What follows belongs to an exercise in optimizing a design on an open flow for small area, a short achievable clock period and few clock cycles per item; a production flow would make more cautious choices.
Only simulation tests tie the RTL to the original design; equivalence was not proved.
Some runs may be left out. An edit can pass the tests and still lose a function that they never use.

run_1/power_grid.png
Drawn at 1 px/um. Pins as bars on the die edge.
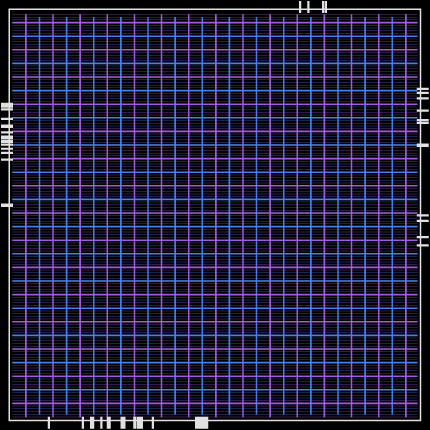
run_1/placement_by_type.png
Drawn at 1.5 px/um.
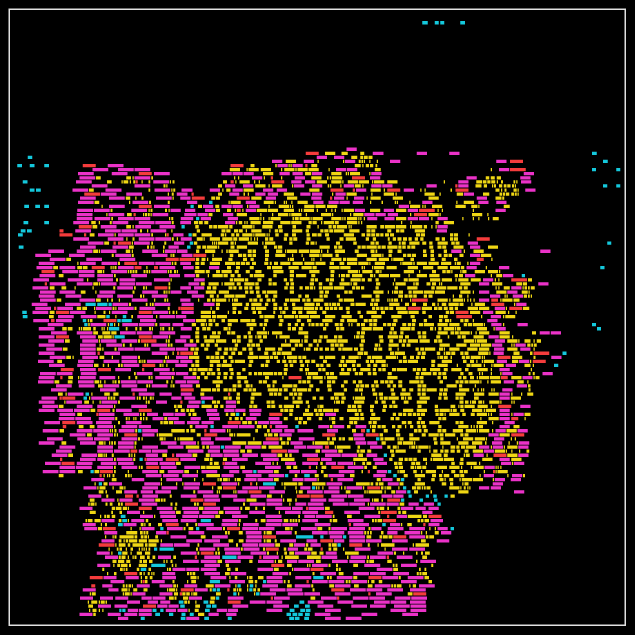
run_1/clk_routes.png
Drawn at 1 px/um.
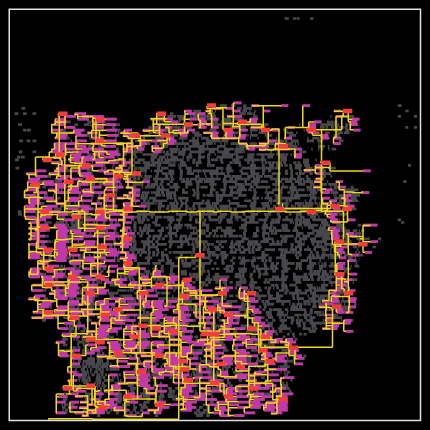
--- flow/design.v: outline only ---
// module systolic_matrix_mult: 2477 lines
module systolic_matrix_mult #(
    parameter DATA_WIDTH = 16,
    parameter FRAC_WIDTH = 8,
    parameter M = 4,
    parameter N = 4,
    parameter K = 4
)(
    input wire clk,
    input wire rst_n,
    input wire start,
    input wire signed [DATA_WIDTH-1:0] a_data,
    input wire [$clog2(M)-1:0] a_row,
    input wire [$clog2(K)-1:0] a_col,
    input wire a_valid,
    input wire signed [DATA_WIDTH-1:0] b_data,
    input wire [$clog2(K)-1:0] b_row,
    input wire [$clog2(N)-1:0] b_col,
    input wire b_valid,
    output reg signed [DATA_WIDTH-1:0] c_data,
    output reg [$clog2(M)-1:0] c_row,
    output reg [$clog2(N)-1:0] c_col,
    output reg c_valid,
    output reg done
);
  // ...
==> flow/flow/run.sh <==
#!/bin/bash
set -euo pipefail
margin=$(cat flow/margin.txt)
bash standard.sh SETUP_SLACK_MARGIN="$margin" finish > standard_flow.log 2>&1
==> flow/flow/margin.txt <==
6.6
==> flow/standard.sh <==
#!/bin/bash
# synth_recipe.tcl (not shown) runs the flow's synth.tcl, then flattens the netlist and writes it again
# the make line also repeats each setting of config.mk as NAME=value (left out here)
make -C /OpenROAD-flow-scripts/flow DESIGN_CONFIG=/design/flow/config.mk WORK_HOME=/design/flow/orfs CLKGATE_MAP_FILE= SYNTH_SCRIPT=/design/flow/synth_recipe.tcl "${@:-finish}"
==> flow/config.mk <==
export PLATFORM = sky130hd
export DESIGN_NAME = systolic_matrix_mult
export DESIGN_NICKNAME = systolic_matrix_mult
export VERILOG_FILES = /design/flow/design.v
export SDC_FILE = /design/flow/constraint.sdc
export NUM_CORES = 4
export LEC_CHECK = 0
export CAP_MARGIN = 20
export CORE_MARGIN = 2
export CORE_UTILIZATION = 30
export SLEW_MARGIN = 20
==> flow/constraint.sdc <==
create_clock -name core_clock -period 10.0 [get_ports {clk}]
set_input_delay 2.0000 -clock core_clock [delete_from_list [all_inputs] [get_ports {clk}]]
set_output_delay 2.0000 -clock core_clock [all_outputs]
set_load 0.01 [all_outputs]
==> results.ini, run 1 <==
[timing]
worst_slew_pin_slew_ps = 1093
whs_ps = 311.1

[setup_path]
arrival_ps = 3810
critical-path-top-delay-family = simple AND/OR/NAND/NOR gates

[synth]
netlist_area_sq_um = 49380
ys_ff_latch = 917
synth_area_per_cell_sq_um = 12.23
synth_mux_area_share_pct = 3.801
synth.area.top_cells = edfxtp_1 (31%), fa_1 (17%), dfxtp_1 (14%)
syn_inst = 4039
synth_top_area_share_pct = 31.14
dominantRegCellSynth = edfxtp_1

[drt]
highest_layer = met4
drtAntennaViolNets = 0
routed_wl_um = 139700
wl_met2_um = 63020
dr_total_vias = 30930
wl_per_cell_um = 22.53
wl_met3_um = 10790
dr.pass1.iters = 7

[job]
maxCapViolCount = 0

[global_route]
met1_usage_pct = 21.94
grt_most_used_layer = met2
overflow = 0
antenna_found_initial = 0
grt_pass1_wl_um = 208600
met2_usage_pct = 25.77

[floorplanning]
initial_utilization_pct = 30.27
die_area_sq_um = 167900

[clock_network]
cts.repair.resized = 182
cts_buffer_depth = 3
cts_buffers = 93
htreeDepth = 3
cts.reportedPaths.clkPinSlew_ps = 60

[status]
status = timing/DRC/antenna clean

[layout]
fin_util_pct = 34.39
final_cell_mix = edfxtp_1 (512), a22oi_1 (432), xor2_1 (428), fa_1 (411), inv_1 (338)

[place]
dp_hpwl_um = 97670

Testbench counts for the RTL of run 1, summed over its fixed seeds: cycles 51,521, items 1,600.
-- power_grid.png (at the start) --
legend:
  VSS:
    color: purple
  VDD:
    color: blue
met1 rails: 149
rows: 148
met4 straps: 29
met5 straps: 29
Chip Width: 409.7 um
Core ar.: 163100 sq um
Die H: 409.7 um

-- placement_by_type.png (at the start) --
legend:
  clock drivers and dummy loads:
    color: red
    cells: 175
    share_of_their_area: 5.8%
  other buffers and delay cells:
    color: cyan
    cells: 146
    share_of_their_area: 2.7%
  flops:
    color: magenta
    cells: 917
    share_of_their_area: 45%
  combinational and other logic:
    color: yellow
    cells: 2786
    share_of_their_area: 46%

-- clk_routes.png (at the start) --
legend:
  clock wires:
    color: yellow
    length: 10800 um
  clock drivers:
    color: red
    count: 93
  flip-flops:
    color: magenta
    count: 917
flops lie: widely spread
routed clock nets: 94
Clock Latency Late Sink: 700 ps
Layout Skew: 56.15 ps

-- run 1: cell usage after synthesis, types with 3 or more instances --
master    instances
a211oi_1          6
a21o_1            5
a21oi_1         142
a221o_1           4
a221oi_1          4
a221oi_2         24
a22oi_1         433
a31oi_1          11
and2_1            3
buf_1            23
buf_2            22
buf_4             8
buf_6             3
clkbuf_1        279
clkbuf_2          4
dfrtp_1          52
dfxtp_1         353
edfxtp_1        512
fa_1            411
ha_1             41
inv_1           338
mux2_2            4
mux2i_1         183
nand2_1         116
nand2b_1         56
nand3_1           6
nand3b_1          4
nand4_1           5
nor2_1          224
nor2b_1          12
nor3_1           18
o21a_1            5
o21ai_0         122
or2_1             3
or3_1             6
xnor2_1         138
xor2_1          428
-- run 1: layout make-up --
| type | count | area [sq um] |
|---|---|---|
| clock buffers | 129 | 2547 |
| clock inverters | 46 | 566.8 |
| fillers | 15770 | 107000 |
| inverters | 339 | 1272 |
| multi-input cells | 2447 | 23530 |
| flip-flops and latches | 917 | 24020 |
| well taps | 2175 | 2721 |
| repair buffers | 146 | 1445 |
==> run 2: changes to the inputs <==
==> flow/flow/margin.txt (replaced) <==
7.0
run_2/placement_by_type.png
Drawn at 1.5 px/um.
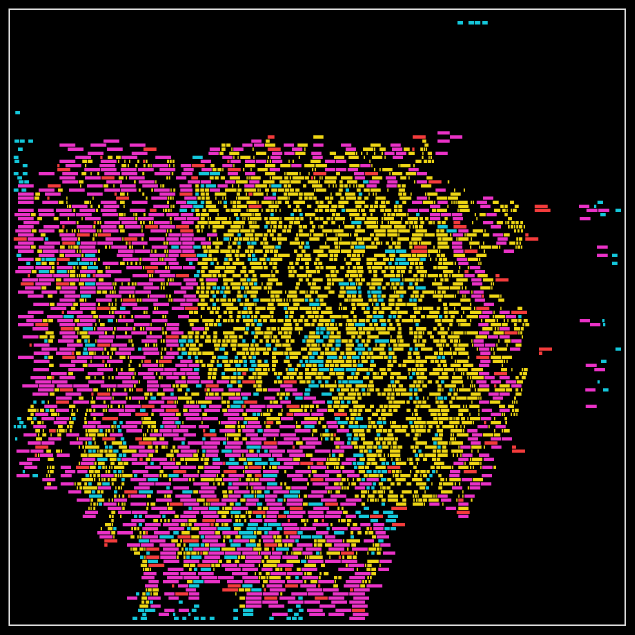
legend:
  flops:
    color: magenta
    cells: 917
    share_of_their_area: 40%
  other buffers and delay cells:
    color: cyan
    cells: 511
    share_of_their_area: 9.7%
  combinational and other logic:
    color: yellow
    cells: 2789
    share_of_their_area: 45%
  clock drivers and dummy loads:
    color: red
    cells: 180
    share_of_their_area: 5.4%

run_2/worst_path.png
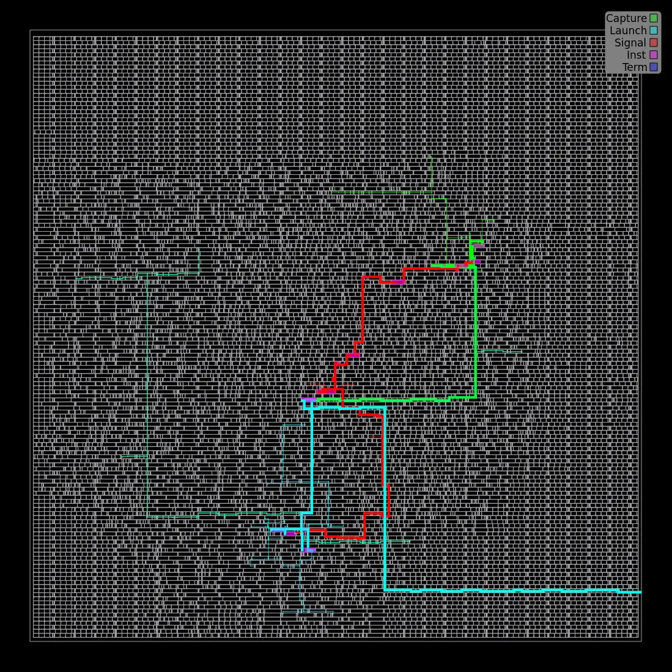
Final Non-Filler Cells: 6574
setup TNS: 0 ps

run_2/power_grid.png
Drawn at 1 px/um. Pins as bars on the die edge.
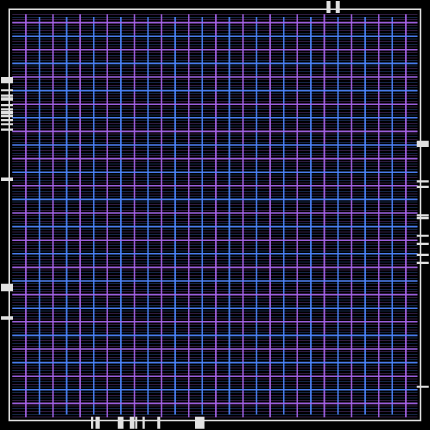
legend:
  VDD:
    color: blue
  VSS:
    color: purple
signal pins: 67
met5 straps: 29
met4 straps: 29
rows: 148
met1 rails: 149

==> run 2 against run 1 <==
Still clean. Hold slack improved by 2.1 ps. Area after synthesis stayed put. Clock-buffer cell count up 6. Routed wire length grew 13%. Final area is 12% higher. Core utilization is 4.2 points higher. Global-route usage is 1.8 points higher. Critical path depth increased by 6. Via count rose by 7.5%. Highest routed layer unchanged.
==> results.ini, run 2 <==
[synth]
ys_ff_latch = 917  ; unchanged
seq_area_frac_synth_pct = 48.08
ys_top_cells_by_count = edfxtp_1 (512), a22oi_1 (433), xor2_1 (428), fa_1 (411), dfxtp_1 (353)
synth_area_per_cell_sq_um = 12.23  ; unchanged
syn_inst = 4039  ; unchanged
synth.area.top_cells = edfxtp_1 (31%), fa_1 (17%), dfxtp_1 (14%)
netlist_area_sq_um = 49380  ; unchanged
yosysMostFrequentCell = edfxtp_1
dominantRegCellSynth = edfxtp_1
synth_top_area_share_pct = 31.14  ; unchanged
synth_cell_type_count = 63

[clock_network]
cts.repair.resized = 778  ; +330%
cts_buffer_depth = 3  ; unchanged
htreeDepth = 3  ; unchanged
clock_latency_ps = 750  ; +50 ps
cts_buffers = 96  ; +3.2%
cts.reportedPaths.clkPinSlew_ps = 60  ; about the same

[layout]
finish.instance_area_sq_um = 62900
final_cell_mix = edfxtp_1 (512), xor2_1 (401), inv_1 (299), fa_1 (264), a22oi_1 (247)
fin_util_pct = 38.55  ; +4.2 points
drive_above_1_share_pct = 29.95
area_delta_synth_final_pct = 27.38

[setup_path]
critical-path-top-delay-family = adder cells
arrival_ps = 3900  ; +90 ps
critPathSlowestCell = fa_2

[place]
globalplace.congestion = 0.9235
dp_hpwl_um = 99200  ; +1.6%
port_buffers = 66

[floorplanning]
fp.dieH_um = 409.7  ; unchanged
die_w_um = 409.7  ; unchanged
initial_utilization_pct = 30.27  ; unchanged
die_area_sq_um = 167900  ; unchanged
core_area_sq_um = 163100  ; unchanged

[timing]
worst_slew_pin_slew_ps = 1150  ; +57.29 ps
whs_ps = 313.1  ; +2.071 ps
fin_skew_ps = 94.64  ; +38.50 ps
layout_setup_ws_ps = 6701

[drt]
viasPerCell = 5.057
wl_per_cell_um = 24.01  ; +6.6%
drtAntennaViolNets = 0  ; unchanged
routed_wl_um = 157900  ; +13%
dr.pass1.iters = 6  ; -1
dr_total_vias = 33240  ; +7.5%

[global_route]
overflow = 0  ; unchanged
met2_usage_pct = 28.36  ; +2.6 points
antenna_found_initial = 1  ; +1
grt_pass1_wl_um = 228100  ; +9.3%
met1_usage_pct = 23.89  ; +2.0 points

[job]
maxCapViolCount = 0  ; unchanged

[status]
status = timing/DRC/antenna clean

run 2: kinds of logic after synthesis:
logic type	count (synthesis)	synth area share (%)
AOI/OAI and AO/OA	774	10.90
xor gates and xnor gates	566	10.04
and+or+nand+nor	465	4.153
adders and majority gates	452	17.70
buffers and inverters	678	5.326
muxes	187	3.801
DFF	917	48.08
run 2: cell type report:
| class | count | area (sq um) | share of cell area (%) |
|---|---|---|---|
| multi-input combinational | 2450 | 25640 | 40.76 |
| sequential | 917 | 24200 | 38.47 |
| timing repair buffer | 511 | 5831 | 9.270 |
| clock buffer | 135 | 2750 | 4.372 |
| tap | 2175 | 2721 | 4.327 |
| inverter | 339 | 1275 | 2.027 |
| clock inverter | 45 | 483.0 | 0.7679 |
| antenna | 2 | 5.005 | 0.007957 |
run 2: per-layer routing:
layer	part of all wire, %	routed length [um]
met1	41	64200
met5	0	0
met3	8.9	14100
met2	45	71100
met4	5.4	8472
==> run 3: changes to the inputs <==
==> flow/flow/margin.txt (replaced) <==
6.8
run_3/wires.png
Drawn at 1 px/um.
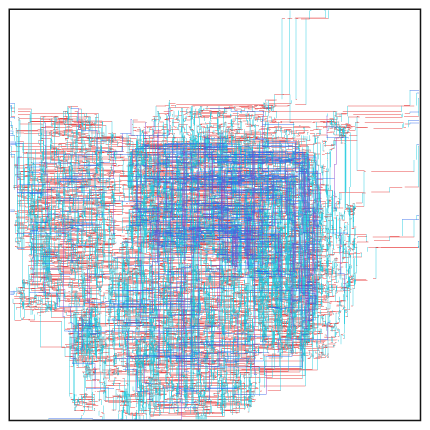
legend:
  metal 1:
    color: red
    wire_length: 61.5 mm
  metal 4:
    color: purple
    wire_length: 8170 um
  metal 3:
    color: blue
    wire_length: 13100 um
  metal 2:
    color: cyan
    wire_length: 67.1 mm

run_3/worst_path.png
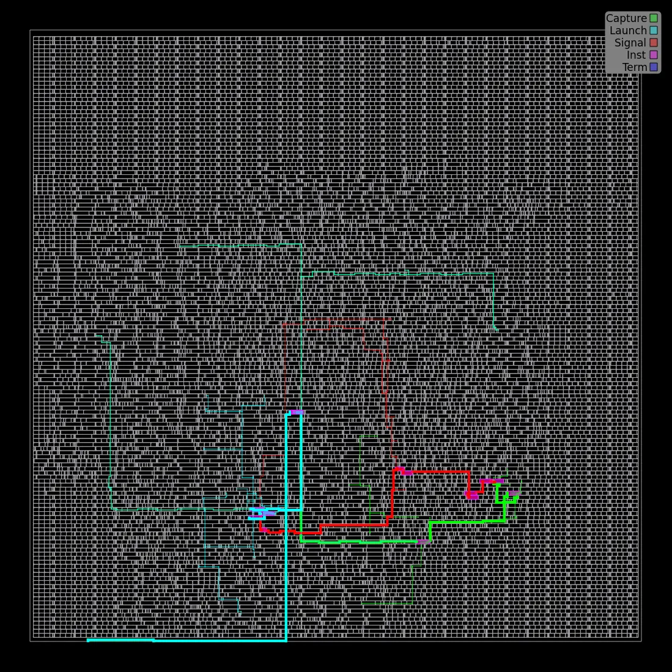
min setup slack post-route: 6748 ps
final core utilization: 36.13%
Final Non-Filler Cells: 6346
Tmin final: 3252 ps

run_3/clk_routes.png
Drawn at 1 px/um.
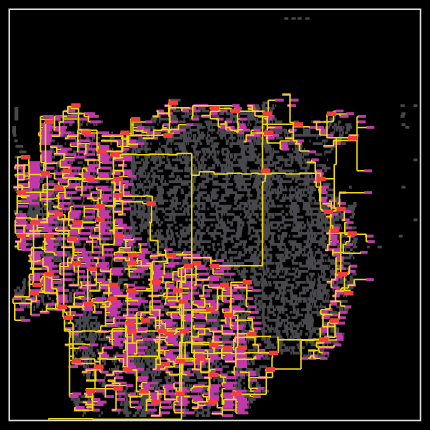
legend:
  clock wires:
    color: yellow
    length: 11400 um
  flip-flops:
    color: magenta
    count: 917
  clock drivers:
    color: red
    count: 94
routed clock nets: 95
Clock Latency Late Sink: 740 ps
Layout Skew: 57.18 ps

==> run 3 against run 2 <==
Cell count fell by 3.5%. Synthesized cell count did not move. Final area fell by 6.3%. Non-clock buffer count fell by 217. Maximum frequency rose by 1.4%. Setup slack improved by 47 ps. Clock skew fell by 37 ps. Core utilization fell by 2.4 points.
==> results.ini, run 3 <==
[setup_path]
critPathSlowestCell = fa_1
critical-path-top-delay-family = adder cells

[synth]
synth_cell_type_count = 63  ; unchanged
ys_top_cells_by_count = edfxtp_1 (512), a22oi_1 (433), xor2_1 (428), fa_1 (411), dfxtp_1 (353)
synth.area.top_cells = edfxtp_1 (31%), fa_1 (17%), dfxtp_1 (14%)
synth_area_per_cell_sq_um = 12.23  ; unchanged
yosysMostFrequentCell = edfxtp_1
dominantRegCellSynth = edfxtp_1
netlist_area_sq_um = 49380  ; unchanged

[global_route]
met2_usage_pct = 26.56  ; -1.8 points
antenna_found_initial = 0  ; -1
met1_usage_pct = 22.91  ; -0.97 points
grt_pass1_wl_um = 215900  ; -5.3%

[drt]
drtAntennaViolNets = 0  ; unchanged
dr.pass1.iters = 9  ; +3
highest_layer = met4
wl_met2_um = 67140  ; -5.6%
wl_met3_um = 13150  ; -6.8%

[status]
status = timing/DRC/antenna clean

[job]
maxCapViolCount = 0  ; unchanged

[clock_network]
htreeDepth = 3  ; unchanged
cts_buffer_depth = 3  ; unchanged
cts_buffers = 94  ; -2.1%

[floorplanning]
fp.dieH_um = 409.7  ; unchanged
die_area_sq_um = 167900  ; unchanged
die_w_um = 409.7  ; unchanged

[layout]
finish.instance_area_sq_um = 58940  ; -6.3%

[place]
port_buffers = 66  ; unchanged

run 3: cells by family after synthesis:
| family | count (synthesis) | share of synthesized area [%] |
|---|---|---|
| XOR/XNOR | 566 | 10.04 |
| flip-flops | 917 | 48.08 |
| adder cells (fa/ha/maj) | 452 | 17.70 |
| multiplexers | 187 | 3.801 |
| buffers and inverters | 678 | 5.326 |
| AO/OA/AOI/OAI | 774 | 10.90 |
| AND/OR/NAND/NOR | 465 | 4.153 |
run 3: layout make-up:
class | instances | area, sq um | share of cell area [%]
Inverter | 339 | 1272 | 2.159
Tap cell | 2175 | 2721 | 4.617
Clock buffer | 125 | 2669 | 4.528
Sequential cell | 917 | 24190 | 41.03
Clock inverter | 49 | 610.6 | 1.036
Multi-Input combinational cell | 2447 | 24090 | 40.87
Timing Repair Buffer | 294 | 3393 | 5.757
run 3: through the flow:
step / std cells / hold slack, ps
after CTS: 6249 / 325.9
after global placement: 5995 / 310.2
after global routing: 6346 / 331.4
after detailed placement: 5996 / 312.1
after floorplan: 4039 / 309.6
final: 6346 / 325.2
==> run 4: changes to the inputs <==
==> flow/flow/margin.txt (replaced) <==
6.7
--- a/flow/config.mk
+++ b/flow/config.mk
@@ -9,3 +9,3 @@
 export CORE_MARGIN = 2
-export CORE_UTILIZATION = 30
+export CORE_UTILIZATION = 50
 export SLEW_MARGIN = 20
run_4/wires.png
Drawn at 1 px/um.
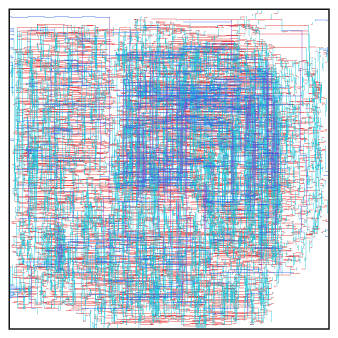
legend:
  metal 2:
    color: cyan
    wire_length: 62.7 mm
  metal 3:
    color: blue
    wire_length: 11700 um
  metal 4:
    color: purple
    wire_length: 5750 um
  metal 1:
    color: red
    wire_length: 59.4 mm
routed len/inst: 25.79 um
Vias: 31170
Total Routing Usage GR: 27.18%
final wirelength: 139500 um

run_4/congestion.png
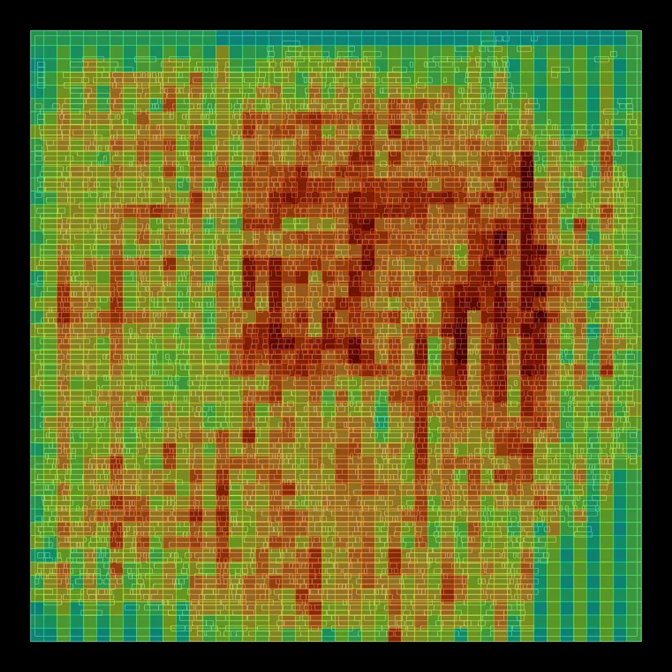
met2 Use GR: 41.82%
met3 GRT Util: 5.533%
GRT Max-Usage Layer: met2

run_4/clk_routes.png
Drawn at 1.5 px/um.
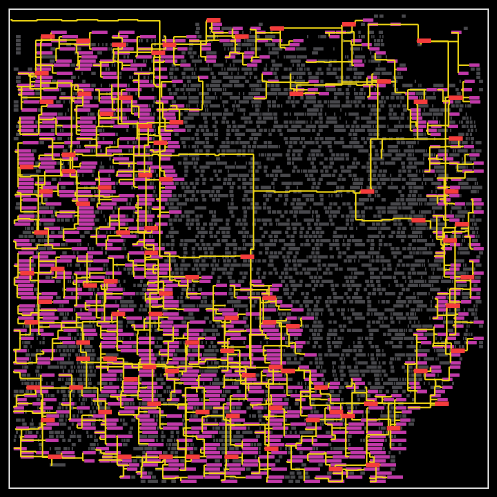
legend:
  clock drivers:
    color: red
    count: 93
  clock wires:
    color: yellow
    length: 10600 um
  flip-flops:
    color: magenta
    count: 917
routed clock nets: 94
flops lie: widely spread
Layout Skew: 28.16 ps
Clock Latency Late Sink: 680 ps

==> run 4 against run 3 <==
Still clean. Synthesized cell count is the same. Critical path depth shrank 4. Non-clock buffer count shrank 53. Routed wire length shrank 7.0%. Via count shrank 2.2%. First-iteration DRC count grew 0.17%. Die area shrank 40%. Clock-buffer cell count shrank 2. Sequential share of layout area grew 1.8 points. Largest cell class unchanged.
==> results.ini, run 4 <==
[status]
status = timing/DRC/antenna clean

[synth]
synth_area_per_cell_sq_um = 12.23  ; unchanged
ys_top_cells_by_count = edfxtp_1 (512), a22oi_1 (433), xor2_1 (428), fa_1 (411), dfxtp_1 (353)
synth-adder-area-share_pct = 17.70  ; unchanged
synth_top_family_by_area = adder cells
synth_mux_area_share_pct = 3.801  ; unchanged
dominantRegCellSynth = edfxtp_1
yosysMostFrequentCell = edfxtp_1
netlist_area_sq_um = 49380  ; unchanged
synth_cell_type_count = 63  ; unchanged
yosys.area_share.simple_pct = 4.153  ; unchanged

[timing]
layout_setup_ws_ps = 6671  ; -77.22 ps
post-route-min-period_ps = 3329  ; +77.22 ps

[global_route]
antenna_found_initial = 0  ; unchanged
grt_pass1_wl_um = 204800  ; -5.2%

[layout]
ff_latch_area_sq_um = 24100  ; -0.34%
seq_cells = 917  ; unchanged
nNonClkBuffers = 241  ; -18%
multi_input_gates = 2450  ; +0.12%
multi_input_area_sq_um = 23830  ; -1.1%
num-nonclk-inverters = 339  ; unchanged
final-clk-cell-share_pct = 5.478  ; -0.086 points
finish.instance_area_sq_um = 56330  ; -4.4%
multi_input_area_share_pct = 42.31  ; +1.4 points
clock_buffer_count = 123  ; -1.6%
final_cell_mix = edfxtp_1 (512), xor2_1 (426), a22oi_1 (412), fa_1 (382), inv_1 (333)

[clock_network]
cts_buffers = 93  ; -1.1%
cts_buffer_depth = 3  ; unchanged

[setup_path]
arrival_ps = 3670

[floorplanning]
nWellTaps = 1287  ; -41%
die_w_um = 318.3  ; -22%

[min_path]
whs_path_depth = 0

[place]
port_buffers = 66  ; unchanged
dp.cells = 5118  ; -15%

[job]
maxCapViolCount = 0  ; unchanged

[drt]
drtAntennaViolNets = 0  ; unchanged

-- run 4: metal layers --
layer  share of wire [%]  wire (um)  vias up  global-route usage, %
li1                    -          -    13720                      -
met4                 4.1       5754        0                  10.31
met2                  45      62670     1499                  41.82
met1                  43      59370    15610                  38.13
met5                   0          0        -                      0
met3                 8.4      11680      342                  5.533
-- run 4: critical path, cell delays in order --
cell and delay [ps]:
clkdlybuf4s50_1 750, nand2_1 390, nor2_1 220, buf_4 300
-- run 4: per-stage QoR --
stage | hold WS [ps] | util (%)
final | 319.0 | 57.40
after global routing | 328.9 | 57.40
after CTS | 325.8 | 56.03
after detailed placement | 312.1 | 51.89
after global placement | 311.4 | 51.89
after floorplan | 309.6 | -
-- run 4: what timing repair did --
action,in CTS,in global routing
buffers inserted,31,75
hold endpoints to repair,0,0
resized for setup,233,179
endpoints found under the setup margin,490,284
hold buffers,0,0
pin swaps,16,52
gates cloned,7,3
-- run 4: cell families after synthesis --
group / Yosys count
XOR/XNOR: 566
adder cells (fa/ha/maj): 452
flip-flops: 917
AND/OR/NAND/NOR: 465
buffers and inverters: 678
multiplexers: 187
AO/OA/AOI/OAI: 774
==> run 5: changes to the inputs <==
==> flow/flow/margin.txt (replaced) <==
6.8
--- a/flow/config.mk
+++ b/flow/config.mk
@@ -9,3 +9,3 @@
 export CORE_MARGIN = 2
-export CORE_UTILIZATION = 50
+export CORE_UTILIZATION = 40
 export SLEW_MARGIN = 20
run_5/power_grid.png
Drawn at 1.5 px/um. Pins as bars on the die edge.
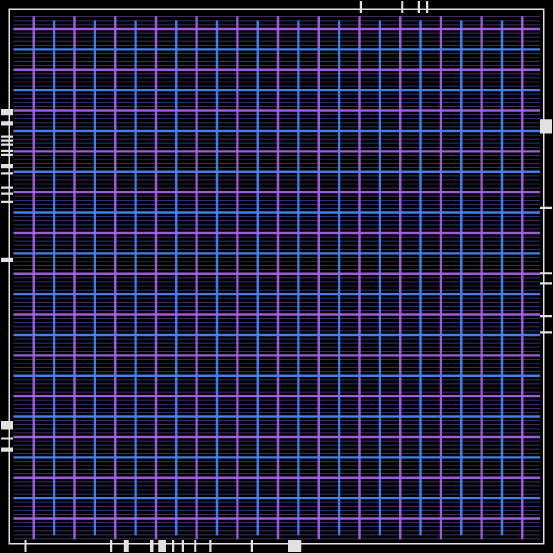
legend:
  VDD:
    color: blue
  VSS:
    color: purple
rows: 128
met5 straps: 25
met1 rails: 129

run_5/congestion.png
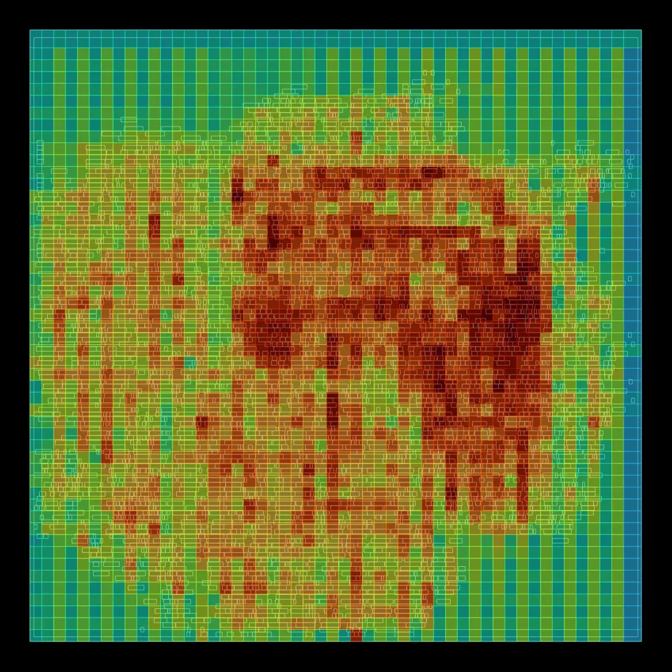
routed len/inst: 25.63 um
met3 GRT Util: 4.190%
met2 Use GR: 34.27%

run_5/wires.png
Drawn at 1 px/um.
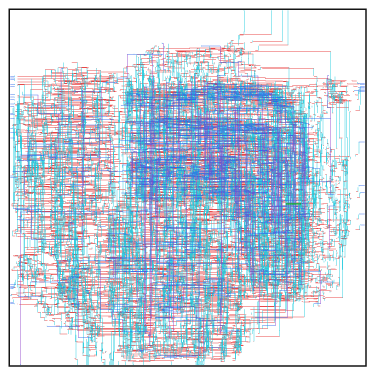
legend:
  metal 3:
    color: blue
    wire_length: 13300 um
  metal 2:
    color: cyan
    wire_length: 65.3 mm
  metal 1:
    color: red
    wire_length: 60.5 mm
  metal 4:
    color: purple
    wire_length: 9630 um
  metal 5:
    color: green
    wire_length: 13.8 um

==> run 5 against run 4 <==
Via count up 2.4%. Highest routed layer is now met5. Register-to-register slack better by 80 ps. Setup slack better by 92 ps. Non-clock buffer count up 51. Critical path type is now reg -> reg. Sequential cell count unchanged. Clock skew up 14 ps. Die area up 25%.
==> results.ini, run 5 <==
[status]
status = timing/DRC/antenna clean

[timing]
post-route-min-period_ps = 3237  ; -92.02 ps
whs_ps = 326.6  ; +7.584 ps
fin_skew_ps = 42.08  ; +13.92 ps
layout_setup_ws_ps = 6763  ; +92.02 ps

[clock_network]
cts.hold.buffers_added = 0  ; unchanged
clock_latency_ps = 700  ; +20 ps
cts_buffers = 96  ; +3.2%
cts_buffer_depth = 3  ; unchanged

[layout]
fin_util_pct = 47.64  ; -9.8 points
final_cell_mix = edfxtp_1 (512), xor2_1 (418), a22oi_1 (370), fa_1 (365), inv_1 (333)
finish.instance_area_sq_um = 58220  ; +3.4%

[setup_path]
arrival_ps = 3760  ; +90 ps
reg2regPathDepth = 7
required_ps = 10530

[synth]
netlist_area_sq_um = 49380  ; unchanged
ys_top_cells_by_count = edfxtp_1 (512), a22oi_1 (433), xor2_1 (428), fa_1 (411), dfxtp_1 (353)
yosys.area_share.simple_pct = 4.153  ; unchanged
synth_area_per_cell_sq_um = 12.23  ; unchanged
synth_cell_type_count = 63  ; unchanged
synth_top_family_by_area = adder cells
dominantRegCellSynth = edfxtp_1

[floorplanning]
die_w_um = 355.4  ; +12%
ios = 67

[global_route]
grt_use_total_pct = 22.49  ; -4.7 points
antenna_found_initial = 2  ; +2
grt_pass1_wl_um = 211700  ; +3.4%

[drt]
routed_wl_um = 148700  ; +6.6%
drtAntennaViolNets = 0  ; unchanged

[place]
port_buffers = 66  ; unchanged

[job]
maxCapViolCount = 0  ; unchanged

[min_path]
hold_path.class = reg -> reg
whs_path_depth = 0  ; unchanged

-- run 5: kinds of logic after synthesis --
logic type	Yosys count
AO/OA/AOI/OAI	774
XOR/XNOR	566
adder cells (fa/ha/maj)	452
buffers and inverters	678
flip-flops	917
multiplexers	187
AND/OR/NAND/NOR	465
-- run 5: what timing repair did --
item,CTS,global route
pin swaps,61,100
setup buffers,76,74
resized for setup,438,159
gates cloned,7,6
endpoints found under the setup margin,593,387
-- run 5: routing by layer --
metal,track usage (%),wire length [um],part of all wire [%],up-vias
li1,-,-,-,13840
met3,4.190,13270,8.9,472
met1,30.73,60520,41,15940
met4,11.40,9633,6.5,2
met2,34.27,65250,44,1662
met5,0,13,0.0087,-
-- run 5: layout make-up --
cell class | instances | area [sq um]
timing repair buffer | 292 | 3304
clock inverter | 47 | 427.9
fill | 10750 | 63980
antenna | 2 | 5.005
clock buffer | 131 | 2769
multi-input combinational | 2448 | 24270
tap | 1625 | 2033
inverter | 339 | 1272
sequential | 917 | 24140
-- run 5: worst max-delay path: stages (launching register included) --
cell	delay, ps
dfxtp_4	530
a22oi_1	160
xor2_1	180
fa_1	600
fa_1	460
fa_1	520
inv_1	50
fa_1	520
==> run 6: changes to the inputs <==
==> flow/flow/margin.txt (replaced) <==
6.6
run_6/clk_routes.png
Drawn at 1.5 px/um.
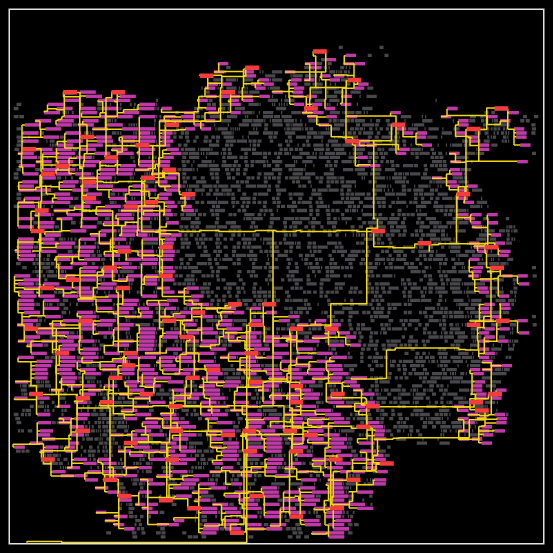
legend:
  flip-flops:
    color: magenta
    count: 917
  clock drivers:
    color: red
    count: 95
  clock wires:
    color: yellow
    length: 11000 um
routed clock nets: 96
flops lie: widely spread

run_6/congestion.png
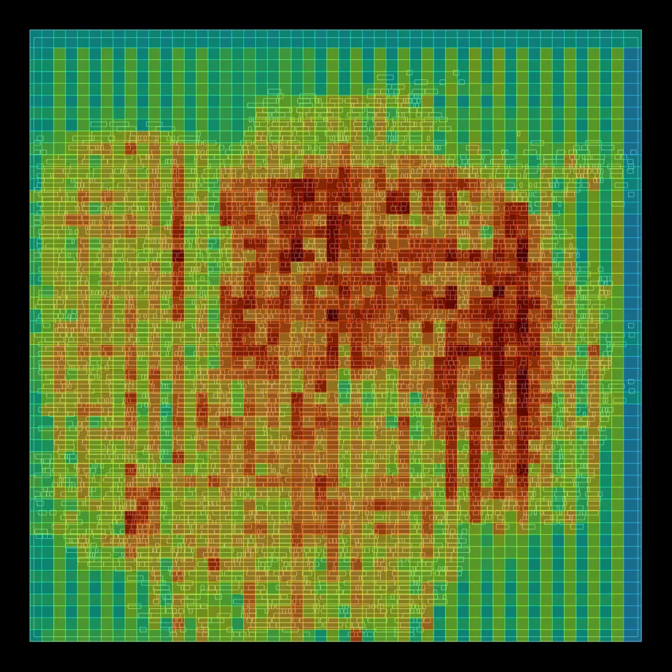
met3 GRT Util: 4.051%
met1 Use GR: 30.71%
final core utilization: 45.61%
met2 Use GR: 33.95%
Total Routing Usage GR: 22.19%

run_6/wires.png
Drawn at 1 px/um.
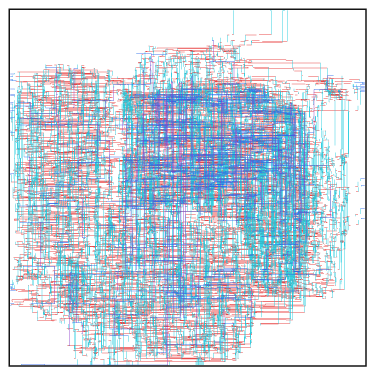
legend:
  metal 1:
    color: red
    wire_length: 59.4 mm
  metal 4:
    color: purple
    wire_length: 7040 um
  metal 3:
    color: blue
    wire_length: 11100 um
  metal 2:
    color: cyan
    wire_length: 62.5 mm

==> run 6 against run 5 <==
Via count shrank 2.7%. Die area is the same. First-iteration DRC count decreased by 1.9%. Clock-buffer cell count is 3 lower. Synthesized cell count unchanged.
==> results.ini, run 6 <==
[setup_path]
crit_chain = a22oi_1 > xor2_1 > fa_1 > inv_1 > fa_1 > inv_1 > fa_1 > inv_1 > fa_1
arrival_ps = 3850  ; +90 ps
slowest_delay_ps = 570  ; -30 ps
critical_path.most_common_cell = fa_1
cp_num_cells = 9  ; +2
critical-path-top-delay-family = adder cells
reg2regPathDepth = 9  ; +2

[timing]
layout_setup_ws_ps = 6665  ; -98.33 ps
whs_ps = 323.8  ; -2.726 ps
fin_skew_ps = 50.32  ; +8.237 ps

[job]
maxCapViolCount = 0  ; unchanged

[synth]
synth_area_per_cell_sq_um = 12.23  ; unchanged
ys_top_cells_by_count = edfxtp_1 (512), a22oi_1 (433), xor2_1 (428), fa_1 (411), dfxtp_1 (353)
yosysTopAreaCell = edfxtp_1
netlist_area_sq_um = 49380  ; unchanged
yosys.area_share.simple_pct = 4.153  ; unchanged
dominantRegCellSynth = edfxtp_1
synth_cell_type_count = 63  ; unchanged

[status]
status = timing/DRC/antenna clean

[clock_network]
cts_buffers = 95  ; -1.0%
cts.hold.buffers_added = 0  ; unchanged
clock_latency_ps = 700  ; about the same
cts_buffer_depth = 3  ; unchanged

[layout]
multi_input_area_sq_um = 23520  ; -3.1%
antennaDiodeCount = 0  ; -2
ff_latch_area_sq_um = 24040  ; -0.40%
final_cell_mix = edfxtp_1 (512), a22oi_1 (432), xor2_1 (428), fa_1 (410), inv_1 (338)
finish.instance_area_sq_um = 55740  ; -4.3%

[place]
port_buffers = 66  ; unchanged

[floorplanning]
ios = 67  ; unchanged

[global_route]
grt_pass1_wl_um = 208400  ; -1.6%

[drt]
wl_per_cell_um = 24.68  ; -3.7%
drtAntennaViolNets = 0  ; unchanged

[min_path]
whs_path_depth = 0  ; unchanged

==> run 6: routing by layer <==
layer  vias up  global-route usage, %  wire, um
li1      13570                      -         -
met2      1543                  33.95     62530
met1     15590                  30.71     59390
met4         0                  10.05      7038
met3       363                  4.051     11100
met5         -                      0         0
==> run 6: cell type report <==
type,instances,share of cell area [%]
clock buffers,128,4.698
clock inverters,49,1.057
flip-flops and latches,917,43.13
well taps,1625,3.648
repair buffers,171,2.979
multi-input cells,2445,42.20
inverters,339,2.283
==> run 6: cells by family after synthesis <==
| family | after synthesis |
|---|---|
| simple gates | 465 |
| xor+xnor | 566 |
| flops | 917 |
| fa+ha+maj | 452 |
| compound gates | 774 |
| mux | 187 |
| buf+inv | 678 |
==> run 6: timing repair <==
| action | CTS | global route |
|---|---|---|
| cloned | 3 | 2 |
| buffers inserted | 5 | 19 |
| gates resized for setup | 180 | 96 |
| endpoints found under the setup margin | 370 | 267 |
| pin swaps | 5 | 10 |
## Run 7: large edit since run 6, in outline
flow/design.v: 2478 -> 2478 lines; modules unchanged: 0
  systolic_matrix_mult: edited, 2477 -> 2477 lines
==> flow/flow/margin.txt (replaced) <==
6.8
--- a/flow/config.mk
+++ b/flow/config.mk
@@ -9,3 +9,5 @@
 export CORE_MARGIN = 2
 export CORE_UTILIZATION = 40
+export CTS_CLUSTER_DIAMETER = 120
+export CTS_CLUSTER_SIZE = 28
 export SLEW_MARGIN = 20
run_7/clk_routes.png
Drawn at 1.5 px/um.
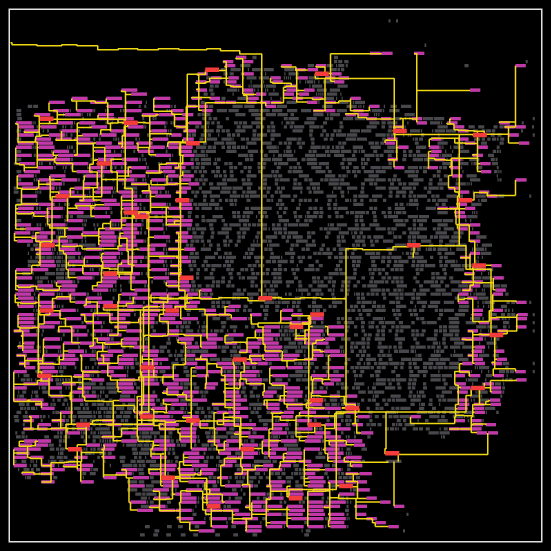
legend:
  flip-flops:
    color: magenta
    count: 917
  clock wires:
    color: yellow
    length: 10100 um
  clock drivers:
    color: red
    count: 42
routed clock nets: 43
flops lie: widely spread

run_7/power_grid.png
Drawn at 1.5 px/um. Pins as bars on the die edge.
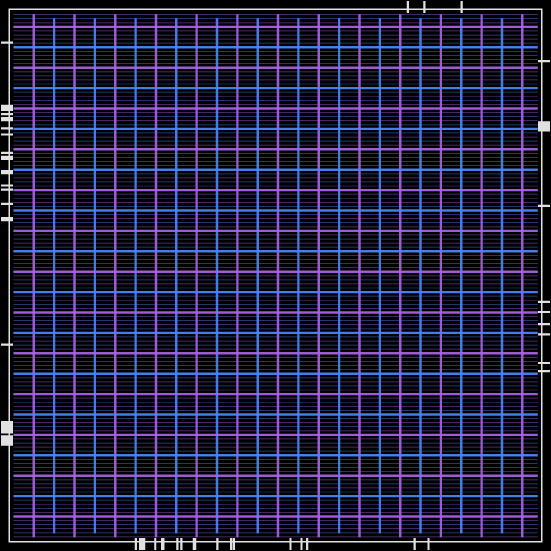
legend:
  VDD:
    color: blue
  VSS:
    color: purple
met1 rails: 129
signal pins: 67

run_7/wires.png
Drawn at 1 px/um.
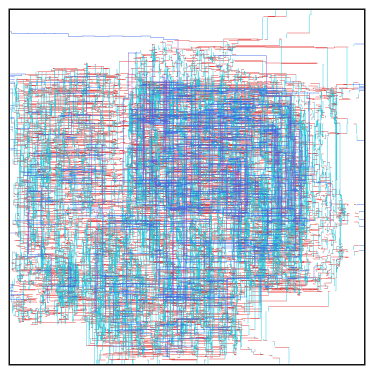
legend:
  metal 2:
    color: cyan
    wire_length: 67.0 mm
  metal 1:
    color: red
    wire_length: 60.6 mm
  metal 3:
    color: blue
    wire_length: 13900 um
  metal 4:
    color: purple
    wire_length: 7280 um
Total Routing Usage GR: 23.47%
routed len/inst: 26.47 um
Vias: 32370
final wirelength: 148800 um

==> run 7 against run 6 <==
Still clean on timing, DRC and antenna. Synthesized cell count is 0.84% lower. Area after synthesis fell by 0.78%. Critical path type unchanged. Largest cell class unchanged.
==> results.ini, run 7 <==
[clock_network]
cts_setup_buffers = 79  ; +74
cts_buffer_depth = 3  ; unchanged
cts.hold.buffers_added = 0  ; unchanged

[floorplanning]
ios = 67  ; unchanged
nWellTaps = 1625  ; unchanged

[drt]
drtAntennaViolNets = 0  ; unchanged
wl_met2_um = 67040  ; +7.2%

[synth]
ys_top_cells_by_count = edfxtp_1 (512), xnor2_1 (450), a22oi_1 (436), fa_1 (411), dfxtp_1 (353)
yosysTopAreaCell = edfxtp_1
dominantRegCellSynth = edfxtp_1

[layout]
num-nonclk-inverters = 203  ; -40%
seq_cells = 917  ; unchanged
nonClkBufAreaFrac_pct = 5.195  ; +2.2 points
multi_input_area_share_pct = 43.50  ; +1.3 points
seq_share_pct = 43.72  ; +0.59 points
ff_latch_area_sq_um = 24090  ; +0.21%
multi_input_gates = 2549  ; +4.3%
fin_util_pct = 45.27  ; -0.34 points
nNonClkBuffers = 248  ; +45%
finish.instance_area_sq_um = 55100  ; -1.1%
antennaDiodeCount = 1  ; +1
multi_input_area_sq_um = 23970  ; +1.9%

[status]
status = timing/DRC/antenna clean

[setup_path]
slowest_delay_ps = 450  ; -120 ps
critical-path-top-delay-family = compound AO/OA/AOI/OAI gates
arrival_ps = 3910  ; +60 ps
critical_path.most_common_cell = buf_12
cp_num_cells = 13  ; +4
reg2regPathDepth = 13  ; +4

[global_route]
grt_pass1_wl_um = 218600  ; +4.9%

[min_path]
whs_path_depth = 0  ; unchanged

[timing]
whs_ps = 335.5  ; +11.67 ps
layout_setup_ws_ps = 6653  ; -11.33 ps

Testbench counts for the RTL of run 7, summed over its fixed seeds: cycles 51,521, items 1,600.
-- run 7: cell types whose count changed after synthesis, moves of 45 or more --
cell      previous run  this run
o21ai_0            122       167
nand3_1              6        97
inv_1              338       202
xor2_1             428       115
nand2b_1            56        11
nand2_1            116       296
mux2i_1            183        19
a21oi_1            142        52
xnor2_1            138       450
nor2_1             224       102
-- run 7: cells by family (layout without fill, tap and decap cells) --
| kind of cell | count (synthesis) | count (layout) | share of synthesized area [%] |
|---|---|---|---|
| DFF | 917 | 917 | 48.46 |
| buffers and inverters | 543 | 528 | 4.216 |
| and+or+nand+nor | 617 | 619 | 5.644 |
| adders and majority gates | 452 | 452 | 17.84 |
| xor gates and xnor gates | 565 | 565 | 10.10 |
| AOI/OAI and AO/OA | 849 | 851 | 12.36 |
| other | 0 | 1 | 0 |
| muxes | 62 | 62 | 1.376 |
-- run 7: metal layers --
| layer | global-route usage, % | vias up |
|---|---|---|
| li1 | - | 13860 |
| met1 | 32.54 | 16300 |
| met2 | 36.83 | 1834 |
| met3 | 4.046 | 378 |
| met4 | 8.983 | 0 |
| met5 | 0 | - |
==> run 8: changes to the inputs <==
==> flow/flow/margin.txt (replaced) <==
6.5
run_8/power_grid.png
Drawn at 1.5 px/um. Pins as bars on the die edge.
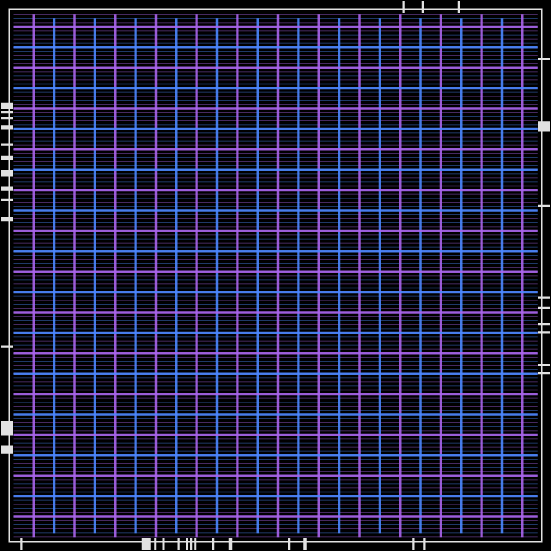
legend:
  VDD:
    color: blue
  VSS:
    color: purple
rows: 128
met5 straps: 25
met1 rails: 129
signal pins: 67
met4 straps: 25
Chip Width: 354.0 um
Die H: 354.0 um
Core ar.: 121700 sq um

run_8/placement_by_type.png
Drawn at 1.5 px/um.
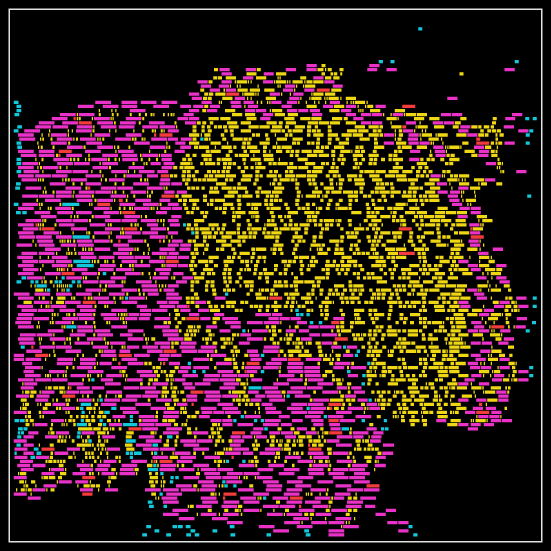
legend:
  clock drivers and dummy loads:
    color: red
    cells: 73
    share_of_their_area: 2.4%
  combinational and other logic:
    color: yellow
    cells: 2749
    share_of_their_area: 48%
  other buffers and delay cells:
    color: cyan
    cells: 162
    share_of_their_area: 3.1%
  flops:
    color: magenta
    cells: 917
    share_of_their_area: 47%

run_8/wires.png
Drawn at 1 px/um.
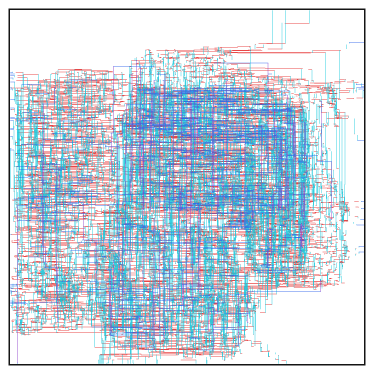
legend:
  metal 1:
    color: red
    wire_length: 60.2 mm
  metal 3:
    color: blue
    wire_length: 12300 um
  metal 4:
    color: purple
    wire_length: 6700 um
  metal 2:
    color: cyan
    wire_length: 65.7 mm

==> run 8 against run 7 <==
Via count shrank 1.9%. Routed wire length fell by 2.6%. Non-clock buffer count fell by 86. Sequential share of layout area up 1.4 points. Clock skew down 3.9 ps. Setup slack worse by 130 ps. Highest routed layer unchanged.
==> results.ini, run 8 <==
[layout]
antennaDiodeCount = 0  ; -1
finish.instance_area_sq_um = 52990  ; -3.8%
multi_input_area_sq_um = 23470  ; -2.1%
num-nonclk-inverters = 203  ; unchanged
ff_latch_area_sq_um = 23900  ; -0.81%
nonClkBufAreaFrac_pct = 2.994  ; -2.2 points
fin_util_pct = 43.54  ; -1.7 points
seq_cells = 917  ; unchanged
nNonClkBuffers = 162  ; -35%

[synth]
ys_top_cells_by_count = edfxtp_1 (512), xnor2_1 (450), a22oi_1 (436), fa_1 (411), dfxtp_1 (353)

[drt]
drtAntennaViolNets = 0  ; unchanged
routed_wl_um = 145000  ; -2.6%
wl_per_cell_um = 26.23  ; -0.90%

[clock_network]
cts_buffer_depth = 3  ; unchanged

[setup_path]
reg2regPathDepth = 11  ; -2
arrival_ps = 3820  ; -90 ps
cp_num_cells = 4  ; -9
slowest_delay_ps = 630  ; +180 ps

[status]
status = timing/DRC/antenna clean

[global_route]
grt_use_total_pct = 22.87  ; -0.59 points

[min_path]
whs_path_depth = 0  ; unchanged

[run 8: cell counts after synthesis]
No cell type changed its count.
[run 8: metrics by stage]
step | hold WS [ps] | worst slack, ps
after floorplan | 309.6 | 6210
after global placement | 312.3 | 5506
after detailed placement | 312.1 | 5419
after CTS | 336.5 | 6500
after global routing | 339.6 | 6457
final | 334.8 | 6526
[run 8: cells by family after synthesis]
family | Yosys count | synth area share [%]
buffers and inverters | 543 | 4.216
AO/OA/AOI/OAI | 849 | 12.36
adder cells (fa/ha/maj) | 452 | 17.84
AND/OR/NAND/NOR | 617 | 5.644
multiplexers | 62 | 1.376
flip-flops | 917 | 48.46
XOR/XNOR | 565 | 10.10
[run 8: repair_timing]
item                       4_1_cts  5_1_grt
cloned                           4        2
setup buffers                    6       11
pin swaps                        3        6
gates resized for setup        114       76
setup endpoints to repair      251      120
[run 8: layer usage]
layer	vias to the layer above	part of all wire [%]	GRT usage [%]
li1	13660	-	-
met1	16090	42	31.27
met2	1686	45	36.04
met3	321	8.5	4.062
met4	0	4.6	9.407
met5	-	0	0
==> run 9: changes to the inputs <==
==> flow/flow/margin.txt (replaced) <==
6.6
run_9/worst_path.png
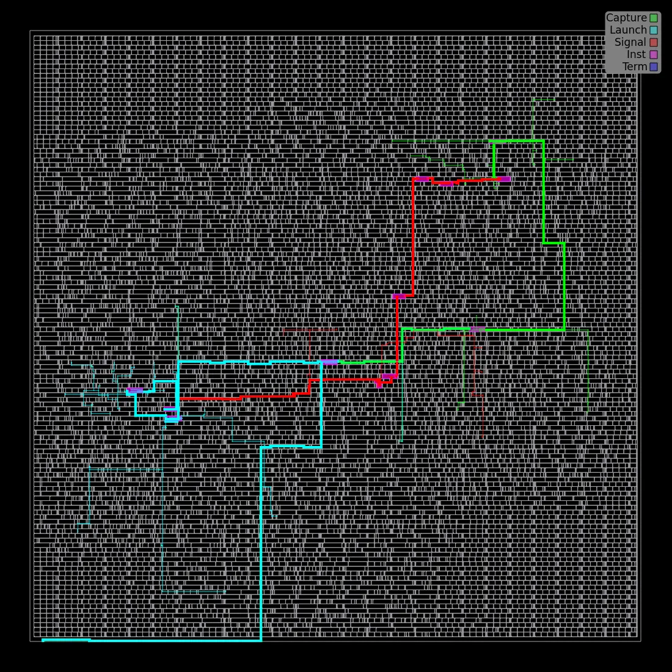
min setup slack post-route: 6590 ps
Final Non-Filler Cells: 5531
Tmin final: 3410 ps

run_9/placement_by_type.png
Drawn at 1.5 px/um.
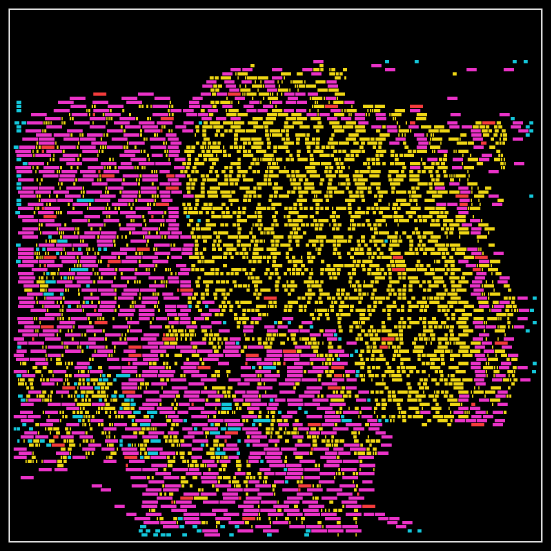
legend:
  clock drivers and dummy loads:
    color: red
    cells: 75
    share_of_their_area: 2.5%
  flops:
    color: magenta
    cells: 917
    share_of_their_area: 47%
  other buffers and delay cells:
    color: cyan
    cells: 166
    share_of_their_area: 3.3%
  combinational and other logic:
    color: yellow
    cells: 2748
    share_of_their_area: 47%

run_9/congestion.png
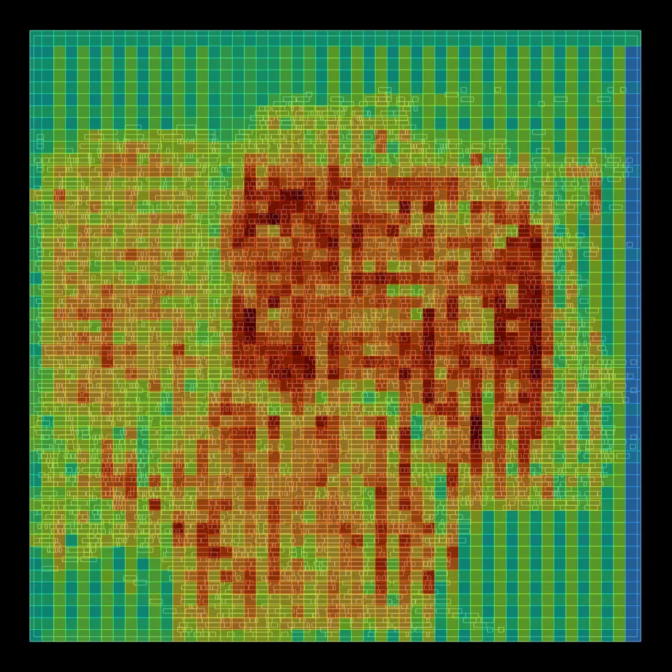
met2 Use GR: 34.94%
routed len/inst: 26.13 um
met1 Use GR: 31.43%
met3 GRT Util: 3.866%

==> run 9 against run 8 <==
Still clean. Sequential share of layout area down 0.18 points. Maximum frequency is 1.9% higher. Hold slack worse by 11 ps. Via count rose by 0.54%. Setup slack gained 64 ps. Final area is 0.54% higher. Global-route usage down 0.23 points. Routed wire length decreased by 0.30%. Synthesized cell count is the same. Critical path type is now reg -> reg.
==> results.ini, run 9 <==
[drt]
wl_met2_um = 64060  ; -2.5%
drtAntennaViolNets = 0  ; unchanged
routed_wl_um = 144500  ; -0.30%
dr.pass1.iters = 6
wl_met3_um = 12900  ; +4.7%

[min_path]
whs_path_depth = 0  ; unchanged

[global_route]
grt_most_used_layer = met2
grt_use_total_pct = 22.64  ; -0.23 points

[floorplanning]
fp.dieH_um = 354.0  ; unchanged
die_w_um = 354.0  ; unchanged
core_area_sq_um = 121700  ; unchanged

[setup_path]
arrival_ps = 3910  ; +90 ps
reg2regPathDepth = 7  ; -4

[timing]
whs_ps = 324.0  ; -10.83 ps
fin_skew_ps = 32.21

[synth]
ys_top_cells_by_count = edfxtp_1 (512), xnor2_1 (450), a22oi_1 (436), fa_1 (411), dfxtp_1 (353)

[layout]
antennaDiodeCount = 0  ; unchanged
finish.instance_area_sq_um = 53280  ; +0.54%
ff_latch_area_sq_um = 23930  ; +0.14%
fin_util_pct = 43.77  ; +0.23 points

[clock_network]
cts_setup_buffers = 13  ; +7
cts_buffer_depth = 3  ; unchanged
cts.repair.resized = 154  ; +35%

[place]
pre_cts_ws_ps = 5227  ; -192.0 ps
dp_hpwl_um = 99830

[status]
status = timing/DRC/antenna clean

==> run 9: cell types whose count changed in the layout (fill, tap and decap cells not counted), moves of 5 or more <==
cell / before / now
buf_12: 6 / 13
buf_4: 78 / 71
dfxtp_1: 255 / 243
dfxtp_2: 87 / 92
dfxtp_4: 11 / 18
nor2_1: 96 / 88
nor2_4: 3 / 14
==> run 9: critical path: stages (launching register included) <==
cell	delay [ps]
dfxtp_2	690
a22oi_1	200
xnor2_1	180
fa_1	490
inv_1	70
fa_1	580
fa_1	600
fa_1	440
==> run 9: cell families (layout without fill, tap and decap cells) <==
logic type	count (synthesis)	in the layout	synth area share, %
flops	917	917	48.46
simple gates	617	617	5.644
xor+xnor	565	565	10.10
mux	62	62	1.376
compound gates	849	849	12.36
buf+inv	543	444	4.216
fa+ha+maj	452	452	17.84
==> run 9: cell type report <==
type,instances,share of cell area (%)
sequential,917,44.92
tap,1625,3.816
clock inverter,10,0.2701
inverter,203,1.473
clock buffer,65,2.135
timing repair buffer,166,3.192
multi-input combinational,2545,44.20
==> run 10: changes to the inputs <==
--- a/flow/config.mk
+++ b/flow/config.mk
@@ -9,3 +9,3 @@
 export CORE_MARGIN = 2
-export CORE_UTILIZATION = 40
+export CORE_UTILIZATION = 60
 export CTS_CLUSTER_DIAMETER = 120
run_10/placement_by_type.png
Drawn at 2 px/um.
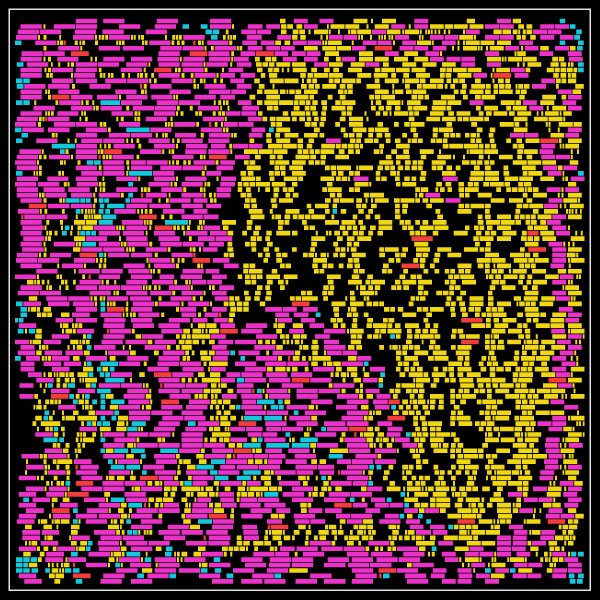
legend:
  clock drivers and dummy loads:
    color: red
    cells: 69
    share_of_their_area: 2.3%
  other buffers and delay cells:
    color: cyan
    cells: 208
    share_of_their_area: 4.5%
  combinational and other logic:
    color: yellow
    cells: 2748
    share_of_their_area: 47%
  flops:
    color: magenta
    cells: 917
    share_of_their_area: 46%

run_10/clk_routes.png
Drawn at 1.5 px/um.
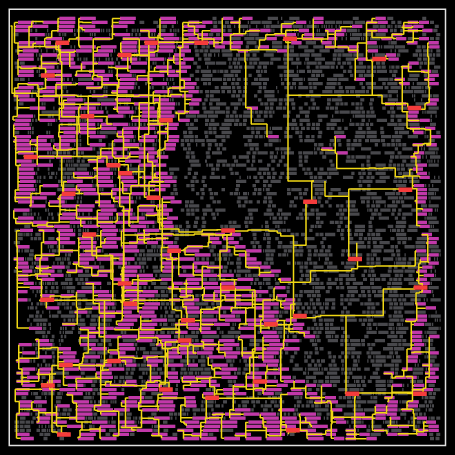
legend:
  clock wires:
    color: yellow
    length: 9160 um
  clock drivers:
    color: red
    count: 40
  flip-flops:
    color: magenta
    count: 917
routed clock nets: 41
flops lie: widely spread

run_10/power_grid.png
Drawn at 1.5 px/um. Pins as bars on the die edge.
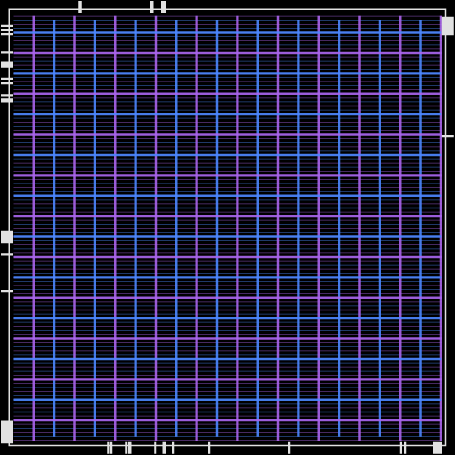
legend:
  VSS:
    color: purple
  VDD:
    color: blue
signal pins: 67
rows: 104
met4 straps: 21
met1 rails: 105

==> run 10 against run 9 <==
Still clean. Maximum frequency shrank 1.3%. Cell count is 9.5% lower. Via count increased by 4.3%. Register-to-register slack lost 40 ps. Clock skew up 3.5 ps. Synthesized cell count stayed put. Final area rose by 0.18%. Area after synthesis unchanged. Setup slack worse by 43 ps.
==> results.ini, run 10 <==
[status]
status = timing/DRC/antenna clean

[timing]
layout_setup_ws_ps = 6547  ; -43.34 ps
post-route-min-period_ps = 3453  ; +43.34 ps
fin_skew_ps = 35.75  ; +3.544 ps

[drt]
drtAntennaViolNets = 0  ; unchanged
dr.pass1.iters = 6  ; unchanged
wl_per_cell_um = 30.82  ; +18%
routed_wl_um = 154200  ; +6.7%

[synth]
synthXorXnorAreaFrac_pct = 10.10  ; unchanged
yosys.area_share.simple_pct = 5.644  ; unchanged
synth-adder-area-share_pct = 17.84  ; unchanged
synth_top_family_by_area = adder cells
synth_compound_area_share_pct = 12.36  ; unchanged
ys_top_cells_by_count = edfxtp_1 (512), xnor2_1 (450), a22oi_1 (436), fa_1 (411), dfxtp_1 (353)
synth_mux_area_share_pct = 1.376  ; unchanged

[setup_path]
critical_path.most_common_cell = a221oi_2
reg2regPathDepth = 12  ; +5
arrival_ps = 3990  ; +80 ps
cp_num_cells = 12  ; +5
crit_chain = buf_4 > nor2b_2 > o41ai_4 > a311oi_2 > or2_4 > buf_16 > o2111a_2 > clkbuf_16 > buf_12 > a221oi_2 > a221oi_2 > mux2_2
critical-path-top-delay-family = compound AO/OA/AOI/OAI gates

[floorplanning]
fp.dieH_um = 289.8  ; -18%
core_area_sq_um = 80680  ; -34%

[global_route]
grt_use_total_pct = 36.19  ; +14 points

[clock_network]
cts_buffer_depth = 3  ; unchanged

[place]
dp_hpwl_um = 103100  ; +3.3%

[min_path]
whs_path_depth = 0  ; unchanged

run 10: layout make-up:
class	instances	area [sq um]	area share, %
Timing Repair Buffer	208	2350	4.403
Clock buffer	64	1091	2.044
Antenna cell	3	7.507	0.01407
Clock inverter	5	122.6	0.2297
Inverter	203	777.0	1.456
Tap cell	1060	1326	2.485
Sequential cell	917	23940	44.85
Multi-Input combinational cell	2545	23760	44.51
run 10: through the flow:
stage	area (sq um)	hold WS, ps
after floorplan	49100	309.6
after detailed placement	50250	312.8
after global routing	53360	342.4
after global placement	50230	311.1
final	53370	335.3
after CTS	52270	337.9
run 10: per-layer routing:
| layer | wire length [um] | global-route usage [%] | vias to the layer above |
|---|---|---|---|
| met2 | 69310 | 55.76 | 2297 |
| met1 | 57410 | 47.72 | 16690 |
| li1 | - | - | 13750 |
| met5 | 94 | 0.7386 | - |
| met4 | 9600 | 19.01 | 4 |
| met3 | 17820 | 8.948 | 568 |
run 10: repair_timing:
action / in CTS / in global routing
setup endpoints to repair: 443 / 204
cloned: 6 / 11
pin swaps: 13 / 34
gates resized for setup: 171 / 109
setup buffers: 24 / 41
==> run 11: changes to the inputs <==
--- a/flow/config.mk
+++ b/flow/config.mk
@@ -9,3 +9,3 @@
 export CORE_MARGIN = 2
-export CORE_UTILIZATION = 60
+export CORE_UTILIZATION = 50
 export CTS_CLUSTER_DIAMETER = 120
run_11/power_grid.png
Drawn at 1.5 px/um. Pins as bars on the die edge.
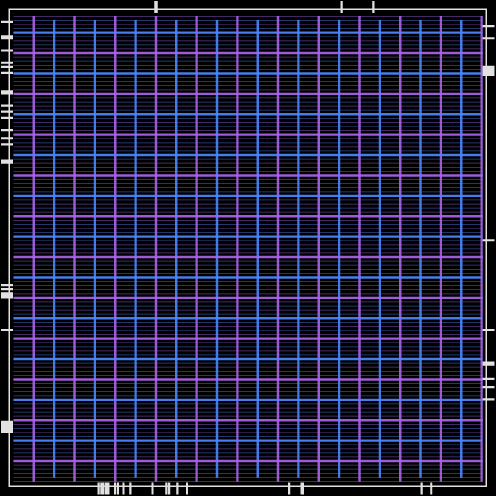
legend:
  VSS:
    color: purple
  VDD:
    color: blue
met4 straps: 23
rows: 114
met5 straps: 22
signal pins: 67
Chip Width: 317.0 um

run_11/congestion.png
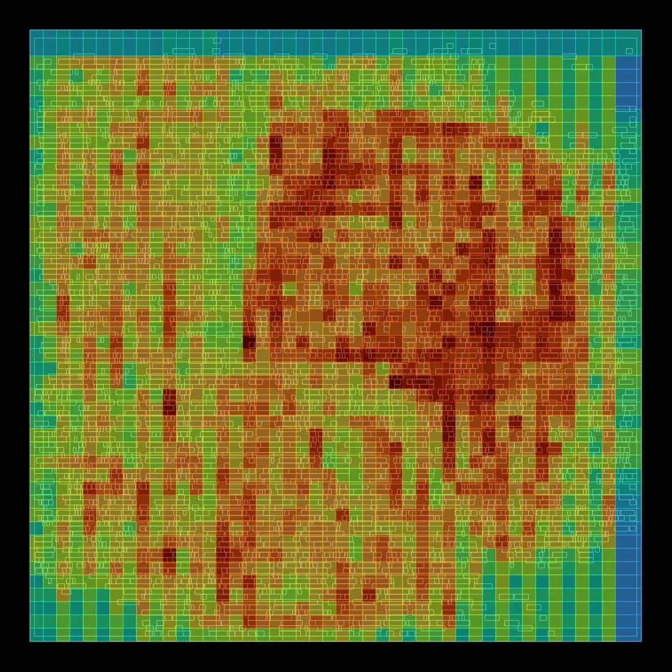
met2 Use GR: 45.83%
met3 GRT Util: 5.680%
final core utilization: 54.50%

run_11/clk_routes.png
Drawn at 1.5 px/um.
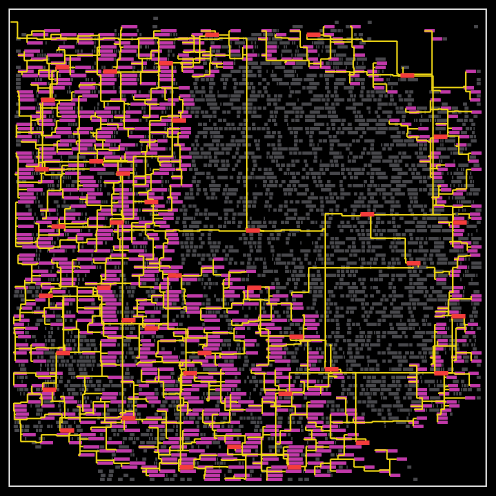
legend:
  clock wires:
    color: yellow
    length: 9760 um
  flip-flops:
    color: magenta
    count: 917
  clock drivers:
    color: red
    count: 40
flops lie: widely spread
routed clock nets: 41
Layout Skew: 50.24 ps
Clock Latency Late Sink: 660 ps

==> run 11 against run 10 <==
Still clean. Core utilization down 12 points. Non-clock buffer count shrank 39. Die area up 20%. Critical path depth fell by 5. Register-to-register slack gained 98 ps. Clock skew up 14 ps. Routed wire length shrank 5.1%. Synthesized cell count did not move. Highest routed layer is now met4.
==> results.ini, run 11 <==
[status]
status = timing/DRC/antenna clean

[drt]
drcViolationCount = 0
drtAntennaViolNets = 0  ; unchanged
routed_wl_um = 146300  ; -5.1%
wl_per_cell_um = 28.23  ; -8.4%
dr.pass1.iters = 10  ; +4

[layout]
seq_cells = 917  ; unchanged
seq_share_pct = 45.36  ; +0.51 points
nonClkBufAreaFrac_pct = 3.148  ; -1.3 points
multi_input_area_share_pct = 44.67  ; +0.16 points
final-clk-cell-share_pct = 2.323  ; +0.049 points
antennaDiodeCount = 0  ; -3
multi_input_gates = 2549  ; +0.16%
largest_cell_class = registers
nNonClkBuffers = 169  ; -19%
clock_buffer_count = 65  ; +1.6%
n_fill_cell = 8135
num-nonclk-inverters = 203  ; unchanged
finish.instance_area_sq_um = 52780  ; -1.1%
multi_input_area_sq_um = 23580  ; -0.75%
ff_latch_area_sq_um = 23940  ; about the same

[setup_path]
arrival_ps = 3850  ; -140 ps
reg2regPathDepth = 7  ; -5

[timing]
whs_ps = 334.7  ; -0.5590 ps
post-route-min-period_ps = 3355  ; -98.23 ps
hold_violations = 0
worst_slew_pin_slew_ps = 1064
fmax_ghz = 0.2980
fin_crit_sh_pct = 33.55

[synth]
yosysTopAreaCell = edfxtp_1
synth_cell_type_count = 61
dominantRegCellSynth = edfxtp_1
ys_top_cells_by_count = edfxtp_1 (512), xnor2_1 (450), a22oi_1 (436), fa_1 (411), dfxtp_1 (353)

[floorplanning]
core_area_sq_um = 96850  ; +20%
nWellTaps = 1276  ; +20%

[global_route]
grt_pass1_wl_um = 216100

[place]
placed_area_sq_um = 50540  ; +0.58%
dp_hpwl_um = 100100  ; -2.9%

[job]
maxCapViolCount = 0

[min_path]
whs_path_depth = 0  ; unchanged

[clock_network]
cts_buffer_depth = 3  ; unchanged

run 11: what timing repair did:
action	in CTS	in global routing
endpoints found under the setup margin	410	187
gates cloned	8	0
setup buffers	23	11
pin swaps	12	8
resized for setup	171	65
hold buffers	0	0
run 11: critical path: stages, from the launching register on:
cell	delay [ps]
dfxtp_2	650
a22oi_1	150
xor2_1	190
fa_1	550
inv_1	80
fa_1	510
fa_1	600
fa_1	450
run 11: cells by family after synthesis:
| kind of cell | count (synthesis) | synth area share, % |
|---|---|---|
| xor gates and xnor gates | 565 | 10.10 |
| buffers and inverters | 543 | 4.216 |
| DFF | 917 | 48.46 |
| AOI/OAI and AO/OA | 849 | 12.36 |
| muxes | 62 | 1.376 |
| and+or+nand+nor | 617 | 5.644 |
| adders and majority gates | 452 | 17.84 |
run 11: routing by layer:
layer  GRT usage [%]  vias to the layer above  part of all wire (%)
met5               0                        -                     0
met2           45.83                     1650                    45
met1           41.82                    16150                    42
met4           9.873                        0                   3.7
met3           5.680                      314                   9.4
li1                -                    13680                     -
==> run 12: changes to the inputs <==
--- a/flow/config.mk
+++ b/flow/config.mk
@@ -10,4 +10,4 @@
 export CORE_UTILIZATION = 50
-export CTS_CLUSTER_DIAMETER = 120
-export CTS_CLUSTER_SIZE = 28
+export CTS_CLUSTER_DIAMETER = 100
+export CTS_CLUSTER_SIZE = 24
 export SLEW_MARGIN = 20
run_12/congestion.png
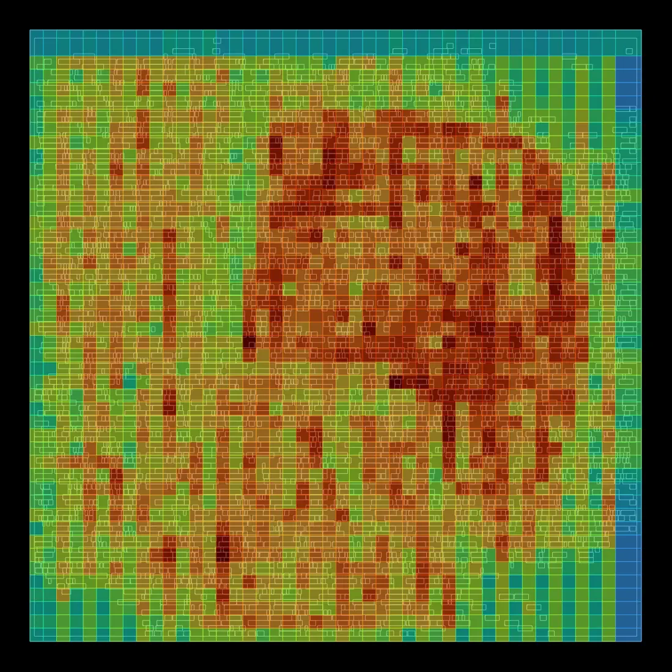
routed len/inst: 28.15 um
met3 GRT Util: 5.439%
met2 Use GR: 45.77%

run_12/placement_by_type.png
Drawn at 2 px/um.
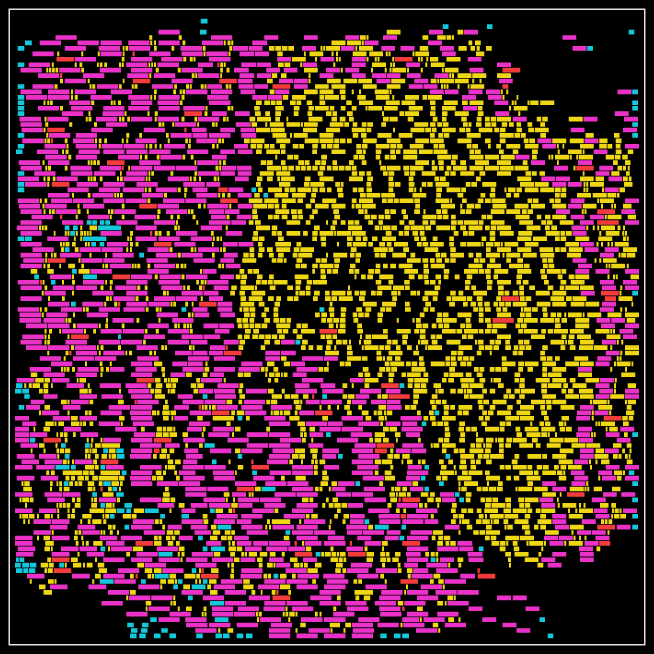
legend:
  combinational and other logic:
    color: yellow
    cells: 2752
    share_of_their_area: 47%
  clock drivers and dummy loads:
    color: red
    cells: 84
    share_of_their_area: 2.8%
  other buffers and delay cells:
    color: cyan
    cells: 165
    share_of_their_area: 3.1%
  flops:
    color: magenta
    cells: 917
    share_of_their_area: 47%

run_12/clk_routes.png
Drawn at 1.5 px/um.
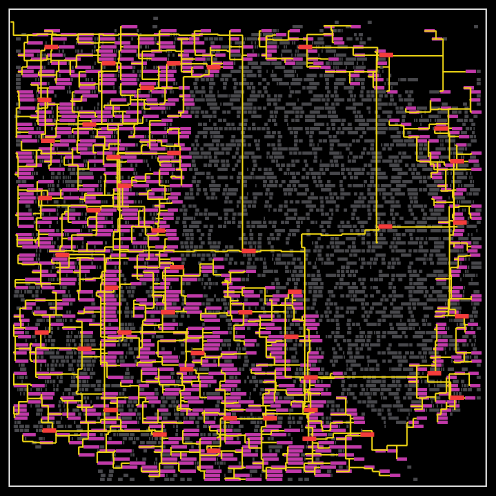
legend:
  clock drivers:
    color: red
    count: 46
  flip-flops:
    color: magenta
    count: 917
  clock wires:
    color: yellow
    length: 9770 um
routed clock nets: 47

==> run 12 against run 11 <==
Still clean. Sequential share of layout area decreased by 0.22 points. Maximum frequency decreased by 1.8%. Register-to-register slack got worse by 60 ps. Critical path type unchanged. Clock skew decreased by 1.8 ps. Sequential cell count unchanged. Clock-buffer cell count increased by 10.
==> results.ini, run 12 <==
[min_path]
whs_path_depth = 0  ; unchanged

[setup_path]
cp_num_cells = 7  ; unchanged
crit_chain = a22oi_1 > xor2_1 > fa_1 > inv_1 > fa_1 > fa_1 > fa_1
arrival_ps = 3950  ; +100 ps
critical-path-top-delay-family = adder cells
reg2regPathDepth = 7  ; unchanged
critical_path.most_common_cell = fa_1
cp_num_buf_inv = 1  ; unchanged
slowest_delay_ps = 670  ; +20 ps

[clock_network]
clock_latency_ps = 670  ; about the same
cts_buffer_depth = 3  ; unchanged

[layout]
ff_latch_area_sq_um = 23930  ; about the same
fin_util_pct = 54.74  ; +0.24 points
n_fill_cell = 8074  ; -0.75%
multi_input_area_sq_um = 23610  ; +0.15%

[place]
dp_hpwl_um = 100100  ; unchanged

[timing]
hold_violations = 0  ; unchanged
worst_slew_pin_slew_ps = 1062  ; -2.473 ps
fmax_ghz = 0.2927  ; -1.8%
fin_skew_ps = 48.48  ; -1.753 ps
fin_crit_sh_pct = 34.17  ; +0.62 points
post-route-min-period_ps = 3417  ; +61.53 ps

[synth]
yosys.area_share.simple_pct = 5.644  ; unchanged
synth-adder-area-share_pct = 17.84  ; unchanged
synth_cell_type_count = 61  ; unchanged
synth_compound_area_share_pct = 12.36  ; unchanged
dominantRegCellSynth = edfxtp_1
ys_top_cells_by_count = edfxtp_1 (512), xnor2_1 (450), a22oi_1 (436), fa_1 (411), dfxtp_1 (353)
synth_area_per_cell_sq_um = 12.23
synth_top_family_by_area = adder cells
synthXorXnorAreaFrac_pct = 10.10  ; unchanged
yosysTopAreaCell = edfxtp_1
synth_mux_area_share_pct = 1.376  ; unchanged

[floorplanning]
core_area_sq_um = 96850  ; unchanged
fp.dieH_um = 317.0
die_w_um = 317.0  ; unchanged

[job]
maxCapViolCount = 0  ; unchanged

[global_route]
grt_pass1_wl_um = 215800  ; -0.11%

[drt]
dr.pass1.iters = 6  ; -4
drtAntennaViolNets = 0  ; unchanged
routed_wl_um = 146300  ; about the same
drcViolationCount = 0  ; unchanged

[status]
status = timing/DRC/antenna clean

## run 12: changes by cell type in the layout (fill, tap and decap cells not counted), sizes merged
| cell | change |
|---|---|
| buf | -4 |
| bufinv | +3 |
| clkbuf | +10 |
| clkinv | -1 |
| diode | +2 |
| inv | +1 |
## run 12: area by class of cell
class                      count  area share (%)
clock buffer                  75           2.436
timing repair buffer         165           3.047
tap                         1276           3.011
multi-input combinational   2549           44.54
sequential                   917           45.14
clock inverter                 9          0.3139
antenna                        2        0.009440
inverter                     203           1.501
## run 12: what timing repair did
action,CTS,global route
cloned,7,0
gates resized for setup,166,72
hold buffers,0,0
endpoints found under the setup margin,393,170
buffers inserted,19,12
pin swaps,11,9
## run 12: through the flow
step	hold slack (ps)	setup WS, ps	instance area [sq um]
CTS	331.1	6399	52610
floorplan	309.6	6357	49100
finish	329.1	6583	53020
detailed placement	312.8	4850	50540
global route	333.6	6530	53010
global placement	312.9	5044	50540
## run 12: metal layers
metal  vias up  GRT usage, %  part of all wire, %
li1      13720             -                    -
met1     16110         41.76                   42
met3       305         5.439                  8.9
met2      1617         45.77                   45
met4         0         10.02                  3.5
met5         -             0                    0

## Gallery

Congestion heat map.
panel A
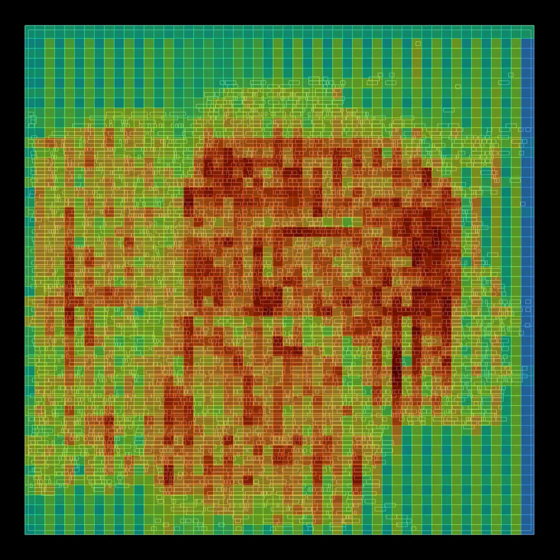
panel B
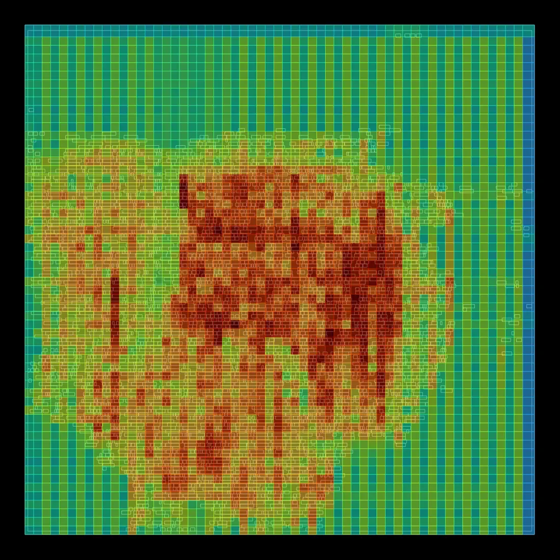
panel C
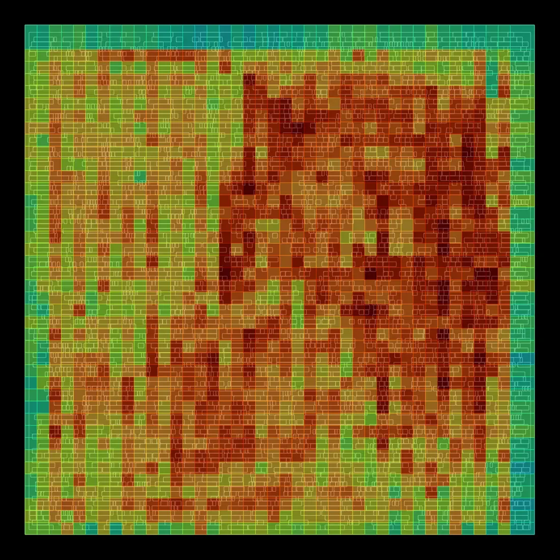
Of these, lowest track usage: panel B
Of these, highest track usage: panel C
panel B -> run 2
panel C -> run 10
panel A -> run 8


==> notes/layouts.md <==
Pictures saved along the way, in no particular order.

Routed metal, one color a layer.
Drawn at 1 px/um.
Plate I
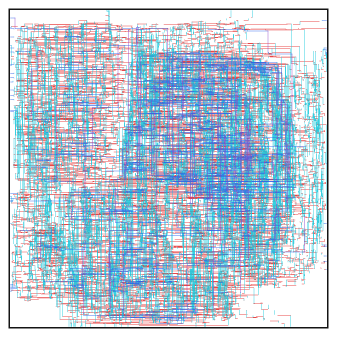
Plate II
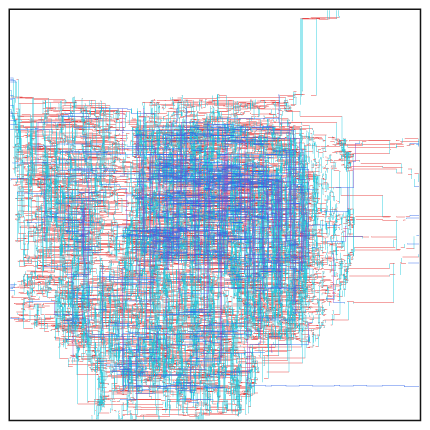
Plate III
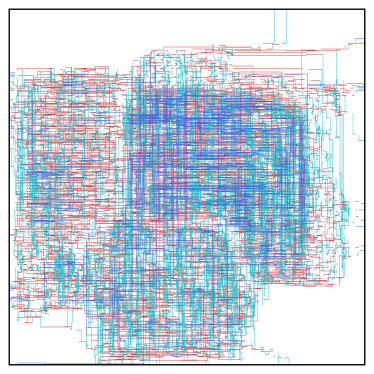
Plate III is run 9.
Plate I is run 11.
Plate II is run 2.

Key to Plate I:
legend:
  metal 3:
    color: blue
    wire_length: 13700 um
  metal 4:
    color: purple
    wire_length: 5430 um
  metal 1:
    color: red
    wire_length: 61.4 mm
  metal 2:
    color: cyan
    wire_length: 65.9 mm

what the ideal ports hide:
No port has a modelled driver above. Below, the same layouts with a new extraction and two added sets of constraints. Step 1, drivers: a clkbuf_16 drives clk and a buf_2 each remaining input, both assumed. Step 2 moves the port delays by t, midway between the first and last clock arrival at a register: inputs arrive t later, outputs are due t later. That takes back most of the time a late clock gives input paths. Three values: ideal, step 1, step 2; two values: the first two.
run	shift t [ns]	setup slack, ns	hold slack, ns	worst data-port slew with drivers (ns)	pins driven straight from the clock port
run 1	0.740	6.492 / 6.532 / 5.792	0.311 / 0.311 / 0.311	0.08	1
run 2	0.781	6.701 / 6.691 / 6.267	0.313 / 0.313 / 0.313	0.06	1
run 3	0.770	6.748 / 6.747 / 6.109	0.325 / 0.325 / 0.325	0.04	1
run 4	0.740	6.671 / 6.681 / 5.969	0.319 / 0.319 / 0.319	0.05	1
run 5	0.752	6.763 / 6.726 / 6.071	0.327 / 0.327 / 0.327	0.05	1
run 6	0.738	6.665 / 6.636 / 5.980	0.324 / 0.324 / 0.324	0.04	1
run 7	0.734	6.653 / 6.653 / 6.120	0.336 / 0.336 / 0.336	0.05	1
run 8	0.738	6.526 / 6.548 / 5.832	0.335 / 0.335 / 0.335	0.05	1
run 9	0.697	6.590 / 6.590 / 5.944	0.324 / 0.324 / 0.324	0.04	1
run 10	0.696	6.547 / 6.547 / 5.979	0.335 / 0.335 / 0.335	0.08	1
run 11	0.711	6.645 / 6.610 / 6.028	0.335 / 0.335 / 0.335	0.04	1
run 12	0.727	6.583 / 6.583 / 5.994	0.329 / 0.329 / 0.329	0.04	1
After both steps every run listed still meets setup and hold. The setup slack of run 4, which loses most, moves by +0.010 ns with the drivers and by -0.702 ns with both steps.
